What follows belongs to an exercise in optimizing a design on an open flow for small area; a production flow would make more cautious choices. At most, simulation tests tie the RTL to the original design; equivalence was not proved. Some runs may be left out. An edit can pass the tests and still lose a function that they never use. No functional check of the RTL was part of runs 3 to 7.

File: config.mk
export PLATFORM = sky130hd
export DESIGN_NAME = xtea_top
export DESIGN_NICKNAME = xtea_top
export VERILOG_FILES = /design/flow/design.v
export SDC_FILE = /design/flow/constraint.sdc
export NUM_CORES = 4
export LEC_CHECK = 0
export ABC_AREA = 1
export CAP_MARGIN = 20
export CORE_MARGIN = 2
export CORE_UTILIZATION = 40
export SLEW_MARGIN = 20
File: constraint.sdc
create_clock -name core_clock -period 10.0 [get_ports {clock}]
set_input_delay 2.0000 -clock core_clock [delete_from_list [all_inputs] [get_ports {clock}]]
set_output_delay 2.0000 -clock core_clock [all_outputs]
set_load 0.01 [all_outputs]
File: design.v
module xtea_top(
    input clock, reset, cfg, start,
    input[127:0] data_i, key,
    output busy, ready,
    output[127:0] data_o
);
localparam [31:0] DELTA  = 32'h9E3779B9;
localparam [31:0] NDELTA = 32'h61C88647;
localparam [31:0] DSUM0  = 32'hC6EF3720;
reg busy_r, busyn_r, ready_r;
reg enc;
reg [4:0] t;
reg [6:0] P;
reg [127:0] R;       
reg [127:0] K;       
reg [1:0] c1, c2;    
reg [2:0] ck;        
assign busy = busy_r;
assign ready = ready_r;
assign data_o = R;
wire b  = busy_r;
wire bn = busyn_r;
wire pol = ~t[0];
wire last  = (t == 5'd31);
wire first = (t == 5'd0);
wire p65   = P[6] & P[0];
wire endp  = enc ? (P[6] & P[1]) : p65;
wire copy  = p65 | (enc ? (P[6] & P[1]) : (P == 7'd0));
wire fin   = P[6] & (P[1] | P[0] | ~enc);
wire [5:0] r = P[6:1];
localparam [65:0] SE = 66'h2c6b16c5b16c1b06c;
localparam [65:0] SD = 66'he4390e5394e53a4e;
wire [1:0] selb = enc ? SE[2*r +: 2] : SD[2*r +: 2];
wire [1:0] sela = enc ? r[1:0] : {r[1] ^ r[0], r[0]};
wire [1:0] sel  = (P[0] ^ enc) ? selb : sela;
wire kbit = (sel == 2'd0) ? K[0] :
            (sel == 2'd1) ? K[32] :
            (sel == 2'd2) ? K[64] : K[96];
wire ktrue = kbit ^ pol;
wire [5:0] dw;
genvar gj;
generate
    for (gj = 0; gj < 6; gj = gj + 1) begin : g_dw
        localparam [31:0] DS = DELTA << gj;
        localparam [31:0] NS = NDELTA << gj;
        assign dw[gj] = enc ? DS[t] : NS[t];
    end
endgenerate
wire cbit = ~enc & DSUM0[t];
wire [2:0] ckin = first ? 3'd0 : ck;
wire tm0 = (r[0] & dw[0]) | (r[5] & dw[5]);
wire [3:0] tot = tm0 + (r[1] & dw[1]) + (r[2] & dw[2]) +
                 (r[3] & dw[3]) + (r[4] & dw[4]) +
                 cbit + ktrue + ckin;
wire kk = tot[0];
wire sub = ~enc;
wire tge4  = (t >= 5'd4);
wire tle26 = (t <= 5'd26);
wire [1:0] xn;
wire [1:0] c1n, c2n;
generate
    for (gj = 0; gj < 2; gj = gj + 1) begin : g_blk
        wire X   = R[64*gj + 0]  ^ pol;
        wire Yt  = R[64*gj + 32] ^ pol;
        wire Yp5 = R[64*gj + 37] ^ pol;
        wire Ym4 = R[64*gj + 28] ^ pol;
        wire f   = (Ym4 & tge4) ^ (Yp5 & tle26);
        wire c1i = c1[gj] & ~first;
        wire m   = f ^ Yt ^ c1i;
        assign c1n[gj] = (f & Yt) | (f & c1i) | (Yt & c1i);
        wire z   = (m ^ kk) & ~copy;
        wire zz  = z ^ sub;
        wire c2i = first ? sub : c2[gj];
        wire xv  = X ^ zz ^ c2i;
        assign c2n[gj] = (X & zz) | (X & c2i) | (zz & c2i);
        assign xn[gj] = xv ^ t[0] ^ fin;
    end
endgenerate
always @(posedge clock, posedge reset) begin
    if (reset) begin
        busy_r  <= 1'b0;
        busyn_r <= 1'b1;
        ready_r <= 1'b0;
    end else begin
        busy_r  <= b ? ~ready_r : start;
        busyn_r <= b ? ready_r : ~start;
        ready_r <= b & ~ready_r & last & endp;
    end
end
wire [127:0] Kn = {K[96], K[127:97], K[64], K[95:65], K[32], K[63:33], K[0], K[31:1]};
wire [127:0] Rn = {1'b0, R[127:65], 1'b0, R[63:1]};
wire [127:0] Rl = ~((Rn | {128{bn}}) & (data_i | {128{b}}));
always @(posedge clock) begin
    K <= ~((Kn | {128{bn}}) & (key | {128{b}}));
    R[62:0]   <= Rl[62:0];
    R[126:64] <= Rl[126:64];
    R[63]  <= b ? xn[0] : ~data_i[63];
    R[127] <= b ? xn[1] : ~data_i[127];
    if (!b) begin
        enc <= cfg;
        {P, t} <= {6'd0, cfg, 5'd0};
    end else begin
        {P, t} <= {P, t} + 12'd1;
    end
    c1 <= c1n;
    c2 <= c2n;
    ck <= tot[3:1];
end
endmodule
File: flow/run.sh
#!/bin/bash
# Standard ORFS layout (standard.sh, standard synthesis unchanged) with
# smaller port buffers and a lighter clock tree.
set -euo pipefail
export BUFFER_PORTS_ARGS="-buffer_cell sky130_fd_sc_hd__buf_1"
export CTS_ARGS="-sink_clustering_enable -repair_clock_nets -dont_use_dummy_load -buf_list sky130_fd_sc_hd__clkbuf_4 -root_buf sky130_fd_sc_hd__clkbuf_4 -sink_clustering_size 10 -sink_clustering_max_diameter 50"
bash standard.sh > standard.log 2>&1
File: standard.sh
#!/bin/bash
# synth_recipe.tcl (not shown) runs the flow's synth.tcl, then flattens the netlist and writes it again
# the make line also repeats each setting of config.mk as NAME=value (left out here)
make -C /OpenROAD-flow-scripts/flow DESIGN_CONFIG=/design/flow/config.mk WORK_HOME=/design/flow/orfs CLKGATE_MAP_FILE= SYNTH_SCRIPT=/design/flow/synth_recipe.tcl "${@:-finish}"
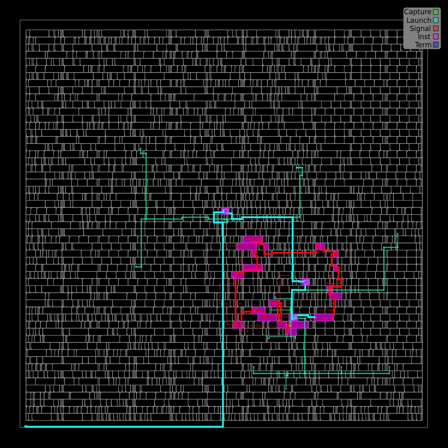
*The worst timing path, run 1*
setup_tns: 0 ps
final non-filler cell total: 1568
fin crit period: 5540 ps
worst setup margin: 4460 ps
final core utilization: 48.9%

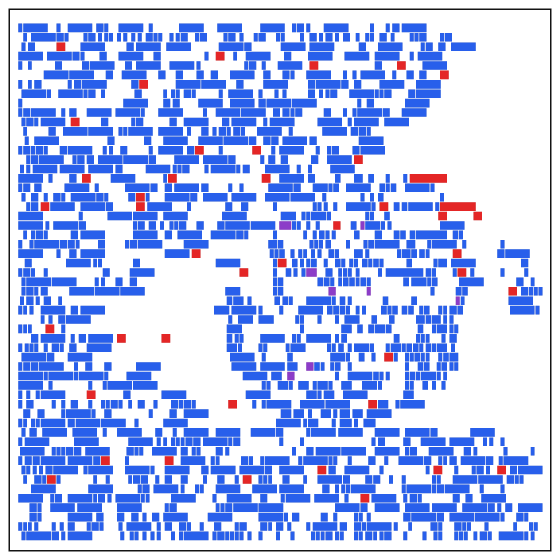
*Cell sizes after repair, run 1*
Key: blue = x1 and smaller [cells 1230, share 96%, most used buf_1]; purple = x2 [cells 8, share 0.62%, most used inv_2]; red = x3 and x4 [cells 43, share 3.4%, most used clkbuf_4]

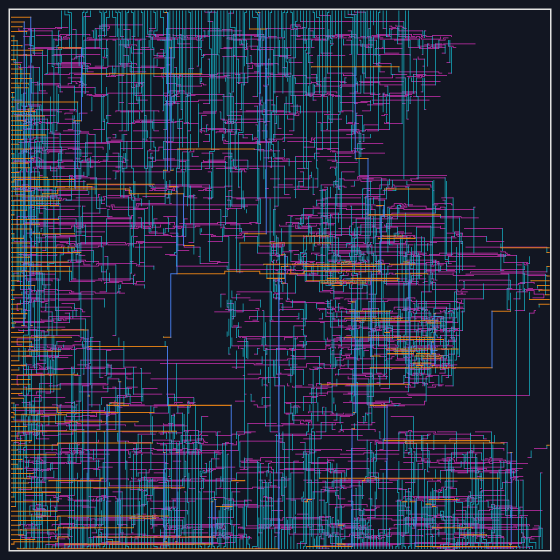
*Signal wires by layer, run 1*
Key: magenta = M1 [wire length 11700 um]; orange = M3 [wire length 2190 um]; blue = M4 [wire length 1070 um]; cyan = M2 [wire length 14100 um]

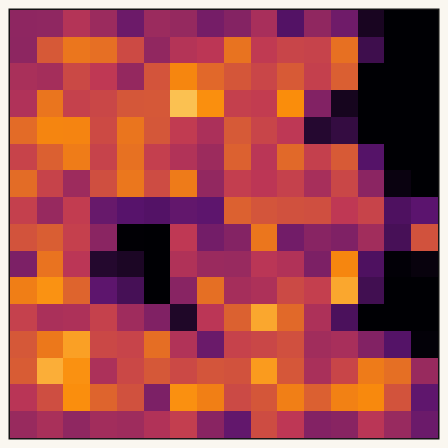
*Cell density map, run 1*
The die is cut into 16 by 16 equal tiles; black is low, pale yellow is high, 0 to 100% covered.
The fullest tile reaches 87%. The mean over all tiles is 44%. The emptiest ninth of the die: north-east.

run 1: cell usage after synthesis (all sizes together):
cell     count  area [sq um]
inv         46           175
nor3         4          20.0
a311oi       1          8.76
a21boi       1          7.51
o22ai      254          1590
nand3b       1          7.51
a21oi       30           154
o21a         1          7.51
o21ai       21           105
nand4        1          6.26
mux2i        2          20.0
xor2        10          87.6
o311ai       1          8.76
nor2        28           105
edfxtp       1          30.0
a31oi        2          12.5
o211ai       3          22.5
xnor2        8          70.1
buf         11          71.3
o2111ai      2          17.5
clkbuf      59           221
or2          2          12.5
o32ai        1          8.76
dfrtp        2          50.1
or3          1          6.26
fa           8           160
dfstp        1          26.3
ha          16           200
nand3       30           155
dfxtp      275          5510
o31ai        3          22.5
nand2       96           363
run 1: cells by family (layout without fill, tap and decap cells):
kind of cell | after synthesis | count (layout) | synth area share, %
xor gates and xnor gates | 18 | 18 | 1.70
AOI/OAI and AO/OA | 320 | 320 | 21.2
muxes | 2 | 2 | 0.216
other | 0 | 2 | 0
buffers and inverters | 116 | 475 | 5.05
adders and majority gates | 24 | 24 | 3.89
DFF | 279 | 279 | 60.6
and+or+nand+nor | 163 | 163 | 7.30
run 1: worst max-delay path, stage by stage, from the launching register on:
cell	delay (ps)
dfxtp_1	790
ha_1	390
o21ai_0	330
nand2_1	150
nand3_1	120
a21oi_1	70
nor3_1	270
a21oi_1	110
fa_1	500
fa_1	490
inv_1	50
fa_1	440
ha_1	330
xnor2_1	160
nand2_1	80
xor2_1	180
fa_1	550
xor2_1	190
xor2_1	160
mux2i_1	80
run 1: flip-flops by register name, summed over array words and instances, names as in the netlist, 2 cells and up:
name and flops:
c1 2, P 7, t 5, R 128, c2 2, K 128, ck 3
run 1: routing by layer:
| metal | GRT usage, % | part of all wire, % | vias to the layer above |
|---|---|---|---|
| met5 | 0 | 0 | - |
| met3 | 6.22 | 7.5 | 73 |
| li1 | - | - | 4087 |
| met2 | 37.5 | 49 | 307 |
| met1 | 28.1 | 40 | 3768 |
| met4 | 9.83 | 3.7 | 0 |
run 1: worst paths after layout:
kind	endpoint	slack, ps	from
max in group asynchronous	busyn_r	8510	reset
setup reg to reg	R[63]	4460	t[0]
hold reg to reg	K[92]	370	K[93]
min in group asynchronous	ready_r	1230	reset
setup / recovery	R[63]	4460	t[0]
hold / removal	K[92]	370	K[93]
run 1: layout make-up:
cell class / count / area [sq um] / area share, %
well taps: 285 / 357 / 3.21
flip-flops and latches: 279 / 5620 / 50.6
repair buffers: 393 / 1490 / 13.4
inverters: 46 / 175 / 1.58
multi-input cells: 527 / 3180 / 28.6
diodes: 2 / 5.00 / 0.0451
clock buffers: 36 / 270 / 2.44
run 1: cell usage in the layout, fill, tap and decap left out, types with 2 or more instances in the layout:
master	synthesis	routed
o22ai_1	254	254
mux2i_1	2	2
nor2_1	28	28
xnor2_1	8	8
nor3_1	4	4
or2_2	2	2
a21oi_1	29	29
buf_4	3	4
nand2_1	95	95
clkbuf_4	0	36
ha_1	16	16
fa_1	8	8
inv_2	3	3
o211ai_1	3	3
inv_1	42	42
a31oi_1	2	2
o21ai_0	21	21
diode_2	0	2
nand3_1	29	29
buf_1	3	389
o2111ai_1	2	2
dfxtp_1	275	275
xor2_1	10	10
o31ai_1	3	3
==> metrics.yaml, run 1 <==
placed_area_sq_um: 10800
hold_viol_final: 0
core_sq_um: 22700
final_net_count: 1567
drt_iter0_drc: 546
fin_skew_ps: 110
cts.htree.levels: 2
avgViaCountPerCell: 5.25
finalMaxSlewViolations: 0
ant_nets: 0
gp_congestion: 0.901
antenna_found_initial: 2
dr.pass1.iters: 8
finalCritPeriodShare_pct: 55.4
grt_pass1_vias: 7968
synth_area_sq_um: 9260
ys_types: 40
ios: 390
cts_root_buf: "clkbuf_4"
syn_inst: 922
cp-end-kind: "flip-flop"
clkTransAtPathRegs_ps: 100
num_vias: 8235
syn_nets: 1206
port-buffer-count: 389
yosys_warnings: 1
grtUsageTotal_pct: 22.8
avgRoutedWirePerCell_um: 18.5
drc_errors: 0
postSynthAreaPerCell_sq_um: 10.0
ys_seq_area_share_pct: 60.6
die_h_um: 156
layout-area-overhead-vs-synth_pct: 19.8
cts_tree: "done"
cts_setup_buffers: 0
drive_above_1_share_pct: 3.98
critPathKind: "reg -> reg"
cap_violations: 0
place_ws_ps: 4530
max_freq_mhz: 181
worst_pin_slew_ps: 1030
relSlewSlack_pct: 31.4
die_w_um: 156
postCtsResizedCells: 0
whs_ps: 366
dp.cells: 1530
grt_pass1_wl_mm: 43.0
die-area_sq_um: 24400
num_rows: 55
cts_made_buffers: 36
synth_seq_cells: 279
dpl.hpwl_mm: 21.2
rr_worst_depth: 19
required_ps: 10460
worstPathArrival_ps: 6000
overflow: 0
hold_path_class: "reg -> reg"
startpoint_type: "flip-flop"
status: "complete, no violations"
hold_depth: 1
hold_buffers: 0
cts_buffer_depth: 3
fin_area_sq_um: 11100
wl_mm: 29.0
start_util_pct: 40.8
crit_path_max_fanout: 15
cts_sinks: 279
grt_max_degree: 97
rsz0062_at_grt: "false"
n_fill_cell: 2301
clock_latency_ps: 670
setup_viol: 0
### Logic cells by family, run 1

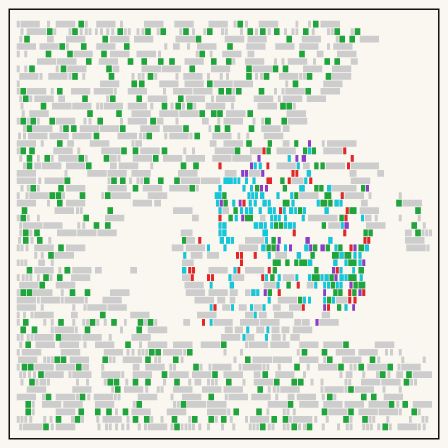

==> run 2, diff against run 1 <==
==> flow/run.sh (replaced) <==
#!/bin/bash
# Standard ORFS layout (standard.sh, standard synthesis unchanged) with
# smaller port buffers and a lighter clock tree.
set -euo pipefail
export BUFFER_PORTS_ARGS="-buffer_cell sky130_fd_sc_hd__buf_1"
export CTS_ARGS="-sink_clustering_enable -repair_clock_nets -dont_use_dummy_load -buf_list sky130_fd_sc_hd__clkbuf_8 -root_buf sky130_fd_sc_hd__clkbuf_8 -sink_clustering_size 18 -sink_clustering_max_diameter 60"
bash standard.sh > standard.log 2>&1
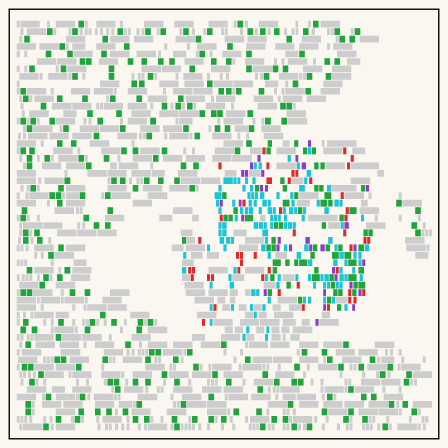
*Logic cells by family, run 2*
Key: green = aoi and oai cells [cells 319, where spread over the die]; purple = nor cells [cells 32]; cyan = nand cells [cells 128]; red = inv cells [cells 46]

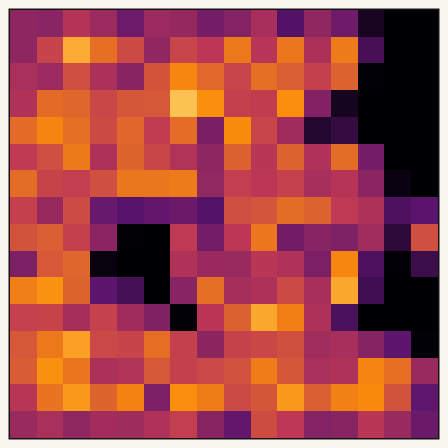
*Cell density map, run 2*
The die is cut into 16 by 16 equal tiles; black is low, pale yellow is high, 0 to 100% covered.
4.7% of the tiles are over 75% full. The mean over all tiles is 44%. The fullest tile reaches 87%. The emptiest ninth of the die: north-east. 11% of the tiles are nearly empty.

==> run 2 against run 1 <==
Against the previous run: first-iteration DRC count grew 14%; final cell count down 0.89%; worst hold slack lost 6.5 ps; register-to-register slack improved by 50 ps; critical endpoint unchanged; synthesized area unchanged; still clean; clock-buffer cell count is 13 lower.
==> metrics.yaml, run 2 <==
setup_viol: 0  # unchanged
rrSetupSlack_ps: 4510  # +50 ps
drc_errors: 0  # unchanged
finalMaxSlewViolations: 0  # unchanged
max_freq_mhz: 182  # +0.93%
overflow: 0  # unchanged
dp.cells: 1530  # unchanged
reg2reg_to: "R[63]"
crit_path_top_delay_cell: "dfxtp_1"
placed_area_sq_um: 10800  # unchanged
fin_area_sq_um: 11100  # +0.39%
fin_cells: 1554  # -0.89%
cts_sinks: 279  # unchanged
ys_seq_area_share_pct: 60.6  # unchanged
path_delay_family: "adder cells"
num_rows: 55  # unchanged
crit_path_max_fanout: 15  # unchanged
syn_nets: 1206  # unchanged
required_ps: 10400  # -60 ps
die_w_um: 156  # unchanged
hold_path_class: "reg -> reg"
ios: 390  # unchanged
worstPathArrival_ps: 5890  # -110 ps
cap_violations: 0  # unchanged
cts_tree: "done"
slowest_delay_ps: 780  # about the same
startpoint_type: "flip-flop"
dpl.hpwl_mm: 21.2  # unchanged
gp_congestion: 0.901  # unchanged
die_h_um: 156  # unchanged
ant_nets: 0  # unchanged
layout-area-overhead-vs-synth_pct: 20.3
drt_iter0_drc: 623  # +14%
ys_top_cells_by_count: "275 x dfxtp_1, 254 x o22ai_1, 95 x nand2_1"
multi_input_area_sq_um: 3180  # unchanged
hold_viol_final: 0  # unchanged
port-buffer-count: 389  # unchanged
wl_mm: 29.0  # -0.25%
grtUsageTotal_pct: 22.5  # -0.27 points
min_to: "K[32]"
rr_worst_depth: 21  # +2
final_common_cell: "buf_1"
cts_buffer_depth: 3  # unchanged
syn_inst: 922  # unchanged
worst_pin_slew_ps: 1050  # +19.6 ps
start_util_pct: 40.8  # unchanged
synthArstFlopShare_pct: 1.08  # unchanged
ff_latch_area_sq_um: 5620  # unchanged
core_sq_um: 22700  # unchanged
cts_setup_buffers: 0  # unchanged
dr.pass1.iters: 5  # -3
worstPathCellList: "ha_1 > nand2_1 > inv_1 > nor2_1 > nand2_1 > nand3_1 > a31oi_1 > nor3_1 > a21oi_1 > fa_1 > fa_1 > inv_1 > fa_1 > ha_1 > xnor2_1 > nand2_1 > xor2_1 > fa_1 > xor2_1 > xor2_1 > mux2i_1"
cp-end-kind: "flip-flop"
num_vias: 8157  # -0.95%
synth_edf_count: 1  # unchanged
hold_buffers: 0  # unchanged
postSynthAreaPerCell_sq_um: 10.0  # unchanged
synth_top_cell_by_area: "dfxtp_1"
synth.most_common_cell: "dfxtp_1"
clock_latency_ps: 570  # -100 ps
synth_top_area_share_pct: 59.5  # unchanged
grt_pass1_vias: 7836  # -1.7%
whs_ps: 360  # -6.54 ps
layout_common_cells: "389 x buf_1, 275 x dfxtp_1, 254 x o22ai_1, 95 x nand2_1, 42 x inv_1"
tns_ps: 0  # unchanged
grt_max_degree: 97  # unchanged
place_ws_ps: 4530  # unchanged
status: "complete, no violations"
finalCritPeriodShare_pct: 54.9  # -0.51 points
hp-start: "K[33]"
rsz0062_at_grt: "false"
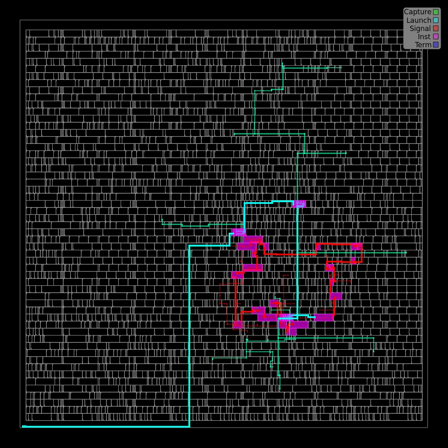
*The worst timing path, run 2*
final core utilization: 49.0%
worst setup margin: 4510 ps

run 2: how the worst max path moves through the flow:
stage | from | endpoint | slack, ps | cells past startpoint
final | t[0] | R[63] | 4510 | 21
after global routing | t[0] | R[63] | 4120 | 19
after CTS | t[0] | R[63] | 4490 | 19
after detailed placement | t[0] | R[63] | 4530 | 19
after global placement | t[0] | R[127] | 4620 | 21
after floorplan | P[1] | R[127] | 5240 | 26
run 2: cells by family (layout without fill, tap and decap cells):
| group | Yosys count | count (layout) | share of synthesized area, % |
|---|---|---|---|
| multiplexers | 2 | 2 | 0.216 |
| buffers and inverters | 116 | 462 | 5.05 |
| other | 0 | 1 | 0 |
| AND/OR/NAND/NOR | 163 | 163 | 7.30 |
| XOR/XNOR | 18 | 18 | 1.70 |
| flip-flops | 279 | 279 | 60.6 |
| adder cells (fa/ha/maj) | 24 | 24 | 3.89 |
| AO/OA/AOI/OAI | 320 | 320 | 21.2 |
run 2: cell type report:
class	count	area share, %
diodes	1	0.0225
clock buffers	23	2.84
inverters	46	1.57
multi-input cells	527	28.5
flip-flops and latches	279	50.4
well taps	285	3.20
repair buffers	393	13.4
run 2: worst register-to-register path, delay by kind of cell, from the launching register on:
kind | cells | cell delay [ps]
flops | 1 | 780
mux | 1 | 80
compound gates | 2 | 200
fa+ha+maj | 6 | 2690
xor+xnor | 4 | 690
buf+inv | 2 | 110
simple gates | 6 | 830
run 2: routing by layer:
| layer | routed length, um | part of all wire, % | vias up | global-route usage (%) |
|---|---|---|---|---|
| li1 | - | - | 4040 | - |
| met5 | 0 | 0 | - | 0 |
| met2 | 14000 | 48 | 275 | 37.0 |
| met1 | 11700 | 41 | 3773 | 28.0 |
| met3 | 2130 | 7.4 | 69 | 6.44 |
| met4 | 1120 | 3.9 | 0 | 8.82 |
### Cell sizes after repair, run 2

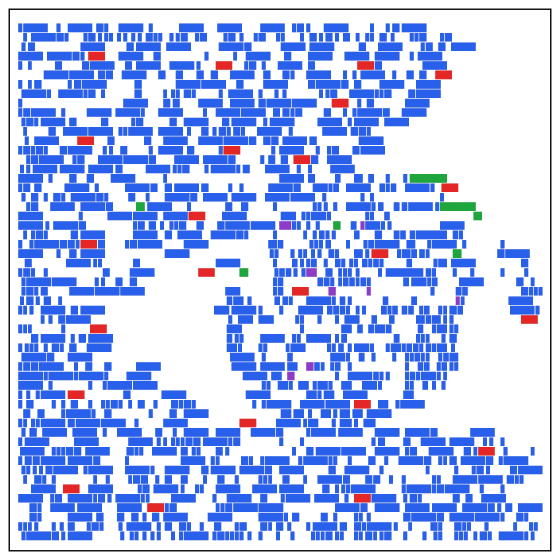

==> run 3, diff against run 2 <==
--- a/design.v
+++ b/design.v
@@ -5,7 +5,5 @@
     output[127:0] data_o
 );
-localparam [31:0] DELTA  = 32'h9E3779B9;
-localparam [31:0] NDELTA = 32'h61C88647;
-localparam [31:0] DSUM0  = 32'hC6EF3720;
+localparam [31:0] DELTA = 32'h9E3779B9;
 reg busy_r, busyn_r, ready_r;
 reg enc;
@@ -24,14 +22,11 @@
 wire last  = (t == 5'd31);
 wire first = (t == 5'd0);
-wire p65   = P[6] & P[0];
-wire endp  = enc ? (P[6] & P[1]) : p65;
-wire copy  = p65 | (enc ? (P[6] & P[1]) : (P == 7'd0));
-wire fin   = P[6] & (P[1] | P[0] | ~enc);
+wire endp  = enc ? (P == 7'd66) : (P == 7'd0);
+wire copy  = enc ? (P[6] & (P[1] | P[0])) : ((P == 7'd65) | (P == 7'd0));
+wire fin   = enc ? (P[6] & (P[1] | P[0])) : (P[6:1] == 6'd0);
 wire [5:0] r = P[6:1];
-localparam [65:0] SE = 66'h2c6b16c5b16c1b06c;
-localparam [65:0] SD = 66'he4390e5394e53a4e;
-wire [1:0] selb = enc ? SE[2*r +: 2] : SD[2*r +: 2];
-wire [1:0] sela = enc ? r[1:0] : {r[1] ^ r[0], r[0]};
-wire [1:0] sel  = (P[0] ^ enc) ? selb : sela;
+localparam [65:0] S1211 = 66'h2c6b16c5b16c1b06c;
+wire [1:0] s1211 = S1211[2*r +: 2];
+wire [1:0] sel = P[0] ? r[1:0] : s1211;
 wire kbit = (sel == 2'd0) ? K[0] :
             (sel == 2'd1) ? K[32] :
@@ -43,14 +38,11 @@
     for (gj = 0; gj < 6; gj = gj + 1) begin : g_dw
         localparam [31:0] DS = DELTA << gj;
-        localparam [31:0] NS = NDELTA << gj;
-        assign dw[gj] = enc ? DS[t] : NS[t];
+        assign dw[gj] = DS[t];
     end
 endgenerate
-wire cbit = ~enc & DSUM0[t];
 wire [2:0] ckin = first ? 3'd0 : ck;
-wire tm0 = (r[0] & dw[0]) | (r[5] & dw[5]);
-wire [3:0] tot = tm0 + (r[1] & dw[1]) + (r[2] & dw[2]) +
-                 (r[3] & dw[3]) + (r[4] & dw[4]) +
-                 cbit + ktrue + ckin;
+wire [3:0] tot = (r[0] & dw[0]) + (r[1] & dw[1]) + (r[2] & dw[2]) +
+                 (r[3] & dw[3]) + (r[4] & dw[4]) + (r[5] & dw[5]) +
+                 ktrue + ckin;
 wire kk = tot[0];
 wire sub = ~enc;
@@ -99,7 +91,10 @@
     if (!b) begin
         enc <= cfg;
-        {P, t} <= {6'd0, cfg, 5'd0};
+        t   <= 5'd0;
+        P   <= cfg ? 7'd1 : 7'd65;
     end else begin
-        {P, t} <= {P, t} + 12'd1;
+        t <= t + 5'd1;
+        if (last)
+            P <= enc ? P + 7'd1 : P - 7'd1;
     end
     c1 <= c1n;
==> flow/run.sh (replaced) <==
#!/bin/bash
# Standard ORFS layout (standard.sh, standard synthesis unchanged) with
# smaller port buffers and a lighter clock tree.
set -euo pipefail
export BUFFER_PORTS_ARGS="-buffer_cell sky130_fd_sc_hd__buf_1"
export CTS_ARGS="-sink_clustering_enable -repair_clock_nets -dont_use_dummy_load"
bash standard.sh > standard.log 2>&1
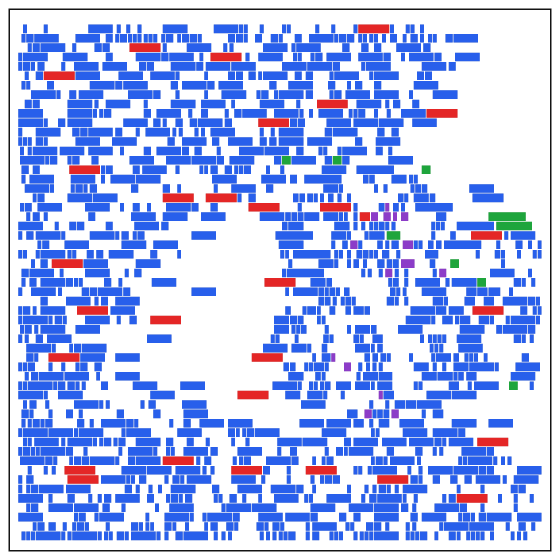
*Cell sizes after repair, run 3*
Key: green = x3 and x4 [cells 9, share 0.73%, most used buf_4]; red = x6 and larger [cells 30, share 2.4%, most used clkbuf_16]; blue = x1 and smaller [cells 1185, share 96%, most used buf_1]; purple = x2 [cells 15, share 1.2%]

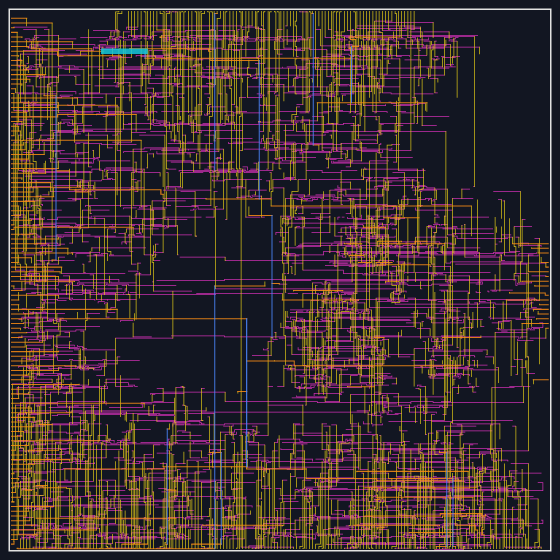
*Signal wires by layer, run 3*
Key: cyan = M5 [wire length 12.0 um]; yellow = M2 [wire length 13300 um]; blue = M4 [wire length 451 um]; magenta = M1 [wire length 12300 um]; orange = M3 [wire length 2150 um]

==> run 3 against run 2 <==
Against the previous run: critical path depth is 6 higher; first-iteration DRC count is 25% lower.
==> metrics.yaml, run 3 <==
synthArstFlopShare_pct: 1.08  # unchanged
drc_errors: 0  # unchanged
slowest_delay_ps: 590  # -190 ps
cts_sinks: 279  # unchanged
cts_setup_buffers: 0  # unchanged
grt_pass1_wl_mm: 41.8
postSynthAreaPerCell_sq_um: 10.6  # +5.2%
synthMuxAreaShare_pct: 0.108  # -0.11 points
port-buffer-count: 389  # unchanged
antenna_cells: 0  # -1
rsz0062_at_grt: "false"
finalMaxSlewViolations: 0  # unchanged
ys_seq_area_share_pct: 61.1  # +0.53 points
grt_max_degree: 103  # +6.2%
die_h_um: 156  # +0.19%
drt_iter0_drc: 470  # -25%
finalCritPeriodShare_pct: 51.8  # -3.1 points
synth_edf_count: 8  # +7
grtUsageTotal_pct: 21.8  # -0.70 points
ant_nets: 0  # unchanged
dpl.hpwl_mm: 20.7  # -2.3%
cts_buffer_depth: 3  # unchanged
grt_pass1_vias: 7605  # -2.9%
max_freq_mhz: 193  # +5.9%
final_common_cell: "buf_1"
crit_path_top_delay_cell: "edfxtp_1"
wl_mm: 28.2  # -2.7%
core_sq_um: 22700  # unchanged
num_vias: 7946  # -2.6%
synth-simple-area-share_pct: 6.25  # -1.1 points
synth_xor_xnor_area_share_pct: 1.79  # +0.088 points
synth.most_common_cell: "dfxtp_1"
start_util_pct: 40.9  # +0.15 points
setup_viol: 0  # unchanged
hold_viol_final: 0  # unchanged
worstPathArrival_ps: 5590  # -300 ps
ios: 390  # unchanged
synth_top_family_by_area: "compound AO/OA/AOI/OAI gates"
cp-end-kind: "flip-flop"
status: "complete, no violations"
ys.flop_type: "dfxtp_1"
synth_compound_area_share_pct: 19.9  # -1.3 points
gp_congestion: 0.869  # -3.6%
ys_top_cells_by_count: "268 x dfxtp_1, 254 x o22ai_1, 71 x nand2_1"
cap_violations: 0  # unchanged
layout-area-overhead-vs-synth_pct: 24.8
die_w_um: 156  # +0.19%
worst_pin_slew_ps: 1040  # -3.62 ps
overflow: 0  # unchanged
clock_latency_ps: 530  # -40 ps
dr.pass1.iters: 5  # unchanged
layout_common_cells: "389 x buf_1, 268 x dfxtp_1, 254 x o22ai_1, 71 x nand2_1, 40 x inv_1"
required_ps: 10410  # about the same
num_rows: 55  # unchanged
startpoint_type: "flip-flop"
cts_tree: "done"
hold_buffers: 0  # unchanged
tns_ps: 0  # unchanged
hold_path_class: "reg -> reg"
synth_fa_ha_area_share_pct: 5.84  # +2.0 points
syn_inst: 880  # -4.6%
syn_nets: 1178  # -2.3%
synth_top_area_share_pct: 57.7  # -1.7 points
synth_top_cell_by_area: "dfxtp_1"
crit_path_max_fanout: 9  # -6
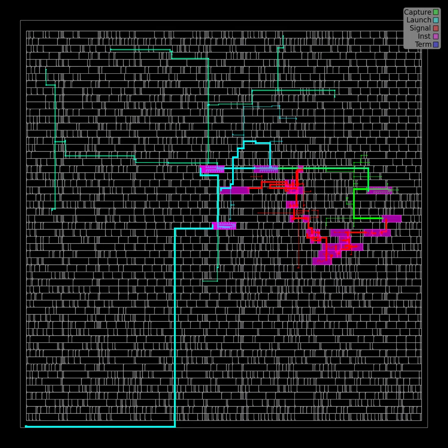
*The worst timing path, run 3*
fin crit period: 5180 ps
final non-filler cell total: 1524
final core utilization: 51.1%
worst setup margin: 4820 ps

==> run 3: cell types whose count changed in the layout (fill, tap and decap cells not counted), moves of 5 or more <==
cell / delta
edfxtp_1: +7
o21ai_0: -5
clkbuf_8: -23
clkbuf_16: +29
nand2_1: -24
nand3_1: -5
ha_1: +13
a21oi_1: -12
nor2_1: -5
dfxtp_1: -7
==> run 3: worst max-delay path, delay by kind of cell, from the launching register on <==
| family | cells | cell delay [ps] |
|---|---|---|
| multiplexers | 1 | 80 |
| XOR/XNOR | 4 | 630 |
| flip-flops | 1 | 590 |
| AND/OR/NAND/NOR | 13 | 950 |
| adder cells (fa/ha/maj) | 6 | 2530 |
| buffers and inverters | 3 | 290 |
==> run 3: area by class of cell <==
class                           instances  area [sq um]  share of cell area, %
Multi-Input combinational cell        491          3150                   27.1
Inverter                               45           174                   1.50
Clock buffer                           29           726                   6.26
Timing Repair Buffer                  395          1510                   13.0
Tap cell                              285           357                   3.07
Sequential cell                       279          5690                   49.0
==> run 3: stage by stage <==
stage	std cells	setup WS [ps]	utilization, %	instance area, sq um	hold WS (ps)
finish	1524	4820	51.1	11600	404
global route	1524	4460	51.1	11600	419
CTS	1524	4860	51.1	11600	410
detailed placement	1495	4850	47.9	10900	405
global placement	1495	4940	47.9	10900	400
floorplan	880	5220	-	9290	399
==> run 3: kinds of logic (layout without fill, tap and decap cells) <==
group | Yosys count | count (layout)
AO/OA/AOI/OAI | 298 | 298
flip-flops | 279 | 279
AND/OR/NAND/NOR | 135 | 135
buffers and inverters | 110 | 469
adder cells (fa/ha/maj) | 38 | 38
XOR/XNOR | 19 | 19
multiplexers | 1 | 1
==> run 3: worst paths after layout <==
check | start | endpoint | slack, ps | cells past startpoint
max | P[2] | R[127] | 4820 | 27
min | K[2] | K[1] | 400 | 1
max reg2reg | P[2] | R[127] | 4820 | 27
min reg2reg | K[2] | K[1] | 400 | 1
max in group asynchronous | reset | busyn_r | 8490 | 2
min in group asynchronous | reset | ready_r | 1300 | 2
==> run 3: per-layer routing <==
| layer | vias to the layer above | GRT usage [%] | part of all wire (%) |
|---|---|---|---|
| met3 | 31 | 6.12 | 7.6 |
| met4 | 2 | 4.98 | 1.6 |
| met2 | 268 | 35.3 | 47 |
| li1 | 3918 | - | - |
| met5 | - | 0 | 0.039 |
| met1 | 3727 | 29.1 | 44 |
### Logic cells by family, run 3

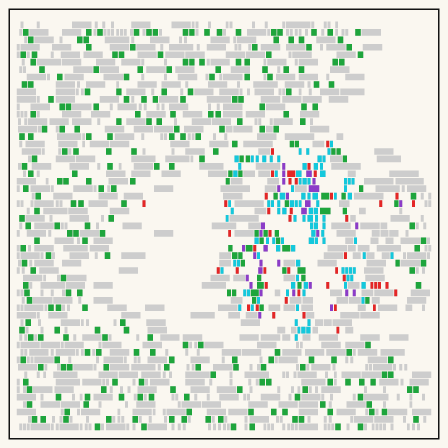

==> run 4: a larger rewrite; changed files in full <==
==> design.v <==
module xtea_top(
    input clock, reset, cfg, start,
    input[127:0] data_i, key,
    output busy, ready,
    output[127:0] data_o
);
localparam [31:0] DELTA  = 32'h9E3779B9;
localparam [31:0] NDELTA = 32'h61C88647;
localparam [31:0] DSUM0  = 32'hC6EF3720;
reg busy_r, busyn_r, ready_r;
reg enc;
reg [4:0] t;
reg [6:0] P;
reg [127:0] R;       
reg [127:0] K;       
reg [1:0] c1, c2;    
reg [2:0] ck;        
reg [4:0] w;         
reg [1:0] V;         
assign busy = busy_r;
assign ready = ready_r;
assign data_o = R;
wire b  = busy_r;
wire bn = busyn_r;
wire pol = ~t[0];
wire last  = &t;
wire first = ~|t;
wire tge4  = t[4] | t[3] | t[2];
wire tle26 = ~(t[4] & t[3] & (t[2] | (t[1] & t[0])));
wire p65   = P[6] & P[0];
wire p66   = P[6] & P[1];
wire endp  = enc ? p66 : p65;
wire copy  = p65 | (enc ? p66 : ~|P);
wire fin   = P[6] & (P[1] | P[0] | ~enc);
wire [5:0] r = P[6:1];
wire r4  = ~r[5] & ~r[4] & ~r[3] &  r[2] & ~r[1] & ~r[0];
wire r8  = ~r[5] & ~r[4] &  r[3] & ~r[2] & ~r[1] & ~r[0];
wire r9  = ~r[5] & ~r[4] &  r[3] & ~r[2] & ~r[1] &  r[0];
wire r13 = ~r[5] & ~r[4] &  r[3] &  r[2] & ~r[1] &  r[0];
wire r18 = ~r[5] &  r[4] & ~r[3] & ~r[2] &  r[1] & ~r[0];
wire r22 = ~r[5] &  r[4] & ~r[3] &  r[2] &  r[1] & ~r[0];
wire r23 = ~r[5] &  r[4] & ~r[3] &  r[2] &  r[1] &  r[0];
wire r27 = ~r[5] &  r[4] &  r[3] & ~r[2] &  r[1] &  r[0];
wire vhold = r4 | r13 | r18 | r27 | (enc ? (r9 | r23) : (r8 | r22));
wire [1:0] sela = {r[1] ^ (r[0] & ~enc), r[0]};
wire [1:0] sel  = (P[0] ^ enc) ? V : sela;
wire kbit = sel[1] ? (sel[0] ? K[96] : K[64]) : (sel[0] ? K[32] : K[0]);
wire ktrue = kbit ^ pol;
wire d0   = enc ? DELTA[t] : NDELTA[t];
wire cbit = ~enc & DSUM0[t];
wire [2:0] ckin = ck & {3{~first}};
wire a0 = (r[0] & d0) | (r[5] & w[4]);
wire a1 = r[1] & w[0];
wire a2 = r[2] & w[1];
wire a3 = r[3] & w[2];
wire a4 = r[4] & w[3];
wire s1 = a0 ^ a1 ^ a2,       q1 = (a0 & a1) | (a0 & a2) | (a1 & a2);
wire s2 = a3 ^ a4 ^ cbit,     q2 = (a3 & a4) | (a3 & cbit) | (a4 & cbit);
wire s3 = ktrue ^ ckin[0] ^ s1, q3 = (ktrue & ckin[0]) | (ktrue & s1) | (ckin[0] & s1);
wire kk = s2 ^ s3;
wire q4 = s2 & s3;
wire u1 = q1 ^ q2 ^ q3,       v1 = (q1 & q2) | (q1 & q3) | (q2 & q3);
wire n0 = q4 ^ ckin[1] ^ u1,  v2 = (q4 & ckin[1]) | (q4 & u1) | (ckin[1] & u1);
wire n1 = v1 ^ v2 ^ ckin[2],  n2 = (v1 & v2) | (v1 & ckin[2]) | (v2 & ckin[2]);
wire sub = ~enc;
wire [1:0] xn;
wire [1:0] c1n, c2n;
genvar gj;
generate
    for (gj = 0; gj < 2; gj = gj + 1) begin : g_blk
        wire X   = R[64*gj + 0]  ^ pol;
        wire Yt  = R[64*gj + 32] ^ pol;
        wire Yp5 = R[64*gj + 37] ^ pol;
        wire Ym4 = R[64*gj + 28] ^ pol;
        wire f   = (Ym4 & tge4) ^ (Yp5 & tle26);
        wire c1i = c1[gj] & ~first;
        wire m   = f ^ Yt ^ c1i;
        assign c1n[gj] = (f & Yt) | (f & c1i) | (Yt & c1i);
        wire z   = (m ^ kk) & ~copy;
        wire zz  = z ^ sub;
        wire c2i = first ? sub : c2[gj];
        wire xv  = X ^ zz ^ c2i;
        assign c2n[gj] = (X & zz) | (X & c2i) | (zz & c2i);
        assign xn[gj] = xv ^ t[0] ^ fin;
    end
endgenerate
always @(posedge clock, posedge reset) begin
    if (reset) begin
        busy_r  <= 1'b0;
        busyn_r <= 1'b1;
        ready_r <= 1'b0;
    end else begin
        busy_r  <= b ? ~ready_r : start;
        busyn_r <= b ? ready_r : ~start;
        ready_r <= b & ~ready_r & last & endp;
    end
end
wire [127:0] Kn = {K[96], K[127:97], K[64], K[95:65], K[32], K[63:33], K[0], K[31:1]};
wire [127:0] Rn = {1'b0, R[127:65], 1'b0, R[63:1]};
wire [127:0] Rl = ~((Rn | {128{bn}}) & (data_i | {128{b}}));
always @(posedge clock) begin
    K <= ~((Kn | {128{bn}}) & (key | {128{b}}));
    R[62:0]   <= Rl[62:0];
    R[126:64] <= Rl[126:64];
    R[63]  <= b ? xn[0] : ~data_i[63];
    R[127] <= b ? xn[1] : ~data_i[127];
    if (!b) begin
        enc <= cfg;
        V   <= {~cfg, 1'b0};
        {P, t} <= {6'd0, cfg, 5'd0};
    end else begin
        {P, t} <= {P, t} + 12'd1;
        if (last & P[0] & ~vhold)
            V <= {V[1] ^ V[0] ^ enc, ~V[0]};
    end
    c1 <= c1n;
    c2 <= c2n;
    ck <= {n2, n1, n0};
    w  <= {w[3:0], d0} & {5{~last}};
end
endmodule
==> flow/run.sh <==
#!/bin/bash
# Standard ORFS layout (standard.sh, standard synthesis unchanged) with
# smaller port buffers and a lighter clock tree.
set -euo pipefail
export BUFFER_PORTS_ARGS="-buffer_cell sky130_fd_sc_hd__buf_1"
export CTS_ARGS="-sink_clustering_enable -repair_clock_nets -dont_use_dummy_load -buf_list sky130_fd_sc_hd__clkbuf_4 -root_buf sky130_fd_sc_hd__clkbuf_4 -sink_clustering_size 10 -sink_clustering_max_diameter 50"
bash standard.sh > standard.log 2>&1
==> config.mk <==
export PLATFORM = sky130hd
export DESIGN_NAME = xtea_top
export DESIGN_NICKNAME = xtea_top
export VERILOG_FILES = /design/flow/design.v
export SDC_FILE = /design/flow/constraint.sdc
export NUM_CORES = 4
export LEC_CHECK = 0
export CAP_MARGIN = 20
export CORE_MARGIN = 2
export CORE_UTILIZATION = 40
export SLEW_MARGIN = 20
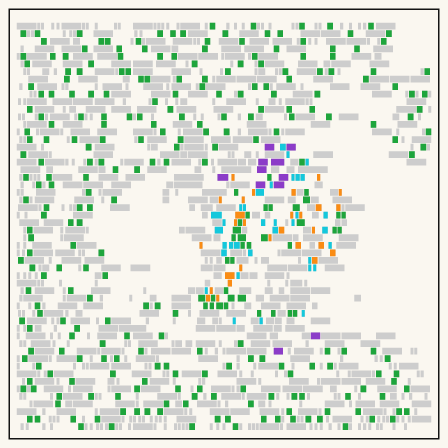
*Logic cells by family, run 4*
Key: orange = nor cells [cells 28, where center]; purple = mux cells [cells 11]; green = aoi and oai cells [cells 291, where spread over the die]; cyan = nand cells [cells 34, where center]

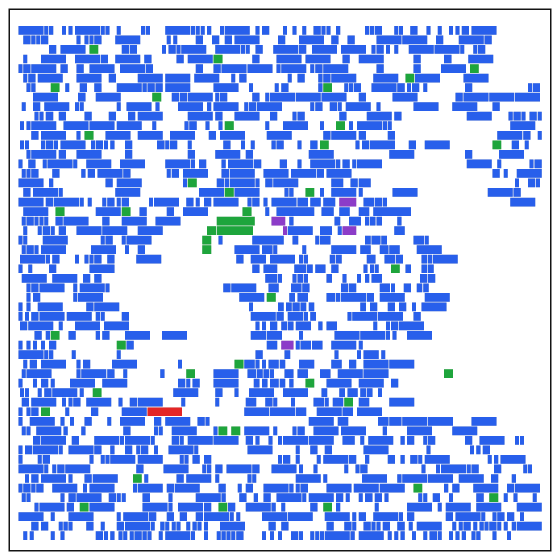
*Cell sizes after repair, run 4*
Key: purple = x2 [cells 5, share 0.43%, most used mux2_2]; blue = x1 and smaller [cells 1113, share 96%, most used buf_1]; green = x3 and x4 [cells 42, share 3.6%, most used clkbuf_4]; red = x6 and larger [cells 1, share 0.086%, most used buf_16]

==> run 4 against run 3 <==
Against the previous run: core utilization is 1.6 points lower; critical endpoint unchanged; highest routed layer unchanged; clock-buffer cell count is 7 higher.
==> metrics.yaml, run 4 <==
status: "complete, no violations"
clkTransAtPathRegs_ps: 110
gp_congestion: 0.821  # -5.5%
cts_made_buffers: 36
syn_nets: 1080  # -8.3%
worstPathCellList: "ha_1 > nand2b_1 > a21oi_1 > o41ai_1 > o21ai_0 > fa_1 > inv_1 > fa_1 > inv_1 > ha_1 > xnor2_1 > o21ai_0 > o31a_1 > fa_1 > xor2_1 > mux2i_1"
ios: 390  # unchanged
cts_buffer_depth: 3  # unchanged
cp-end-kind: "flip-flop"
die_h_um: 154  # -1.5%
num_vias: 7457  # -6.2%
die_w_um: 154  # -1.5%
die-area_sq_um: 23700
startpoint_type: "flip-flop"
hold_viol_final: 0  # unchanged
postCtsResizedCells: 0
fin_skew_ps: 70.2
syn_inst: 803  # -8.8%
worstPathArrival_ps: 5360  # -230 ps
cap_violations: 0  # unchanged
max_freq_mhz: 205  # +6.0%
critPathKind: "reg -> reg"
crit_path_top_delay_cell: "edfxtp_1"
rsz0062_at_grt: "false"
dr.pass1.iters: 4  # -1
tns_ps: 0  # unchanged
drive_above_1_share_pct: 4.13
hold_buffers: 0  # unchanged
ys_seq_area_share_pct: 64.0  # +2.8 points
synth_top_cell_by_area: "dfxtp_1"
num_rows: 54  # -1.8%
whs_ps: 391  # -13.5 ps
final_net_count: 1440
fin_crit_ps: 4890  # -295 ps
crit_top_cell: "fa_1"
antenna_found_initial: 2
cts_root_buf: "clkbuf_4"
path_delay_family: "adder cells"
synth_area_leaders: "dfxtp_1 62%, o22ai_1 18%, fa_1 2.2%, clkbuf_1 2.0%, xnor2_1 1.4%"
synthArstFlopShare_pct: 1.05  # -0.026 points
core_sq_um: 22000  # -3.3%
required_ps: 10480  # +70 ps
hold_path_class: "reg -> reg"
synth_edf_count: 2  # -6
clock_latency_ps: 630  # +100 ps
setup_slack_ps: 5110  # +295 ps
cts_tree: "done"
drc_errors: 0  # unchanged
synth_seq_cells: 286
worst_pin_slew_ps: 892  # -153 ps
finalCritPeriodShare_pct: 48.9  # -3.0 points
n_fill_cell: 2123
port-buffer-count: 389  # unchanged
ant_nets: 0  # unchanged
postSynthAreaPerCell_sq_um: 11.2  # +6.2%
cts_sinks: 286  # +2.5%
cts_setup_buffers: 0  # unchanged
yosys_warnings: 1
ys_top_cells_by_count: "281 x dfxtp_1, 255 x o22ai_1, 48 x clkbuf_1"
cp.buffers_inverters: 2  # -1
avgViaCountPerCell: 5.17
cts.htree.levels: 2
grtUsageTotal_pct: 21.5  # -0.29 points
slowest_delay_ps: 680  # +90 ps
layout-area-overhead-vs-synth_pct: 20.6
grt_pass1_vias: 7349  # -3.4%
synth_area_sq_um: 9010
synth.most_common_cell: "dfxtp_1"
multi_input_area_sq_um: 2880  # -8.5%
drt_iter0_drc: 433  # -7.9%
avgRoutedWirePerCell_um: 18.5
overflow: 0  # unchanged
ff_latch_area_sq_um: 5770  # +1.4%
setup_viol: 0  # unchanged
grt_pass1_wl_mm: 40.3  # -3.5%
place_ws_ps: 5140  # +291 ps
grt_max_degree: 108  # +4.9%
finalMaxSlewViolations: 0  # unchanged
ys_types: 46
ys.flop_type: "dfxtp_1"
crit_path_max_fanout: 19  # +10
start_util_pct: 41.0  # +0.10 points
synth_top_area_share_pct: 62.5  # +4.7 points
wl_mm: 26.7  # -5.4%
relSlewSlack_pct: 40.6
final_common_cell: "buf_1"
layout_common_cells: "389 x buf_1, 281 x dfxtp_1, 255 x o22ai_1, 36 x clkbuf_4, 19 x nand2_1"
dpl.hpwl_mm: 19.1  # -7.4%
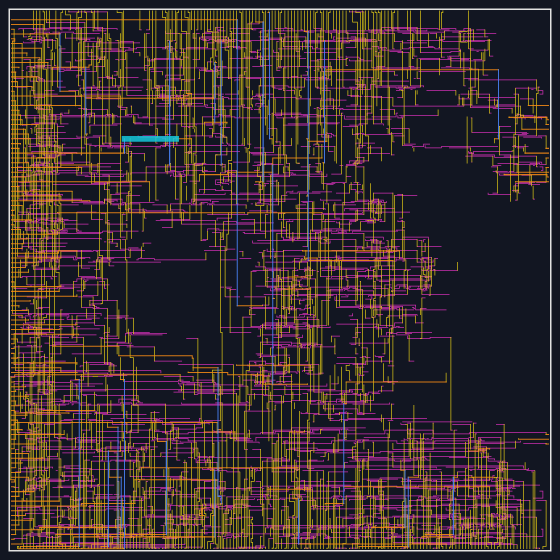
*Signal wires by layer, run 4*
Key: yellow = M2 [wire length 12700 um]; cyan = M5 [wire length 14.7 um]; orange = M3 [wire length 1930 um]; magenta = M1 [wire length 11100 um]; blue = M4 [wire length 822 um]

[run 4: changes by cell type in the layout (fill, tap and decap cells not counted), sizes merged, moves of 9 or more]
cell / previous run / this run
dfxtp: 268 / 281
ha: 29 / 7
inv: 45 / 18
nand2: 75 / 19
nand3: 24 / 7
nor2: 25 / 16
[run 4: cells by family (layout without fill, tap and decap cells)]
family,count (synthesis),count (layout),synth area share [%]
AO/OA/AOI/OAI,297,297,20.6
flip-flops,286,286,64.0
buffers and inverters,90,448,4.04
AND/OR/NAND/NOR,78,78,4.54
XOR/XNOR,24,24,2.33
adder cells (fa/ha/maj),17,17,3.19
multiplexers,11,11,1.29
other,0,2,0
[run 4: per-layer routing]
metal	GRT usage [%]	share of wire, %
met3	6.79	7.3
met5	0	0.053
met1	27.0	42
met2	34.8	48
met4	8.14	3.1
[run 4: final timing paths]
path | startpoint | end | slack [ps] | cells past startpoint
worst max-delay path | enc | R[127] | 5110 | 16
worst min-delay path | R[17] | R[16] | 390 | 1
worst max register to register | enc | R[127] | 5110 | 16
worst min register to register | R[17] | R[16] | 390 | 1
max in group asynchronous | reset | busyn_r | 8610 | 2
min in group asynchronous | reset | busy_r | 1200 | 2
[run 4: layout make-up]
class                      count  area share, %
sequential                   286           53.1
multi-input combinational    427           26.5
timing repair buffer         394           14.0
tap                          280           3.23
clock buffer                  36           2.49
inverter                      18          0.622
antenna                        2         0.0461
[run 4: stage by stage]
| stage | instance area, sq um | std cells | utilization, % |
|---|---|---|---|
| finish | 10900 | 1443 | 49.5 |
| global route | 10900 | 1442 | 49.5 |
| CTS | 10800 | 1440 | 49.3 |
| detailed placement | 10600 | 1404 | 48.1 |
| global placement | 10600 | 1404 | 48.1 |
| floorplan | 9010 | 803 | - |
### Cell density map, run 4

The die is cut into 15 by 15 equal tiles; black is low, pale yellow is high, 0 to 100% covered.
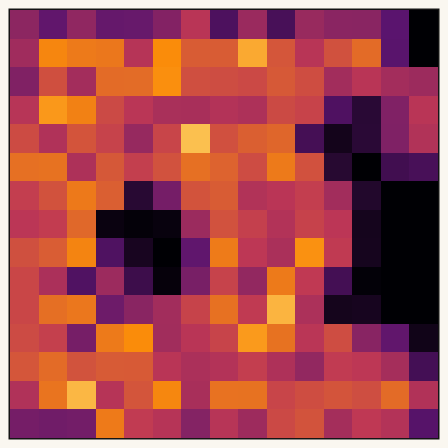

==> run 5, diff against run 4 <==
--- a/config.mk
+++ b/config.mk
@@ -6,4 +6,5 @@
 export NUM_CORES = 4
 export LEC_CHECK = 0
+export ABC_AREA = 1
 export CAP_MARGIN = 20
 export CORE_MARGIN = 2
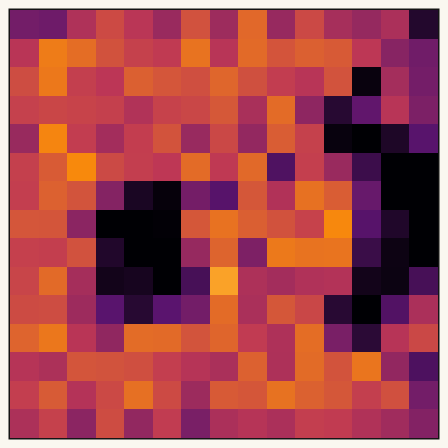
*Cell density map, run 5*
The die is cut into 15 by 15 equal tiles; black is low, pale yellow is high, 0 to 100% covered.
0.40% of the tiles are over 75% full. The mean over all tiles is 44%. The emptiest ninth of the die: east.

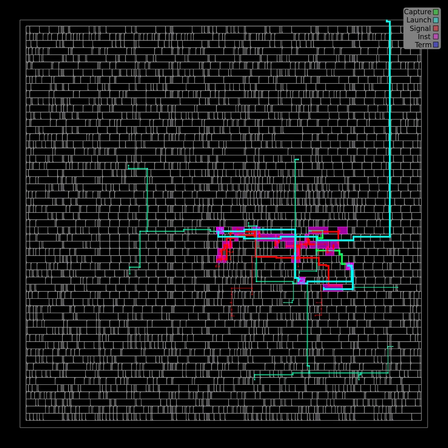
*The worst timing path, run 5*
final core utilization: 48.6%
fin crit period: 4590 ps
worst setup margin: 5410 ps
final non-filler cell total: 1516

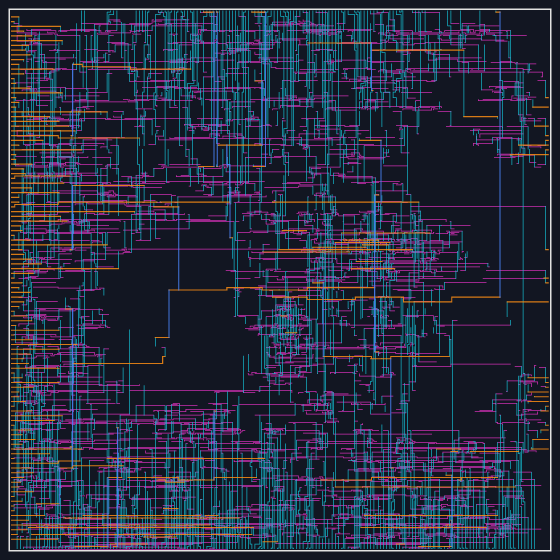
*Signal wires by layer, run 5*
Key: magenta = M1 [wire length 11100 um]; orange = M3 [wire length 2160 um]; blue = M4 [wire length 614 um]; cyan = M2 [wire length 12600 um]

==> run 5 against run 4 <==
Against the previous run: clock-buffer cell count is 1 higher; wire length is 0.81% lower; final cell count increased by 5.1%; sequential share of layout area fell by 0.22 points; worst hold slack worse by 35 ps; clock skew rose by 5.2 ps; register-to-register slack better by 290 ps.
==> metrics.yaml, run 5 <==
cts_buffer_depth: 3  # unchanged
setup_viol: 0  # unchanged
finalMaxSlewViolations: 0  # unchanged
hold_path_class: "reg -> reg"
synth_top_area_share_pct: 62.0  # -0.47 points
layout_common_cells: "389 x buf_1, 281 x dfxtp_1, 254 x o22ai_1, 94 x nand2_1, 46 x inv_1"
avgRoutedWirePerCell_um: 17.4  # -5.6%
ys_types: 36  # -22%
cts.htree.levels: 2  # unchanged
layout-area-overhead-vs-synth_pct: 20.2
drt_iter0_drc: 452  # +4.4%
worst_pin_slew_ps: 1090  # +198 ps
rsz0062_at_grt: "false"
avgViaCountPerCell: 5.11  # -1.1%
dpl.hpwl_mm: 19.1  # -0.41%
final_net_count: 1509  # +4.8%
synth_area_sq_um: 9080  # +0.76%
num_vias: 7747  # +3.9%
tns_ps: 0  # unchanged
finalCritPeriodShare_pct: 45.9  # -2.9 points
grtUsageTotal_pct: 21.1  # -0.45 points
die_w_um: 155  # +0.37%
port-buffer-count: 389  # unchanged
fin_area_sq_um: 10900  # +0.41%
drc_errors: 0  # unchanged
antenna_found_initial: 1  # -1
synth.most_common_cell: "dfxtp_1"
grt_pass1_wl_mm: 39.6  # -1.9%
max_freq_mhz: 218  # +6.4%
postSynthAreaPerCell_sq_um: 10.5  # -6.4%
die-area_sq_um: 23900  # +0.75%
fin_skew_ps: 75.4  # +5.21 ps
cts_tree: "done"
cap_violations: 0  # unchanged
ys_seq_area_share_pct: 63.5  # -0.49 points
hold_buffers: 0  # unchanged
synth_seq_cells: 286  # unchanged
ys_top_cells_by_count: "281 x dfxtp_1, 254 x o22ai_1, 94 x nand2_1"
cts_sinks: 286  # unchanged
grt_max_degree: 108  # unchanged
overflow: 0  # unchanged
cp-end-kind: "flip-flop"
syn_nets: 1141  # +5.6%
cts_root_buf: "clkbuf_4"
yosys_warnings: 1  # unchanged
num_rows: 55  # +1.9%
placed_area_sq_um: 10600  # +0.64%
startpoint_type: "flip-flop"
dr.pass1.iters: 4  # unchanged
final_common_cell: "buf_1"
grt_pass1_vias: 7363  # +0.19%
hold_viol_final: 0  # unchanged
status: "complete, no violations"
start_util_pct: 40.5  # -0.56 points
relSlewSlack_pct: 27.4  # -13 points
synthArstFlopShare_pct: 1.05  # unchanged
clock_latency_ps: 660  # +30 ps
core_sq_um: 22400  # +2.2%
synth_area_leaders: "dfxtp_1 62%, o22ai_1 18%, nand2_1 3.9%, fa_1 2.2%, inv_1 1.9%"
synth_edf_count: 2  # unchanged
ys.flop_type: "dfxtp_1"
worstPathArrival_ps: 5080  # -280 ps
synth_top_cell_by_area: "dfxtp_1"
gp_congestion: 0.915  # +11%
drive_above_1_share_pct: 4.23  # +0.093 points
cts_setup_buffers: 0  # unchanged
postCtsResizedCells: 0  # unchanged
clkTransAtPathRegs_ps: 100  # about the same
cts_made_buffers: 37  # +2.8%
ant_nets: 0  # unchanged
crit_path_max_fanout: 14  # -5
die_h_um: 155  # +0.37%
ios: 390  # unchanged
required_ps: 10490  # about the same
syn_inst: 864  # +7.6%
critPathKind: "reg -> reg"
wl_mm: 26.4  # -0.81%
## run 5: final cells by class
| type | count | area (sq um) |
|---|---|---|
| diodes | 1 | 2.50 |
| clock buffers | 37 | 278 |
| fillers | 2234 | 11500 |
| inverters | 48 | 180 |
| multi-input cells | 466 | 2830 |
| flip-flops and latches | 286 | 5770 |
| well taps | 285 | 357 |
| repair buffers | 393 | 1490 |
## run 5: worst max-delay path, stage by stage, from the launching register on
cell     delay (ps)
dfxtp_1         750
ha_1            370
inv_1            90
nand2_1          70
o21ai_0         150
nand2_1          70
nand4_1         100
nand2_1          70
nand2_1          50
nand2_1          60
fa_1            470
inv_1            50
fa_1            530
inv_1            40
ha_1            310
xor2_1          200
nand2_1          70
nand2_1          60
nand2_1          70
fa_1            470
xnor2_1         150
xnor2_1         180
mux2i_1          80
## run 5: cells by family (layout without fill, tap and decap cells)
kind of cell,after synthesis,count (layout),share of synthesized area [%]
AO/OA/AOI/OAI,279,279,19.0
XOR/XNOR,14,14,1.35
adder cells (fa/ha/maj),17,17,3.17
buffers and inverters,112,478,5.34
flip-flops,286,286,63.5
multiplexers,2,2,0.221
other,0,1,0
AND/OR/NAND/NOR,154,154,7.44
## run 5: path summary, 6_finish.rpt
kind,from,end,slack (ps),depth (start not counted)
setup / recovery,t[0],R[127],5410,22
hold / removal,K[1],K[0],360,1
setup reg to reg,t[0],R[127],5410,22
hold reg to reg,K[1],K[0],360,1
max in group asynchronous,reset,busyn_r,8550,2
min in group asynchronous,reset,busy_r,1230,2
## run 5: metal layers
metal	part of all wire [%]	up-vias	wire (um)	GRT usage [%]
li1	-	3865	-	-
met1	42	3572	11100	26.8
met2	48	263	12600	34.2
met3	8.2	47	2160	6.61
met4	2.3	0	613	6.83
met5	0	-	0	0
## run 5: through the flow
stage          hold WS [ps]  util (%)  instances  setup slack (ps)
2_1_floorplan           399         -        864              6050
3_3_place_gp            400      47.4       1478              5500
5_1_grt                 384      48.6       1516              5030
6_report                355      48.6       1516              5410
3_5_place_dp            405      47.4       1478              5400
4_1_cts                 353      48.6       1515              5370
### Logic cells by family, run 5

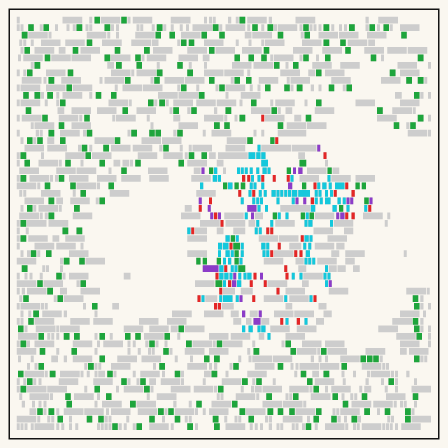

==> run 6, diff against run 5 <==
==> flow/run.sh (replaced) <==
#!/bin/bash
# Standard ORFS layout (standard.sh, standard synthesis unchanged) with
# smaller port buffers and a lighter clock tree.
set -euo pipefail
export BUFFER_PORTS_ARGS="-buffer_cell sky130_fd_sc_hd__buf_1"
export CTS_ARGS="-sink_clustering_enable -repair_clock_nets -dont_use_dummy_load -buf_list sky130_fd_sc_hd__clkbuf_8 -root_buf sky130_fd_sc_hd__clkbuf_8 -sink_clustering_size 16 -sink_clustering_max_diameter 60"
bash standard.sh > standard.log 2>&1
--- a/config.mk
+++ b/config.mk
@@ -6,5 +6,4 @@
 export NUM_CORES = 4
 export LEC_CHECK = 0
-export ABC_AREA = 1
 export CAP_MARGIN = 20
 export CORE_MARGIN = 2
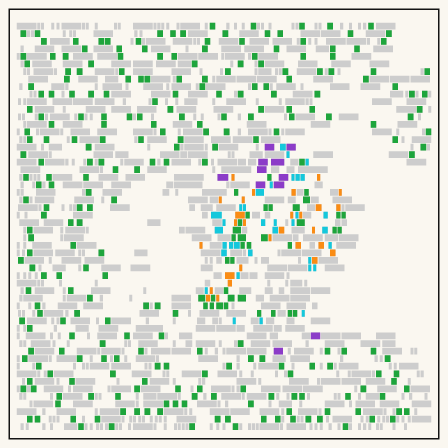
*Logic cells by family, run 6*
Key: cyan = nand cells [cells 34, where center]; purple = mux cells [cells 11]; orange = nor cells [cells 28, where center]; green = aoi and oai cells [cells 291, where spread over the die]

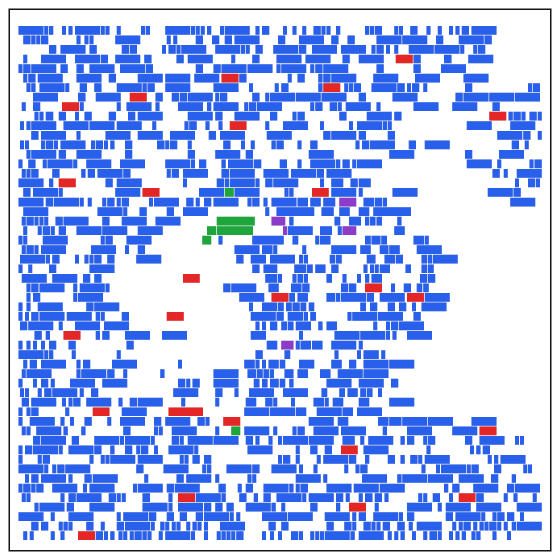
*Cell sizes after repair, run 6*
Key: purple = x2 [cells 5, share 0.44%, most used mux2_2]; blue = x1 and smaller [cells 1113, share 97%, most used buf_1]; green = x3 and x4 [cells 6, share 0.52%, most used buf_4]; red = x6 and larger [cells 25, share 2.2%, most used clkbuf_8]

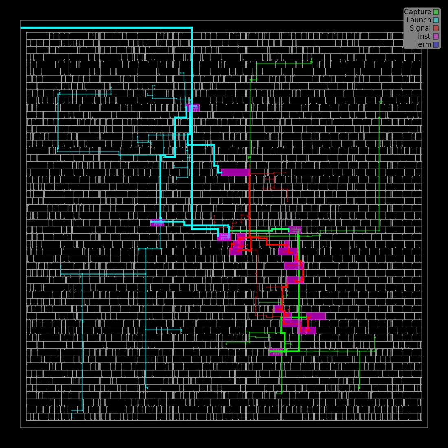
*The worst timing path, run 6*
fin crit period: 4860 ps
final core utilization: 49.7%
final non-filler cell total: 1429
worst setup margin: 5140 ps

==> run 6 against run 5 <==
Against the previous run: critical path depth shrank 7; cell area is essentially flat; core utilization grew 1.1 points; first-iteration DRC count grew 12%; synthesized cell count shrank 7.1%; fmax shrank 5.4%; final cell count shrank 5.7%; critical endpoint is now R[63]; largest cell class unchanged; highest routed layer is now met5.
==> metrics.yaml, run 6 <==
clock_latency_ps: 560  # -100 ps
cp.depth: 15  # -32%
startpoint_type: "flip-flop"
ios: 390  # unchanged
postSynthAreaPerCell_sq_um: 11.2  # +6.8%
antenna_found_initial: 1  # unchanged
max_freq_mhz: 206  # -5.4%
postCtsResizedCells: 0  # unchanged
avgViaCountPerCell: 5.20  # +1.8%
synthArstFlopShare_pct: 1.05  # unchanged
crit_path_max_fanout: 19  # +5
ys_top_cells_by_count: "281 x dfxtp_1, 255 x o22ai_1, 48 x clkbuf_1"
cp-end-kind: "flip-flop"
path_delay_family: "adder cells"
core_sq_um: 22000  # -2.1%
ys_types: 46  # +28%
cp.buffers_inverters: 2  # -1
drt_iter0_drc: 508  # +12%
synth_area_leaders: "dfxtp_1 62%, o22ai_1 18%, fa_1 2.2%, clkbuf_1 2.0%, xnor2_1 1.4%"
hold_path_class: "reg -> reg"
synth_area_sq_um: 9010  # -0.76%
worstPathCellList: "ha_1 > nand2b_1 > a21oi_1 > o41ai_1 > o21ai_0 > fa_1 > inv_1 > fa_1 > inv_1 > ha_1 > xor2_1 > o31a_1 > fa_1 > xor2_1 > mux2i_1"
antenna_cells: 0  # -1
die_w_um: 154  # -0.37%
cts.htree.levels: 1  # -1
num_rows: 54  # -1.8%
grtUsageTotal_pct: 21.2  # +0.10 points
wl_mm: 26.5  # +0.42%
required_ps: 10400  # -90 ps
worst_pin_slew_ps: 874  # -216 ps
syn_inst: 803  # -7.1%
cap_violations: 0  # unchanged
start_util_pct: 41.0  # +0.56 points
place_ws_ps: 5140  # -257 ps
ant_nets: 0  # unchanged
yosys_warnings: 1  # unchanged
drive_above_1_share_pct: 3.13  # -1.1 points
layout-area-overhead-vs-synth_pct: 21.2
tns_ps: 0  # unchanged
critPathKind: "reg -> reg"
die-area_sq_um: 23700  # -0.74%
num_vias: 7431  # -4.1%
cts_setup_buffers: 0  # unchanged
gp_congestion: 0.821  # -10%
rr_worst_depth: 15  # -32%
finalMaxSlewViolations: 0  # unchanged
status: "complete, no violations"
hold_buffers: 0  # unchanged
final_net_count: 1428  # -5.4%
setup_viol: 0  # unchanged
cts_tree: "done"
cts_made_buffers: 24  # -35%
grt_max_degree: 108  # unchanged
hold_viol_final: 0  # unchanged
relSlewSlack_pct: 41.7  # +14 points
cts_sinks: 286  # unchanged
slowest_delay_ps: 680  # -70 ps
port-buffer-count: 389  # unchanged
grt_pass1_wl_mm: 39.9  # +0.94%
fin_skew_ps: 59.0  # -16.5 ps
clkTransAtPathRegs_ps: 90  # about the same
crit_path_top_delay_cell: "edfxtp_1"
synth_top_cell_by_area: "dfxtp_1"
ys.flop_type: "dfxtp_1"
cts_buffer_depth: 3  # unchanged
whs_ps: 374  # +18.7 ps
avgRoutedWirePerCell_um: 18.6  # +6.5%
dpl.hpwl_mm: 19.1  # +0.41%
syn_nets: 1080  # -5.3%
ys_seq_area_share_pct: 64.0  # +0.49 points
cts_root_buf: "clkbuf_8"
die_h_um: 154  # -0.37%
layout_common_cells: "389 x buf_1, 281 x dfxtp_1, 255 x o22ai_1, 24 x clkbuf_8, 19 x nand2_1"
grt_pass1_vias: 7240  # -1.7%
rsz0062_at_grt: "false"
overflow: 0  # unchanged
dr.pass1.iters: 4  # unchanged
synth_edf_count: 2  # unchanged
dp.cells: 1404  # -5.0%
worstPathArrival_ps: 5260  # +180 ps
final_common_cell: "buf_1"
crit_top_cell: "fa_1"
synth_seq_cells: 286  # unchanged
synth.most_common_cell: "dfxtp_1"
hold_depth: 1  # unchanged
drc_errors: 0  # unchanged
synth_top_area_share_pct: 62.5  # +0.47 points
finalCritPeriodShare_pct: 48.6  # +2.6 points
[run 6: cell types whose count changed after synthesis, moves of 6 or more]
cell / before / now
nand3_1: 23 / 7
mux2i_1: 2 / 8
buf_2: 26 / 12
and2_1: 0 / 8
nand2_1: 94 / 19
clkbuf_1: 28 / 48
inv_1: 46 / 17
nor2b_1: 0 / 6
[run 6: through the flow]
step	util (%)	area, sq um
after CTS	49.6	10900
after global routing	49.7	10900
after detailed placement	48.1	10600
final	49.7	10900
after floorplan	-	9010
after global placement	48.1	10600
[run 6: path summary, 6_finish.rpt]
kind / start / endpoint / slack, ps
worst min-delay path: K[1] / K[0] / 370
worst min register to register: K[1] / K[0] / 370
worst max register to register: enc / R[63] / 5140
worst max-delay path: enc / R[63] / 5140
min in group asynchronous: reset / busy_r / 1250
max in group asynchronous: reset / busyn_r / 8530
[run 6: kinds of logic (layout without fill, tap and decap cells)]
kind of cell,count (synthesis),count (layout),synth area share [%]
AO/OA/AOI/OAI,297,297,20.6
XOR/XNOR,24,24,2.33
adder cells (fa/ha/maj),17,17,3.19
buffers and inverters,90,436,4.04
flip-flops,286,286,64.0
multiplexers,11,11,1.29
AND/OR/NAND/NOR,78,78,4.54
[run 6: per-layer routing]
layer,GRT usage (%),part of all wire (%),vias up
met3,5.78,6.5,57
met2,35.4,49,232
li1,-,-,3650
met1,26.5,41,3490
met5,0,0.045,-
met4,7.17,3.3,2
[run 6: cell type report]
cell class | instances | area (sq um)
inverters | 18 | 67.6
well taps | 280 | 350
flip-flops and latches | 286 | 5770
repair buffers | 394 | 1520
clock buffers | 24 | 330
fillers | 2103 | 11000
multi-input cells | 427 | 2880
### Signal wires by layer, run 6

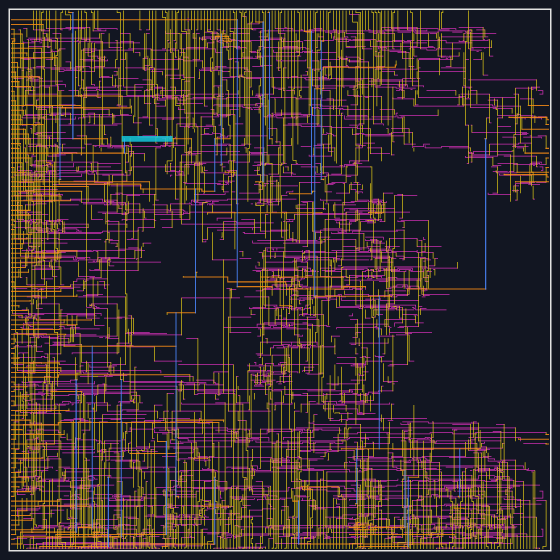

==> run 7, diff against run 6 <==
==> flow/run.sh (replaced) <==
#!/bin/bash
# Standard ORFS layout (standard.sh, standard synthesis unchanged) with
# smaller port buffers and a lighter clock tree.
set -euo pipefail
export BUFFER_PORTS_ARGS="-buffer_cell sky130_fd_sc_hd__buf_1"
export CTS_ARGS="-sink_clustering_enable -repair_clock_nets -dont_use_dummy_load -buf_list sky130_fd_sc_hd__clkbuf_4 -root_buf sky130_fd_sc_hd__clkbuf_4 -sink_clustering_size 8 -sink_clustering_max_diameter 50"
bash standard.sh > standard.log 2>&1
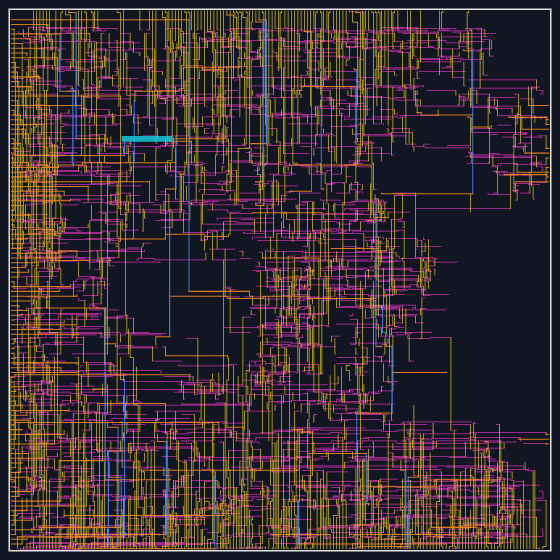
*Signal wires by layer, run 7*
Key: blue = M4 [wire length 837 um]; yellow = M2 [wire length 12900 um]; cyan = M5 [wire length 12.9 um]; magenta = M1 [wire length 11000 um]; orange = M3 [wire length 2020 um]

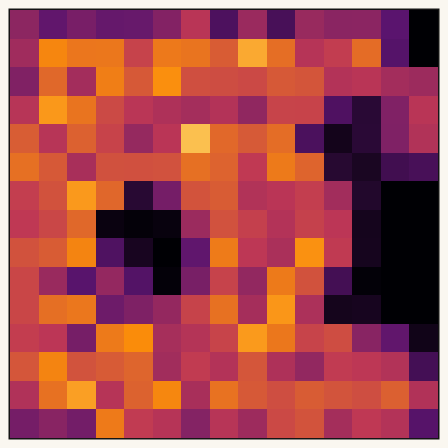
*Cell density map, run 7*
The die is cut into 15 by 15 equal tiles; black is low, pale yellow is high, 0 to 100% covered.
The mean over all tiles is 45%. 7.1% of the tiles are nearly empty. The emptiest ninth of the die: east.

==> run 7 against run 6 <==
Against the previous run: synthesized cell count did not move; clock skew grew 9.3 ps; final cell count grew 1.3%; sequential share of layout area increased by 0.061 points; setup slack better by 24 ps; synthesized area did not move; cell area down 0.11%; wire length increased by 0.77%; critical endpoint unchanged; via count grew 1.3%.
==> metrics.yaml, run 7 <==
synth_area_sq_um: 9010  # unchanged
num_rows: 54  # unchanged
startpoint_type: "flip-flop"
fin_skew_ps: 68.3  # +9.32 ps
finalMaxSlewViolations: 0  # unchanged
fin_crit_ps: 4830  # -23.7 ps
cap_violations: 0  # unchanged
crit_path_top_delay_cell: "edfxtp_1"
hold_buffers: 0  # unchanged
hold_viol_final: 0  # unchanged
cts_made_buffers: 42  # +75%
final_common_cell: "buf_1"
max_freq_mhz: 207  # +0.49%
synth_edf_count: 2  # unchanged
die-area_sq_um: 23700  # unchanged
worstPathCellList: "ha_1 > nand2b_1 > a21oi_1 > o41ai_1 > o21ai_0 > fa_1 > inv_1 > fa_1 > inv_1 > ha_1 > xor2_1 > o31a_1 > fa_1 > xor2_1 > mux2i_1"
synth.most_common_cell: "dfxtp_1"
ff_latch_area_sq_um: 5770  # unchanged
gp_congestion: 0.821  # unchanged
n_fill_cell: 2107  # +0.19%
grtUsageTotal_pct: 21.6  # +0.42 points
core_sq_um: 22000  # unchanged
worst_pin_slew_ps: 890  # +16.3 ps
dpl.hpwl_mm: 19.1  # unchanged
ant_nets: 0  # unchanged
worstPathArrival_ps: 5310  # +50 ps
synth_top_area_share_pct: 62.5  # unchanged
drive_above_1_share_pct: 4.63  # +1.5 points
avgRoutedWirePerCell_um: 18.5  # -0.55%
tns_ps: 0  # unchanged
syn_nets: 1080  # unchanged
cts_root_buf: "clkbuf_4"
required_ps: 10470  # +70 ps
synth_area_leaders: "dfxtp_1 62%, o22ai_1 18%, fa_1 2.2%, clkbuf_1 2.0%, xnor2_1 1.4%"
cts.htree.levels: 2  # +1
layout_common_cells: "389 x buf_1, 281 x dfxtp_1, 255 x o22ai_1, 42 x clkbuf_4, 19 x nand2_1"
antenna_found_initial: 2  # +1
layout-area-overhead-vs-synth_pct: 21.1
drc_errors: 0  # unchanged
multi_input_area_sq_um: 2880  # unchanged
finalCritPeriodShare_pct: 48.3  # -0.24 points
status: "complete, no violations"
clkTransAtPathRegs_ps: 90  # about the same
cts_setup_buffers: 0  # unchanged
cp.buffers_inverters: 2  # unchanged
die_h_um: 154  # unchanged
grt_pass1_wl_mm: 40.5  # +1.4%
final_core_utilization_pct: 49.7  # -0.057 points
synth_top_cell_by_area: "dfxtp_1"
hold_path_class: "reg -> reg"
slowest_delay_ps: 680  # about the same
drt_iter0_drc: 484  # -4.7%
crit_top_cell: "fa_1"
relSlewSlack_pct: 40.6  # -1.1 points
num_vias: 7530  # +1.3%
ios: 390  # unchanged
clock_latency_ps: 650  # +90 ps
die_w_um: 154  # unchanged
cts_tree: "done"
postCtsResizedCells: 0  # unchanged
postSynthAreaPerCell_sq_um: 11.2  # unchanged
ys_seq_area_share_pct: 64.0  # unchanged
wl_mm: 26.7  # +0.77%
synth_seq_cells: 286  # unchanged
synthArstFlopShare_pct: 1.05  # unchanged
yosys_warnings: 1  # unchanged
rrSetupSlack_ps: 5170  # +20 ps
start_util_pct: 41.0  # unchanged
ys_types: 46  # unchanged
path_delay_family: "adder cells"
setup_viol: 0  # unchanged
rsz0062_at_grt: "false"
overflow: 0  # unchanged
syn_inst: 803  # unchanged
ys.flop_type: "dfxtp_1"
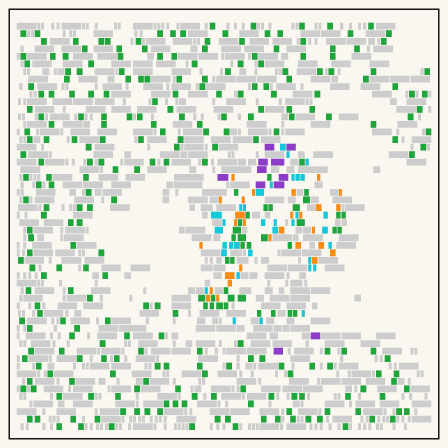
*Logic cells by family, run 7*
Key: purple = mux cells [cells 11]; cyan = nand cells [cells 34, where center]; orange = nor cells [cells 28, where center]; green = aoi and oai cells [cells 291, where spread over the die]

-- run 7: final timing paths --
check	from	endpoint	depth (start not counted)
worst max-delay path	enc	R[63]	15
worst min-delay path	K[1]	K[0]	1
worst max register to register	enc	R[63]	15
worst min register to register	K[1]	K[0]	1
max in group asynchronous	reset	busyn_r	2
min in group asynchronous	reset	busy_r	2
-- run 7: logic make-up after synthesis --
logic type | share of synthesized area [%]
flip-flops | 64.0
AO/OA/AOI/OAI | 20.6
XOR/XNOR | 2.33
AND/OR/NAND/NOR | 4.54
multiplexers | 1.29
adder cells (fa/ha/maj) | 3.19
buffers and inverters | 4.04
-- run 7: cell type report --
type / instances / share of cell area (%)
Multi-Input combinational cell: 427 / 26.4
Tap cell: 280 / 3.21
Antenna cell: 1 / 0.0229
Clock buffer: 42 / 2.89
Timing Repair Buffer: 394 / 13.9
Sequential cell: 286 / 52.9
Inverter: 18 / 0.620
-- run 7: per-stage QoR --
stage / area [sq um] / std cells / hold WS (ps) / setup slack, ps
floorplan: 9010 / 803 / 399 / 5880
global placement: 10600 / 1404 / 401 / 5210
detailed placement: 10600 / 1404 / 406 / 5140
CTS: 10900 / 1446 / 387 / 5090
global route: 10900 / 1448 / 421 / 4880
finish: 10900 / 1448 / 385 / 5170
-- run 7: metal layers --
metal,up-vias,GRT usage (%),wire [um]
met5,-,0,12
li1,3703,-,-
met3,71,6.71,2020
met1,3487,26.6,11000
met2,267,35.5,12900
met4,2,8.37,837
### The worst timing path, run 7

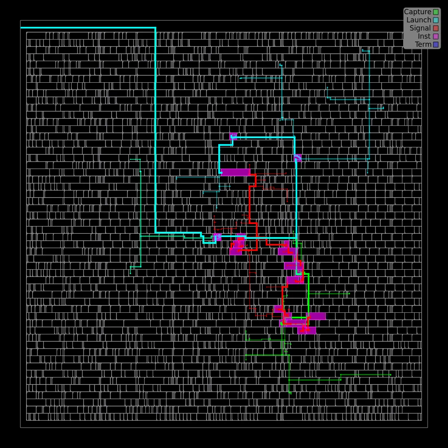

==> run 8, diff against run 7 <==
--- a/design.v
+++ b/design.v
@@ -8,5 +8,5 @@
 localparam [31:0] NDELTA = 32'h61C88647;
 localparam [31:0] DSUM0  = 32'hC6EF3720;
-reg busy_r, busyn_r, ready_r;
+reg busy_r, busyn_r;
 reg enc;
 reg [4:0] t;
@@ -26,9 +26,9 @@
 wire last  = &t;
 wire first = ~|t;
+wire ready_r = busy_r & first & P[6] & P[1] & ~(P[0] ^ enc);
 wire tge4  = t[4] | t[3] | t[2];
 wire tle26 = ~(t[4] & t[3] & (t[2] | (t[1] & t[0])));
 wire p65   = P[6] & P[0];
 wire p66   = P[6] & P[1];
-wire endp  = enc ? p66 : p65;
 wire copy  = p65 | (enc ? p66 : ~|P);
 wire fin   = P[6] & (P[1] | P[0] | ~enc);
@@ -89,9 +89,7 @@
         busy_r  <= 1'b0;
         busyn_r <= 1'b1;
-        ready_r <= 1'b0;
     end else begin
         busy_r  <= b ? ~ready_r : start;
         busyn_r <= b ? ready_r : ~start;
-        ready_r <= b & ~ready_r & last & endp;
     end
 end
--- a/config.mk
+++ b/config.mk
@@ -8,4 +8,5 @@
 export CAP_MARGIN = 20
 export CORE_MARGIN = 2
-export CORE_UTILIZATION = 40
+export CORE_UTILIZATION = 65
+export PLACE_DENSITY = 0.75
 export SLEW_MARGIN = 20
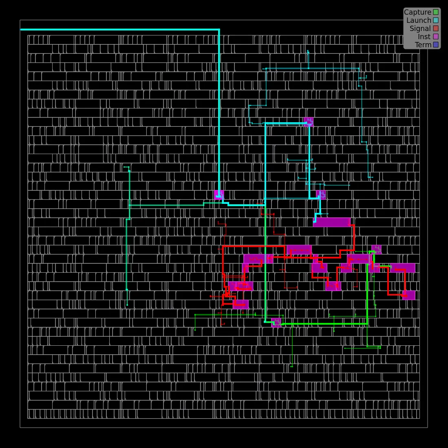
*The worst timing path, run 8*
fin crit period: 4840 ps
final core utilization: 80.1%

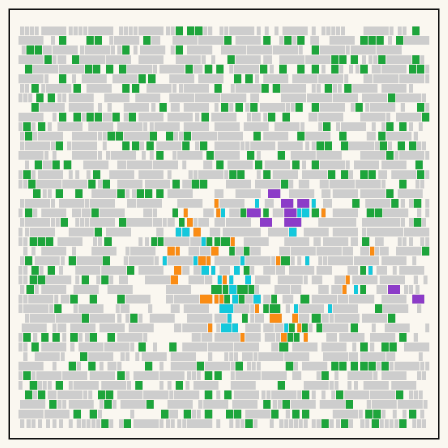
*Logic cells by family, run 8*
Key: cyan = nand cells [cells 31, where center]; orange = nor cells [cells 30]; green = aoi and oai cells [cells 289, where spread over the die]; purple = mux cells [cells 9]

==> run 8 against run 7 <==
Against the previous run: wire length decreased by 2.5%; highest routed layer is now met4; synthesized area decreased by 0.35%; final cell count decreased by 7.6%; largest cell class unchanged; setup slack got worse by 5.2 ps; cell area decreased by 1.9%; core utilization increased by 30 points; sequential cell count decreased by 1; worst hold slack improved by 18 ps.
==> metrics.yaml, run 8 <==
syn_inst: 799  # -0.50%
whs_ps: 404  # +18.2 ps
drc_errors: 0  # unchanged
ys.flop_type: "dfxtp_1"
cts_setup_buffers: 0  # unchanged
drt_iter0_drc: 602  # +24%
dr.pass1.iters: 5
num_rows: 42  # -22%
yosys_warnings: 1  # unchanged
ant_nets: 0  # unchanged
worst_pin_slew_ps: 1090  # +198 ps
ys_types: 50  # +8.7%
ys_seq_area_share_pct: 63.9  # about the same
dp.cells: 1296  # -7.7%
relSlewSlack_pct: 27.4  # -13 points
path_delay_family: "adder cells"
start_util_pct: 67.2  # +26 points
cp.buffers_inverters: 2  # unchanged
max_freq_mhz: 207  # -0.11%
worstPathCellList: "ha_1 > nand2b_1 > a21oi_1 > o41ai_1 > o21ai_0 > fa_1 > inv_1 > fa_1 > inv_1 > ha_1 > xnor2_1 > nor2_1 > xnor2_1 > fa_1 > xor2_1 > mux2i_1"
grtUsageTotal_pct: 33.6  # +12 points
num_vias: 7692  # +2.2%
clock_latency_ps: 640  # about the same
rsz0062_at_grt: "false"
overflow: 0  # unchanged
finalCritPeriodShare_pct: 48.4  # +0.052 points
grt_pass1_wl_mm: 37.6  # -7.2%
hold_viol_final: 0  # unchanged
cts_tree: "done"
slowest_delay_ps: 700  # +20 ps
synth_edf_count: 2  # unchanged
cts_made_buffers: 41  # -2.4%
die_w_um: 122  # -21%
n_fill_cell: 916  # -57%
die-area_sq_um: 14800  # -38%
avgRoutedWirePerCell_um: 19.5  # +5.5%
cts_root_buf: "clkbuf_4"
synth.most_common_cell: "dfxtp_1"
layout-area-overhead-vs-synth_pct: 19.2
required_ps: 10420  # -50 ps
status: "complete, no violations"
synth_top_cell_by_area: "dfxtp_1"
die_h_um: 122  # -21%
gp_congestion: 0.872  # +6.2%
synth_area_leaders: "dfxtp_1 63%, o22ai_1 18%, fa_1 2.2%, clkbuf_1 1.9%, xnor2_1 1.6%"
finalMaxSlewViolations: 0  # unchanged
cts.htree.levels: 2  # unchanged
hold_path_class: "reg -> reg"
core_sq_um: 13300  # -39%
antenna_found_initial: 0  # -2
postSynthAreaPerCell_sq_um: 11.2  # +0.15%
synth_top_area_share_pct: 62.7  # +0.22 points
cts_buffer_depth: 3
cap_violations: 0  # unchanged
fin_skew_ps: 62.7  # -5.59 ps
hold_buffers: 0  # unchanged
crit_top_cell: "fa_1"
synth_seq_cells: 285  # -0.35%
fin_area_sq_um: 10700  # -1.9%
crit_path_top_delay_cell: "edfxtp_1"
dpl.hpwl_mm: 19.2  # +0.58%
tns_ps: 0  # unchanged
postCtsResizedCells: 0  # unchanged
final_common_cell: "buf_1"
placed_area_sq_um: 10400  # -1.6%
setup_viol: 0  # unchanged
worstPathArrival_ps: 5260  # -50 ps
startpoint_type: "flip-flop"
setup_slack_ps: 5160  # -5.15 ps
synthArstFlopShare_pct: 0.702  # -0.35 points
drive_above_1_share_pct: 4.48  # -0.15 points
fin_cells: 1338  # -7.6%
synth_area_sq_um: 8980  # -0.35%
ios: 390  # unchanged
clkTransAtPathRegs_ps: 90  # about the same
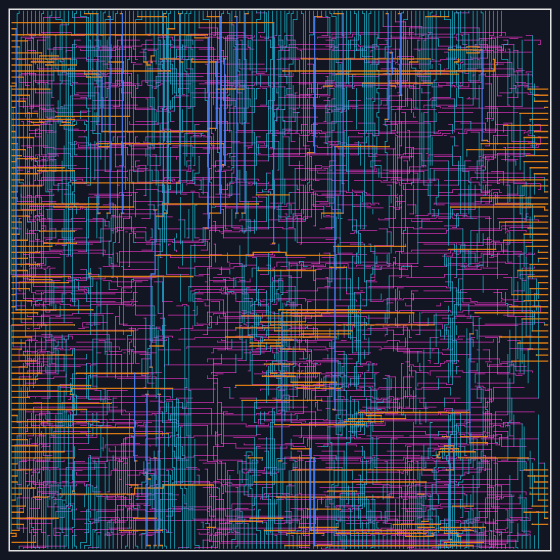
*Signal wires by layer, run 8*
Key: magenta = M1 [wire length 10100 um]; blue = M4 [wire length 1110 um]; cyan = M2 [wire length 12400 um]; orange = M3 [wire length 2400 um]

==> run 8: routing by layer <==
layer  wire length [um]  GRT usage [%]  vias to the layer above
met5                  0              0                        -
met4               1110           15.9                        0
met3               2400           9.49                       77
met2              12400           53.7                      423
met1              10100           42.5                     3516
li1                   -              -                     3676
==> run 8: worst paths after layout <==
| check | start | endpoint | slack, ps | cells past startpoint |
|---|---|---|---|---|
| max | enc | R[127] | 5160 | 16 |
| max reg2reg | enc | R[127] | 5160 | 16 |
| min in group asynchronous | reset | busy_r | 1220 | 2 |
| min reg2reg | K[123] | K[122] | 400 | 1 |
| max in group asynchronous | reset | busyn_r | 8610 | 2 |
| min | K[123] | K[122] | 400 | 1 |
==> run 8: cell type report <==
cell class | count | area (sq um) | area share [%]
multi-input combinational | 424 | 2860 | 26.7
sequential | 285 | 5740 | 53.7
antenna | 1 | 2.50 | 0.0234
timing repair buffer | 394 | 1500 | 14.0
inverter | 17 | 63.8 | 0.596
clock buffer | 41 | 308 | 2.88
tap | 176 | 220 | 2.06
==> run 8: kinds of logic (layout without fill, tap and decap cells) <==
group,count (synthesis),in the layout,synth area share [%]
xor+xnor,27,27,2.72
other cells,0,1,0
flops,285,285,63.9
simple gates,77,77,4.45
fa+ha+maj,17,17,3.21
mux,9,9,1.06
compound gates,294,294,20.4
buf+inv,90,452,4.21
==> run 9, diff against run 8 <==
--- a/config.mk
+++ b/config.mk
@@ -9,4 +9,5 @@
 export CORE_MARGIN = 2
 export CORE_UTILIZATION = 65
+export GPL_ROUTABILITY_DRIVEN = 0
 export PLACE_DENSITY = 0.75
 export SLEW_MARGIN = 20
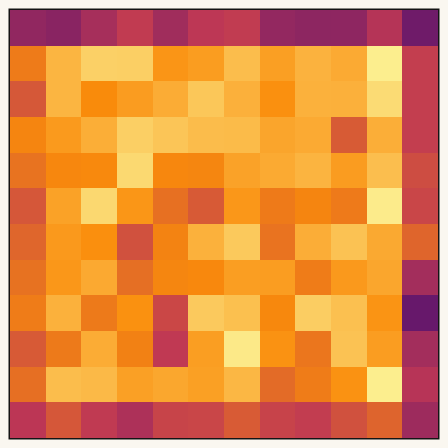
*Cell density map, run 9*
The die is cut into 12 by 12 equal tiles; black is low, pale yellow is high, 0 to 100% covered.
The mean over all tiles is 71%. The fullest tile reaches 96%. 51% of the tiles are over 75% full.

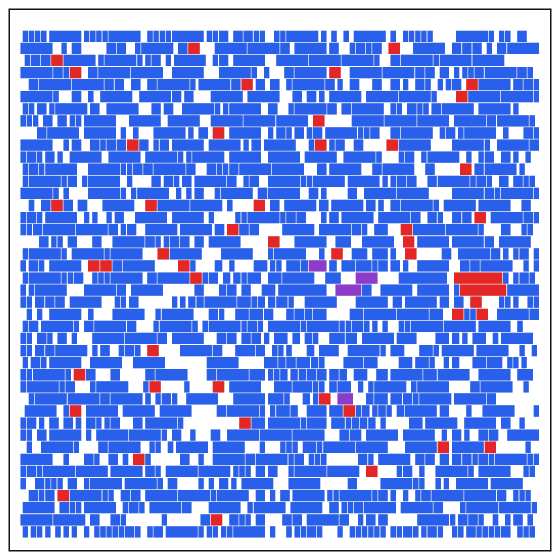
*Cell sizes after repair, run 9*
Key: red = x3 and x4 [cells 48, share 4.1%, most used clkbuf_4]; purple = x2 [cells 4, share 0.34%]; blue = x1 and smaller [cells 1109, share 96%, most used buf_1]

==> run 9 against run 8 <==
Against the previous run: via count did not move; clock-buffer cell count unchanged; wire length stayed put; cell area unchanged; register-to-register slack hardly changed; critical path depth stayed put; global-route usage did not move; die area unchanged; final cell count is the same; non-clock buffer count unchanged; critical path type unchanged; critical endpoint unchanged.
==> metrics.yaml, run 9 <==
clkTransAtPathRegs_ps: 90  # about the same
syn_inst: 799  # unchanged
synth_fa_ha_area_share_pct: 3.21  # unchanged
num_rows: 42  # unchanged
ios: 390  # unchanged
cts_sinks: 285
overflow: 0  # unchanged
start_util_pct: 67.2  # unchanged
ys_top_cells_by_count: "281 x dfxtp_1, 256 x o22ai_1, 46 x clkbuf_1"
drive_above_1_share_pct: 4.48  # unchanged
cts_root_buf: "clkbuf_4"
synth_top_area_share_pct: 62.7  # unchanged
avgRoutedWirePerCell_um: 19.5  # unchanged
port-buffer-count: 389
critPathKind: "reg -> reg"
cts_made_buffers: 41  # unchanged
cp-end-kind: "flip-flop"
worst_pin_slew_ps: 1090  # unchanged
grt_max_degree: 107
clock_latency_ps: 640  # about the same
grt_pass1_wl_mm: 37.6  # unchanged
worstPathArrival_ps: 5260  # about the same
ys_types: 50  # unchanged
synth_area_sq_um: 8980  # unchanged
fin_crit_ps: 4840  # unchanged
postSynthAreaPerCell_sq_um: 11.2  # unchanged
rsz0062_at_grt: "false"
relSlewSlack_pct: 27.4  # unchanged
dr_wl_met3_mm: 2.40  # unchanged
n_fill_cell: 916  # unchanged
hold_viol_final: 0  # unchanged
status: "complete, no violations"
cts_tree: "done"
final_core_utilization_pct: 80.1  # unchanged
wl_mm: 26.1
drt_iter0_drc: 602  # unchanged
synth_seq_cells: 285  # unchanged
die-area_sq_um: 14800  # unchanged
synth_area_leaders: "dfxtp_1 63%, o22ai_1 18%, fa_1 2.2%, clkbuf_1 1.9%, xnor2_1 1.6%"
ys.flop_type: "dfxtp_1"
synth_top_cell_by_area: "dfxtp_1"
met2WireLength_mm: 12.4  # unchanged
die_h_um: 122  # unchanged
tns_ps: 0  # unchanged
cts.htree.levels: 2  # unchanged
fin_cells: 1338  # unchanged
synthArstFlopShare_pct: 0.702  # unchanged
drc_errors: 0  # unchanged
final_common_cell: "buf_1"
fin_skew_ps: 62.7  # unchanged
num_vias: 7692  # unchanged
antenna_found_initial: 0  # unchanged
startpoint_type: "flip-flop"
dp.cells: 1296  # unchanged
required_ps: 10420  # about the same
top_layer: "met4"
dr.pass1.iters: 5  # unchanged
synth_compound_area_share_pct: 20.4  # unchanged
cts_setup_buffers: 0  # unchanged
ant_nets: 0  # unchanged
cts_buffer_depth: 3  # unchanged
layout_common_cells: "389 x buf_1, 281 x dfxtp_1, 256 x o22ai_1, 41 x clkbuf_4, 19 x nor2_1"
hold_buffers: 0  # unchanged
avgViaCountPerCell: 5.75
hold_path_class: "reg -> reg"
synth_top_family_by_area: "compound AO/OA/AOI/OAI gates"
grt_pass1_vias: 7276
core_sq_um: 13300  # unchanged
ys_seq_area_share_pct: 63.9  # unchanged
setup_viol: 0  # unchanged
finalCritPeriodShare_pct: 48.4  # unchanged
grtUsageTotal_pct: 33.6  # unchanged
finalMaxSlewViolations: 0  # unchanged
wl_met1_mm: 10.1  # unchanged
dpl.hpwl_mm: 19.2  # unchanged
yosys_warnings: 1  # unchanged
synth.most_common_cell: "dfxtp_1"
postCtsResizedCells: 0  # unchanged
synth_edf_count: 2  # unchanged
final_net_count: 1440
max_freq_mhz: 207  # unchanged
synthMuxAreaShare_pct: 1.06  # unchanged
crit_path_max_fanout: 18
cap_violations: 0  # unchanged
die_w_um: 122  # unchanged
layout-area-overhead-vs-synth_pct: 19.2  # unchanged
syn_nets: 1076
whs_ps: 404  # unchanged
synth_xor_xnor_area_share_pct: 2.72  # unchanged
synth-simple-area-share_pct: 4.45  # unchanged
==> run 9: cell counts after synthesis <==
No cell type changed its count.
==> run 9: final timing paths <==
| check | from | endpoint | slack (ps) | cells after the start |
|---|---|---|---|---|
| min | K[123] | K[122] | 400 | 1 |
| max | enc | R[127] | 5160 | 16 |
| min reg2reg | K[123] | K[122] | 400 | 1 |
| max in group asynchronous | reset | busyn_r | 8610 | 2 |
| max reg2reg | enc | R[127] | 5160 | 16 |
| min in group asynchronous | reset | busy_r | 1220 | 2 |
==> run 9: cells by family after synthesis <==
kind of cell	count (synthesis)
compound gates	294
xor+xnor	27
fa+ha+maj	17
buf+inv	90
flops	285
mux	9
simple gates	77
==> run 9: worst max-delay path, stage by stage (launching register included) <==
cell	delay [ps]
edfxtp_1	700
ha_1	510
nand2b_1	150
a21oi_1	70
o41ai_1	450
o21ai_0	170
fa_1	490
inv_1	60
fa_1	530
inv_1	40
ha_1	320
xnor2_1	130
nor2_1	110
xnor2_1	100
fa_1	550
xor2_1	160
mux2i_1	100
==> run 9: layout make-up <==
type / instances / area, sq um / share of cell area [%]
Antenna cell: 1 / 2.50 / 0.0234
Clock buffer: 41 / 308 / 2.88
Inverter: 17 / 63.8 / 0.596
Multi-Input combinational cell: 424 / 2860 / 26.7
Sequential cell: 285 / 5740 / 53.7
Tap cell: 176 / 220 / 2.06
Timing Repair Buffer: 394 / 1500 / 14.0
==> run 9: metrics by stage <==
step	setup WS, ps	cell area [sq um]
finish	5160	10700
global route	4810	10700
CTS	5140	10700
detailed placement	5200	10400
global placement	5330	10400
floorplan	5970	8980
==> run 9: metal layers <==
metal | vias up | global-route usage [%]
li1 | 3676 | -
met1 | 3516 | 42.5
met2 | 423 | 53.7
met3 | 77 | 9.49
met4 | 0 | 15.9
met5 | - | 0
==> run 10, diff against run 9 <==
--- a/config.mk
+++ b/config.mk
@@ -8,6 +8,4 @@
 export CAP_MARGIN = 20
 export CORE_MARGIN = 2
-export CORE_UTILIZATION = 65
-export GPL_ROUTABILITY_DRIVEN = 0
-export PLACE_DENSITY = 0.75
+export CORE_UTILIZATION = 40
 export SLEW_MARGIN = 20
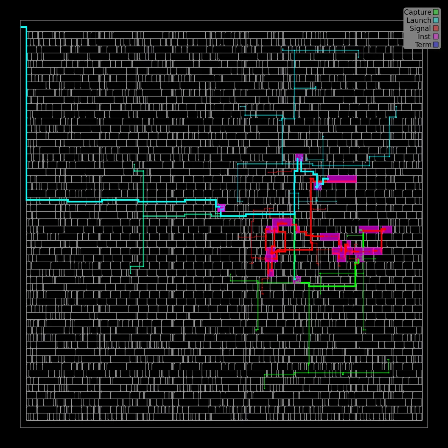
*The worst timing path, run 10*
fin crit period: 4900 ps
final non-filler cell total: 1444
worst setup margin: 5100 ps
final core utilization: 49.4%

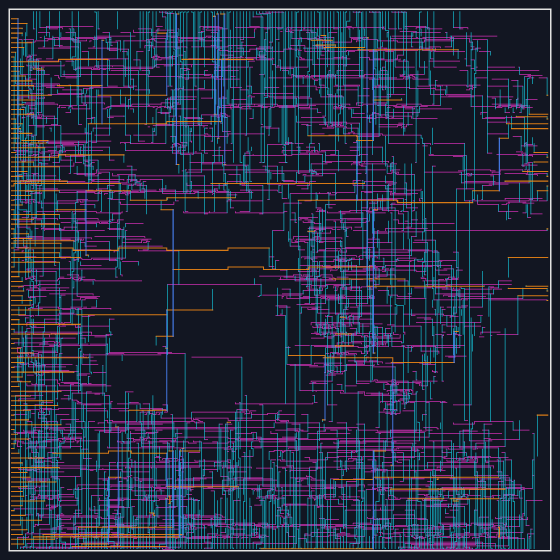
*Signal wires by layer, run 10*
Key: magenta = M1 [wire length 11000 um]; orange = M3 [wire length 1870 um]; blue = M4 [wire length 756 um]; cyan = M2 [wire length 12500 um]

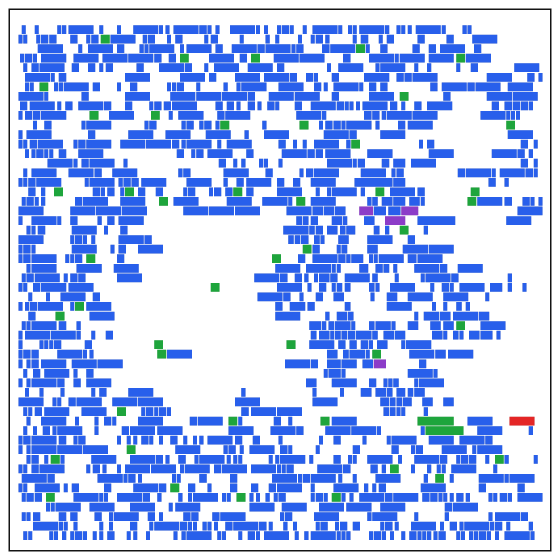
*Cell sizes after repair, run 10*
Key: blue = x1 and smaller [cells 1109, share 96%, most used buf_1]; red = x6 and larger [cells 1, share 0.086%, most used buf_12]; purple = x2 [cells 4, share 0.34%]; green = x3 and x4 [cells 47, share 4.0%, most used clkbuf_4]

==> run 10 against run 9 <==
Against the previous run: setup slack got worse by 65 ps; wire length rose by 0.28%; die area rose by 60%.
==> metrics.yaml, run 10 <==
finalCritPeriodShare_pct: 49.0  # +0.65 points
start_util_pct: 40.9  # -26 points
required_ps: 10460  # +40 ps
postCtsResizedCells: 0  # unchanged
drt_iter0_drc: 406  # -33%
dpl.hpwl_mm: 18.4  # -4.1%
antenna_found_initial: 1  # +1
worstPathArrival_ps: 5360  # +100 ps
synthArstFlopShare_pct: 0.702  # unchanged
ant_nets: 0  # unchanged
core_sq_um: 22000  # +65%
crit_top_cell: "fa_1"
slowest_delay_ps: 710  # about the same
synth.most_common_cell: "dfxtp_1"
grt_pass1_vias: 7237  # -0.54%
whs_ps: 404  # +0.635 ps
place_ws_ps: 5160  # -39.1 ps
cp-end-kind: "flip-flop"
crit_path_max_fanout: 18  # unchanged
max_freq_mhz: 204  # -1.3%
synth_seq_cells: 285  # unchanged
clock_latency_ps: 640  # about the same
grt_max_degree: 222  # +110%
cts_tree: "done"
final_common_cell: "buf_1"
cts.htree.levels: 2  # unchanged
wl_mm: 26.1  # +0.28%
synth_top_cell_by_area: "dfxtp_1"
fin_area_sq_um: 10800  # +1.4%
ys_top_cells_by_count: "281 x dfxtp_1, 256 x o22ai_1, 46 x clkbuf_1"
setup_viol: 0  # unchanged
status: "complete, no violations"
ys_seq_area_share_pct: 63.9  # unchanged
worstPathCellList: "ha_1 > nand2b_1 > o21ai_0 > o41ai_1 > o21ai_0 > fa_1 > inv_1 > fa_1 > inv_1 > ha_1 > xnor2_1 > nor2_1 > xnor2_1 > fa_1 > xor2_1 > mux2i_1"
cts_buffer_depth: 3  # unchanged
final_net_count: 1440  # unchanged
syn_nets: 1076  # unchanged
cts_setup_buffers: 0  # unchanged
yosys_warnings: 1  # unchanged
die_w_um: 154  # +27%
placed_area_sq_um: 10500  # +1.2%
overflow: 0  # unchanged
cts_made_buffers: 43  # +4.9%
clkTransAtPathRegs_ps: 80  # about the same
grtUsageTotal_pct: 21.1  # -13 points
synth_edf_count: 2  # unchanged
cts_root_buf: "clkbuf_4"
cap_violations: 0  # unchanged
worst_pin_slew_ps: 1210  # +122 ps
die_h_um: 154  # +27%
avgViaCountPerCell: 5.13  # -11%
layout-area-overhead-vs-synth_pct: 20.8
tns_ps: 0  # unchanged
synth_top_area_share_pct: 62.7  # unchanged
finalMaxSlewViolations: 0  # unchanged
dr.pass1.iters: 4  # -1
dp.cells: 1398  # +7.9%
relSlewSlack_pct: 19.3  # -8.1 points
synth_area_leaders: "dfxtp_1 63%, o22ai_1 18%, fa_1 2.2%, clkbuf_1 1.9%, xnor2_1 1.6%"
hold_buffers: 0  # unchanged
port-buffer-count: 389  # unchanged
drc_errors: 0  # unchanged
avgRoutedWirePerCell_um: 18.1  # -7.1%
grt_pass1_wl_mm: 39.3  # +4.5%
num_rows: 54  # +29%
synth_area_sq_um: 8980  # unchanged
ys_types: 50  # unchanged
critPathKind: "reg -> reg"
cts_sinks: 285  # unchanged
ys.flop_type: "dfxtp_1"
layout_common_cells: "389 x buf_1, 281 x dfxtp_1, 256 x o22ai_1, 43 x clkbuf_4, 19 x nor2_1"
ios: 390  # unchanged
crit_path_top_delay_cell: "edfxtp_1"
num_vias: 7410  # -3.7%
die-area_sq_um: 23700  # +60%
gp_congestion: 0.863
rsz0062_at_grt: "false"
drive_above_1_share_pct: 4.48  # unchanged
startpoint_type: "flip-flop"
fin_skew_ps: 59.6  # -3.11 ps
n_fill_cell: 2116  # +130%
syn_inst: 799  # unchanged
postSynthAreaPerCell_sq_um: 11.2  # unchanged
hold_path_class: "reg -> reg"
hold_viol_final: 0  # unchanged
[run 10: cell counts after synthesis]
No cell type changed its count.
[run 10: per-layer routing]
metal / share of wire, % / global-route usage (%) / up-vias / routed length (um)
li1: - / - / 3685 / -
met1: 42 / 25.9 / 3409 / 11000
met2: 48 / 35.0 / 255 / 12500
met3: 7.1 / 6.45 / 61 / 1870
met4: 2.9 / 7.52 / 0 / 755
met5: 0 / 0 / - / 0
[run 10: logic make-up (layout without fill, tap and decap cells)]
| kind of cell | after synthesis | after routing | share of synthesized area [%] |
|---|---|---|---|
| buffers and inverters | 90 | 452 | 4.21 |
| AND/OR/NAND/NOR | 77 | 77 | 4.45 |
| flip-flops | 285 | 285 | 63.9 |
| XOR/XNOR | 27 | 27 | 2.72 |
| AO/OA/AOI/OAI | 294 | 294 | 20.4 |
| adder cells (fa/ha/maj) | 17 | 17 | 3.21 |
| other | 0 | 3 | 0 |
| multiplexers | 9 | 9 | 1.06 |
[run 10: final timing paths]
check,from,end,slack [ps],depth (start not counted)
max in group asynchronous,reset,busyn_r,8580,2
min in group asynchronous,reset,busy_r,1220,2
min reg2reg,K[44],K[43],400,1
max,enc,R[127],5100,16
max reg2reg,enc,R[127],5100,16
min,K[44],K[43],400,1
[run 10: area by class of cell]
class	instances	area, sq um	share of cell area, %
antenna	3	7.51	0.0692
tap	280	350	3.23
sequential	285	5740	53.0
clock buffer	43	323	2.98
inverter	17	63.8	0.588
multi-input combinational	424	2860	26.4
timing repair buffer	392	1500	13.8
[run 10: through the flow]
step | utilization, %
floorplan | -
global placement | 47.9
detailed placement | 47.9
CTS | 49.4
global route | 49.4
finish | 49.4
[run 10: worst max-delay path: cells and delay by family (launching register included)]
family / cells / cell delay [ps]
adder cells (fa/ha/maj): 5 / 2400
multiplexers: 1 / 90
XOR/XNOR: 3 / 440
flip-flops: 1 / 710
buffers and inverters: 2 / 100
AO/OA/AOI/OAI: 3 / 760
AND/OR/NAND/NOR: 2 / 230
### Cell density map, run 10

The die is cut into 15 by 15 equal tiles; black is low, pale yellow is high, 0 to 100% covered.
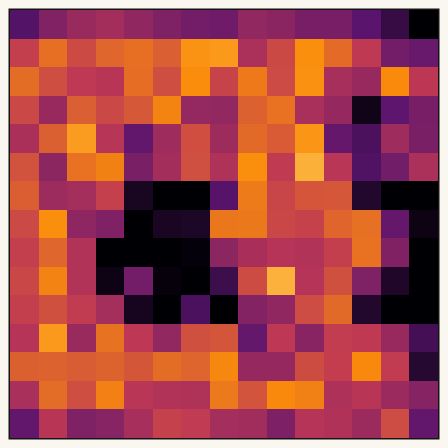

==> run 11, diff against run 10 <==
==> flow/run.sh (replaced) <==
#!/bin/bash
# Standard ORFS layout (standard.sh, standard synthesis unchanged) with
# smaller port buffers and a lighter clock tree.
set -euo pipefail
export BUFFER_PORTS_ARGS="-buffer_cell sky130_fd_sc_hd__buf_1"
export CTS_ARGS="-sink_clustering_enable -repair_clock_nets -dont_use_dummy_load -buf_list sky130_fd_sc_hd__clkbuf_4 -root_buf sky130_fd_sc_hd__clkbuf_4 -sink_clustering_size 10 -sink_clustering_max_diameter 50"
bash standard.sh > standard.log 2>&1
--- a/config.mk
+++ b/config.mk
@@ -8,4 +8,5 @@
 export CAP_MARGIN = 20
 export CORE_MARGIN = 2
-export CORE_UTILIZATION = 40
+export CORE_UTILIZATION = 65
+export PLACE_DENSITY = 0.75
 export SLEW_MARGIN = 20
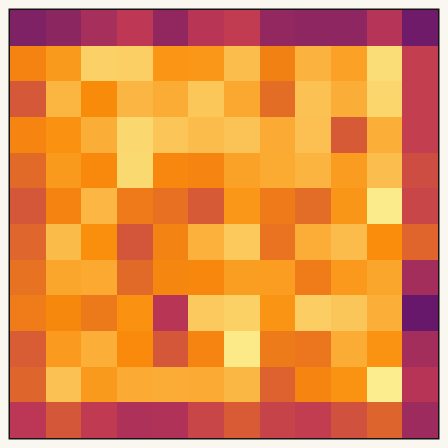
*Cell density map, run 11*
The die is cut into 12 by 12 equal tiles; black is low, pale yellow is high, 0 to 100% covered.
The mean over all tiles is 71%. 49% of the tiles are over 75% full. The fullest tile reaches 96%.

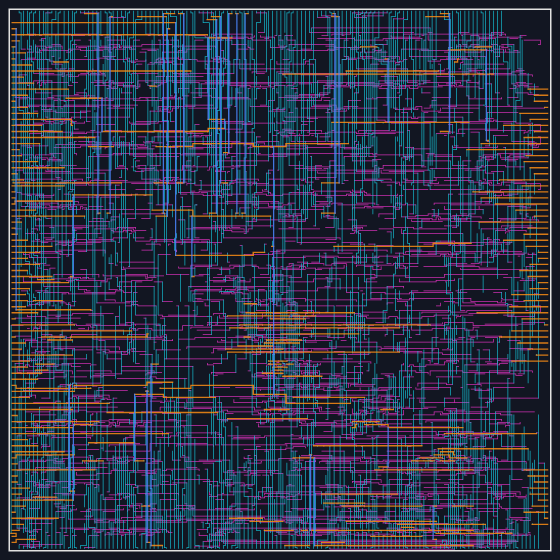
*Signal wires by layer, run 11*
Key: magenta = M1 [wire length 10100 um]; blue = M4 [wire length 974 um]; orange = M3 [wire length 2320 um]; cyan = M2 [wire length 12500 um]

==> run 11 against run 10 <==
Against the previous run: still clean; synthesized area unchanged; critical path depth unchanged; die area decreased by 38%; core utilization increased by 30 points; global-route usage increased by 12 points; sequential share of layout area increased by 1.0 points; clock-buffer cell count decreased by 9; non-clock buffer count increased by 2; sequential cell count unchanged; synthesized cell count unchanged; critical endpoint unchanged; largest cell class unchanged; highest routed layer unchanged.
==> metrics.yaml, run 11 <==
grt_max_degree: 107  # -52%
fin_skew_ps: 82.2  # +22.7 ps
antenna_found_initial: 0  # -1
ys_types: 50  # unchanged
ys_top_cells_by_count: "281 x dfxtp_1, 256 x o22ai_1, 46 x clkbuf_1"
crit_top_cell: "fa_1"
slowest_delay_ps: 710  # about the same
finalCritPeriodShare_pct: 48.6  # -0.45 points
drc_errors: 0  # unchanged
cts_tree: "done"
relSlewSlack_pct: 26.8  # +7.4 points
max_freq_mhz: 206  # +0.93%
status: "complete, no violations"
rrSetupSlack_ps: 5140  # +50 ps
startpoint_type: "flip-flop"
hold_path_class: "reg -> reg"
cts_root_buf: "clkbuf_4"
ff_latch_area_sq_um: 5740  # unchanged
ant_nets: 0  # unchanged
die-area_sq_um: 14800  # -38%
crit_path_start: "enc"
rsz0062_at_grt: "false"
synth_area_leaders: "dfxtp_1 63%, o22ai_1 18%, fa_1 2.2%, clkbuf_1 1.9%, xnor2_1 1.6%"
ys.flop_type: "dfxtp_1"
hp-start: "R[14]"
clock_latency_ps: 650  # about the same
worstPathArrival_ps: 5280  # -80 ps
avgRoutedWirePerCell_um: 19.5  # +7.5%
avgViaCountPerCell: 5.74  # +12%
cap_violations: 0  # unchanged
cts_buffer_depth: 3  # unchanged
synth_edf_count: 2  # unchanged
final_common_cell: "buf_1"
yosys_warnings: 1  # unchanged
clkTransAtPathRegs_ps: 110  # +30 ps
grt_pass1_vias: 7157  # -1.1%
synth.most_common_cell: "dfxtp_1"
num_vias: 7639  # +3.1%
num_rows: 42  # -22%
start_util_pct: 67.2  # +26 points
finalMaxSlewViolations: 0  # unchanged
overflow: 0  # unchanged
worst_pin_slew_ps: 1100  # -111 ps
grtUsageTotal_pct: 33.4  # +12 points
cts_made_buffers: 34  # -21%
ios: 390  # unchanged
n_fill_cell: 911  # -57%
syn_nets: 1076  # unchanged
dr.pass1.iters: 5  # +1
worstPathCellList: "ha_1 > nand2b_1 > a21oi_1 > o41ai_1 > o21ai_0 > fa_1 > inv_1 > fa_1 > inv_1 > ha_1 > xnor2_1 > nor2_1 > xnor2_1 > fa_1 > xor2_1 > mux2i_1"
crit_path_top_delay_cell: "edfxtp_1"
gp_congestion: 0.872  # +1.1%
ys_seq_area_share_pct: 63.9  # unchanged
hold_viol_final: 0  # unchanged
syn_inst: 799  # unchanged
grt_pass1_wl_mm: 37.3  # -5.0%
postSynthAreaPerCell_sq_um: 11.2  # unchanged
synth_top_cell_by_area: "dfxtp_1"
layout_common_cells: "389 x buf_1, 281 x dfxtp_1, 256 x o22ai_1, 34 x clkbuf_4, 19 x nor2_1"
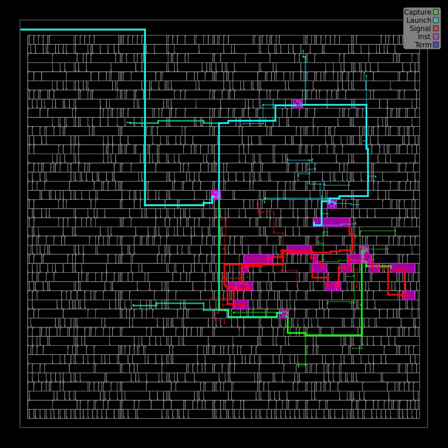
*The worst timing path, run 11*
final non-filler cell total: 1331
final core utilization: 79.8%
worst setup margin: 5140 ps
fin crit period: 4860 ps

## run 11: cell counts after synthesis
Identical to the previous run, type by type.
## run 11: kinds of logic (layout without fill, tap and decap cells)
group                    count (synthesis)  in the layout  synth area share (%)
buffers and inverters                   90            445                  4.21
multiplexers                             9              9                  1.06
other                                    0              1                     0
adder cells (fa/ha/maj)                 17             17                  3.21
AND/OR/NAND/NOR                         77             77                  4.45
flip-flops                             285            285                  63.9
AO/OA/AOI/OAI                          294            294                  20.4
XOR/XNOR                                27             27                  2.72
## run 11: area by class of cell
type | instances | share of cell area [%]
clock buffer | 34 | 2.40
tap | 176 | 2.07
inverter | 17 | 0.599
timing repair buffer | 394 | 14.1
antenna | 1 | 0.0235
sequential | 285 | 54.0
multi-input combinational | 424 | 26.9
## run 11: worst max-delay path: cells and delay by family, from the launching register on
family	cells	cell delay (ps)
AND/OR/NAND/NOR	2	260
multiplexers	1	100
AO/OA/AOI/OAI	3	700
buffers and inverters	2	100
XOR/XNOR	3	390
flip-flops	1	710
adder cells (fa/ha/maj)	5	2410
## run 11: through the flow
step | instance area [sq um] | setup WS [ps] | instances | utilization (%)
final | 10600 | 5140 | 1331 | 79.8
after global routing | 10600 | 4810 | 1330 | 79.7
after CTS | 10600 | 5140 | 1330 | 79.7
after detailed placement | 10400 | 5200 | 1296 | 77.8
after global placement | 10400 | 5330 | 1296 | 77.8
after floorplan | 8980 | 5970 | 799 | -
## run 11: layer usage
layer,vias up,routed length [um],track usage [%]
li1,3670,-,-
met2,369,12500,53.3
met3,66,2320,10.0
met5,-,0,0
met1,3534,10100,42.3
met4,0,974,14.7
## run 11: worst paths after layout
check / to / depth (start not counted)
worst max-delay path: R[127] / 16
worst min-delay path: R[13] / 1
worst max register to register: R[127] / 16
worst min register to register: R[13] / 1
max in group asynchronous: busyn_r / 2
min in group asynchronous: busy_r / 2

## Gallery

Cell sizes after repair.
picture 1
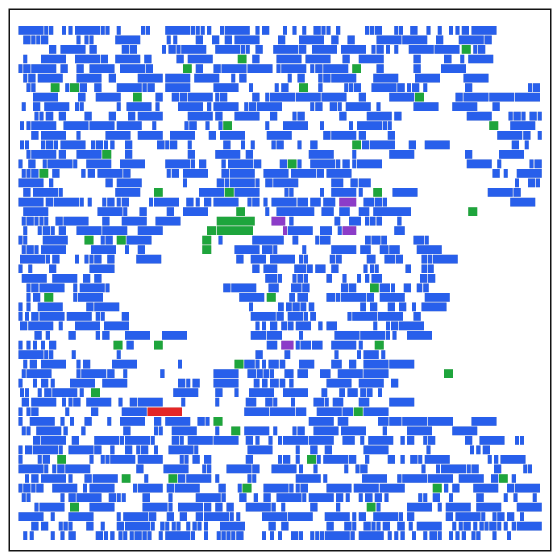
picture 2
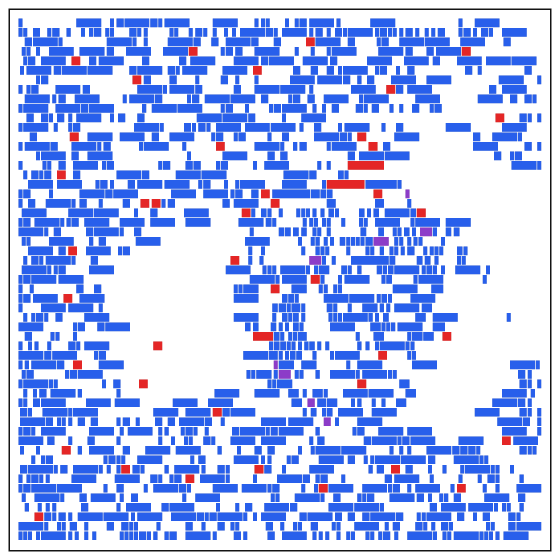
picture 3
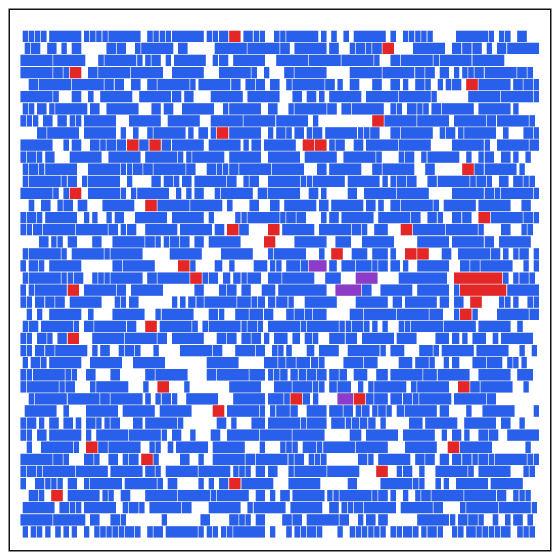
picture 2: run 5
picture 1: run 7
picture 3: run 11

Key to picture 1:
Key: red = x6 and larger [cells 1, share 0.086%, most used buf_16]; blue = x1 and smaller [cells 1113, share 95%, most used buf_1]; purple = x2 [cells 5, share 0.43%, most used mux2_2]; green = x3 and x4 [cells 48, share 4.1%, most used clkbuf_4]

==> port drivers added, routing unchanged <==
Ports are ideal in the flow. The routed layouts listed here were re-timed in OpenROAD. Step 1 (the two cells are an assumption about what drives the block):
set clk [get_ports {clock}]
set_driving_cell -lib_cell sky130_fd_sc_hd__clkbuf_16 $clk
set_driving_cell -lib_cell sky130_fd_sc_hd__buf_2 [delete_from_list [all_inputs] $clk]
Step 2 times the ports against the registers' clock, not the clock port: input delays grow and output delays shrink by t, the midpoint of the rising clock arrivals with the driver on. a / b / c = ideal ports / drivers / drivers and shift; a / b = the first two.
| run | t (ns) | setup slack, ns | worst setup path at the end | slew at the worst register clock pin (ns) |
|---|---|---|---|---|
| run 1 | 0.650 | 4.461 / 4.461 / 4.461 | register to register | 0.11 / 0.11 |
| run 2 | 0.566 | 4.511 / 4.511 / 4.511 | register to register | 0.11 / 0.11 |
| run 3 | 0.568 | 4.817 / 4.817 / 4.817 | register to register | 0.06 / 0.06 |
| run 4 | 0.644 | 5.113 / 5.113 / 5.113 | register to register | 0.12 / 0.12 |
| run 5 | 0.656 | 5.407 / 5.407 / 5.407 | register to register | 0.11 / 0.11 |
| run 6 | 0.575 | 5.143 / 5.143 / 5.143 | register to register | 0.10 / 0.10 |
| run 7 | 0.664 | 5.166 / 5.166 / 5.166 | register to register | 0.09 / 0.09 |
| run 8 | 0.643 | 5.161 / 5.161 / 5.161 | register to register | 0.09 / 0.09 |
| run 9 | 0.643 | 5.161 / 5.161 / 5.161 | register to register | 0.09 / 0.09 |
| run 10 | 0.655 | 5.097 / 5.097 / 5.097 | register to register | 0.10 / 0.10 |
| run 11 | 0.639 | 5.142 / 5.142 / 5.142 | register to register | 0.12 / 0.12 |
After both steps setup and hold are still met in every run listed.
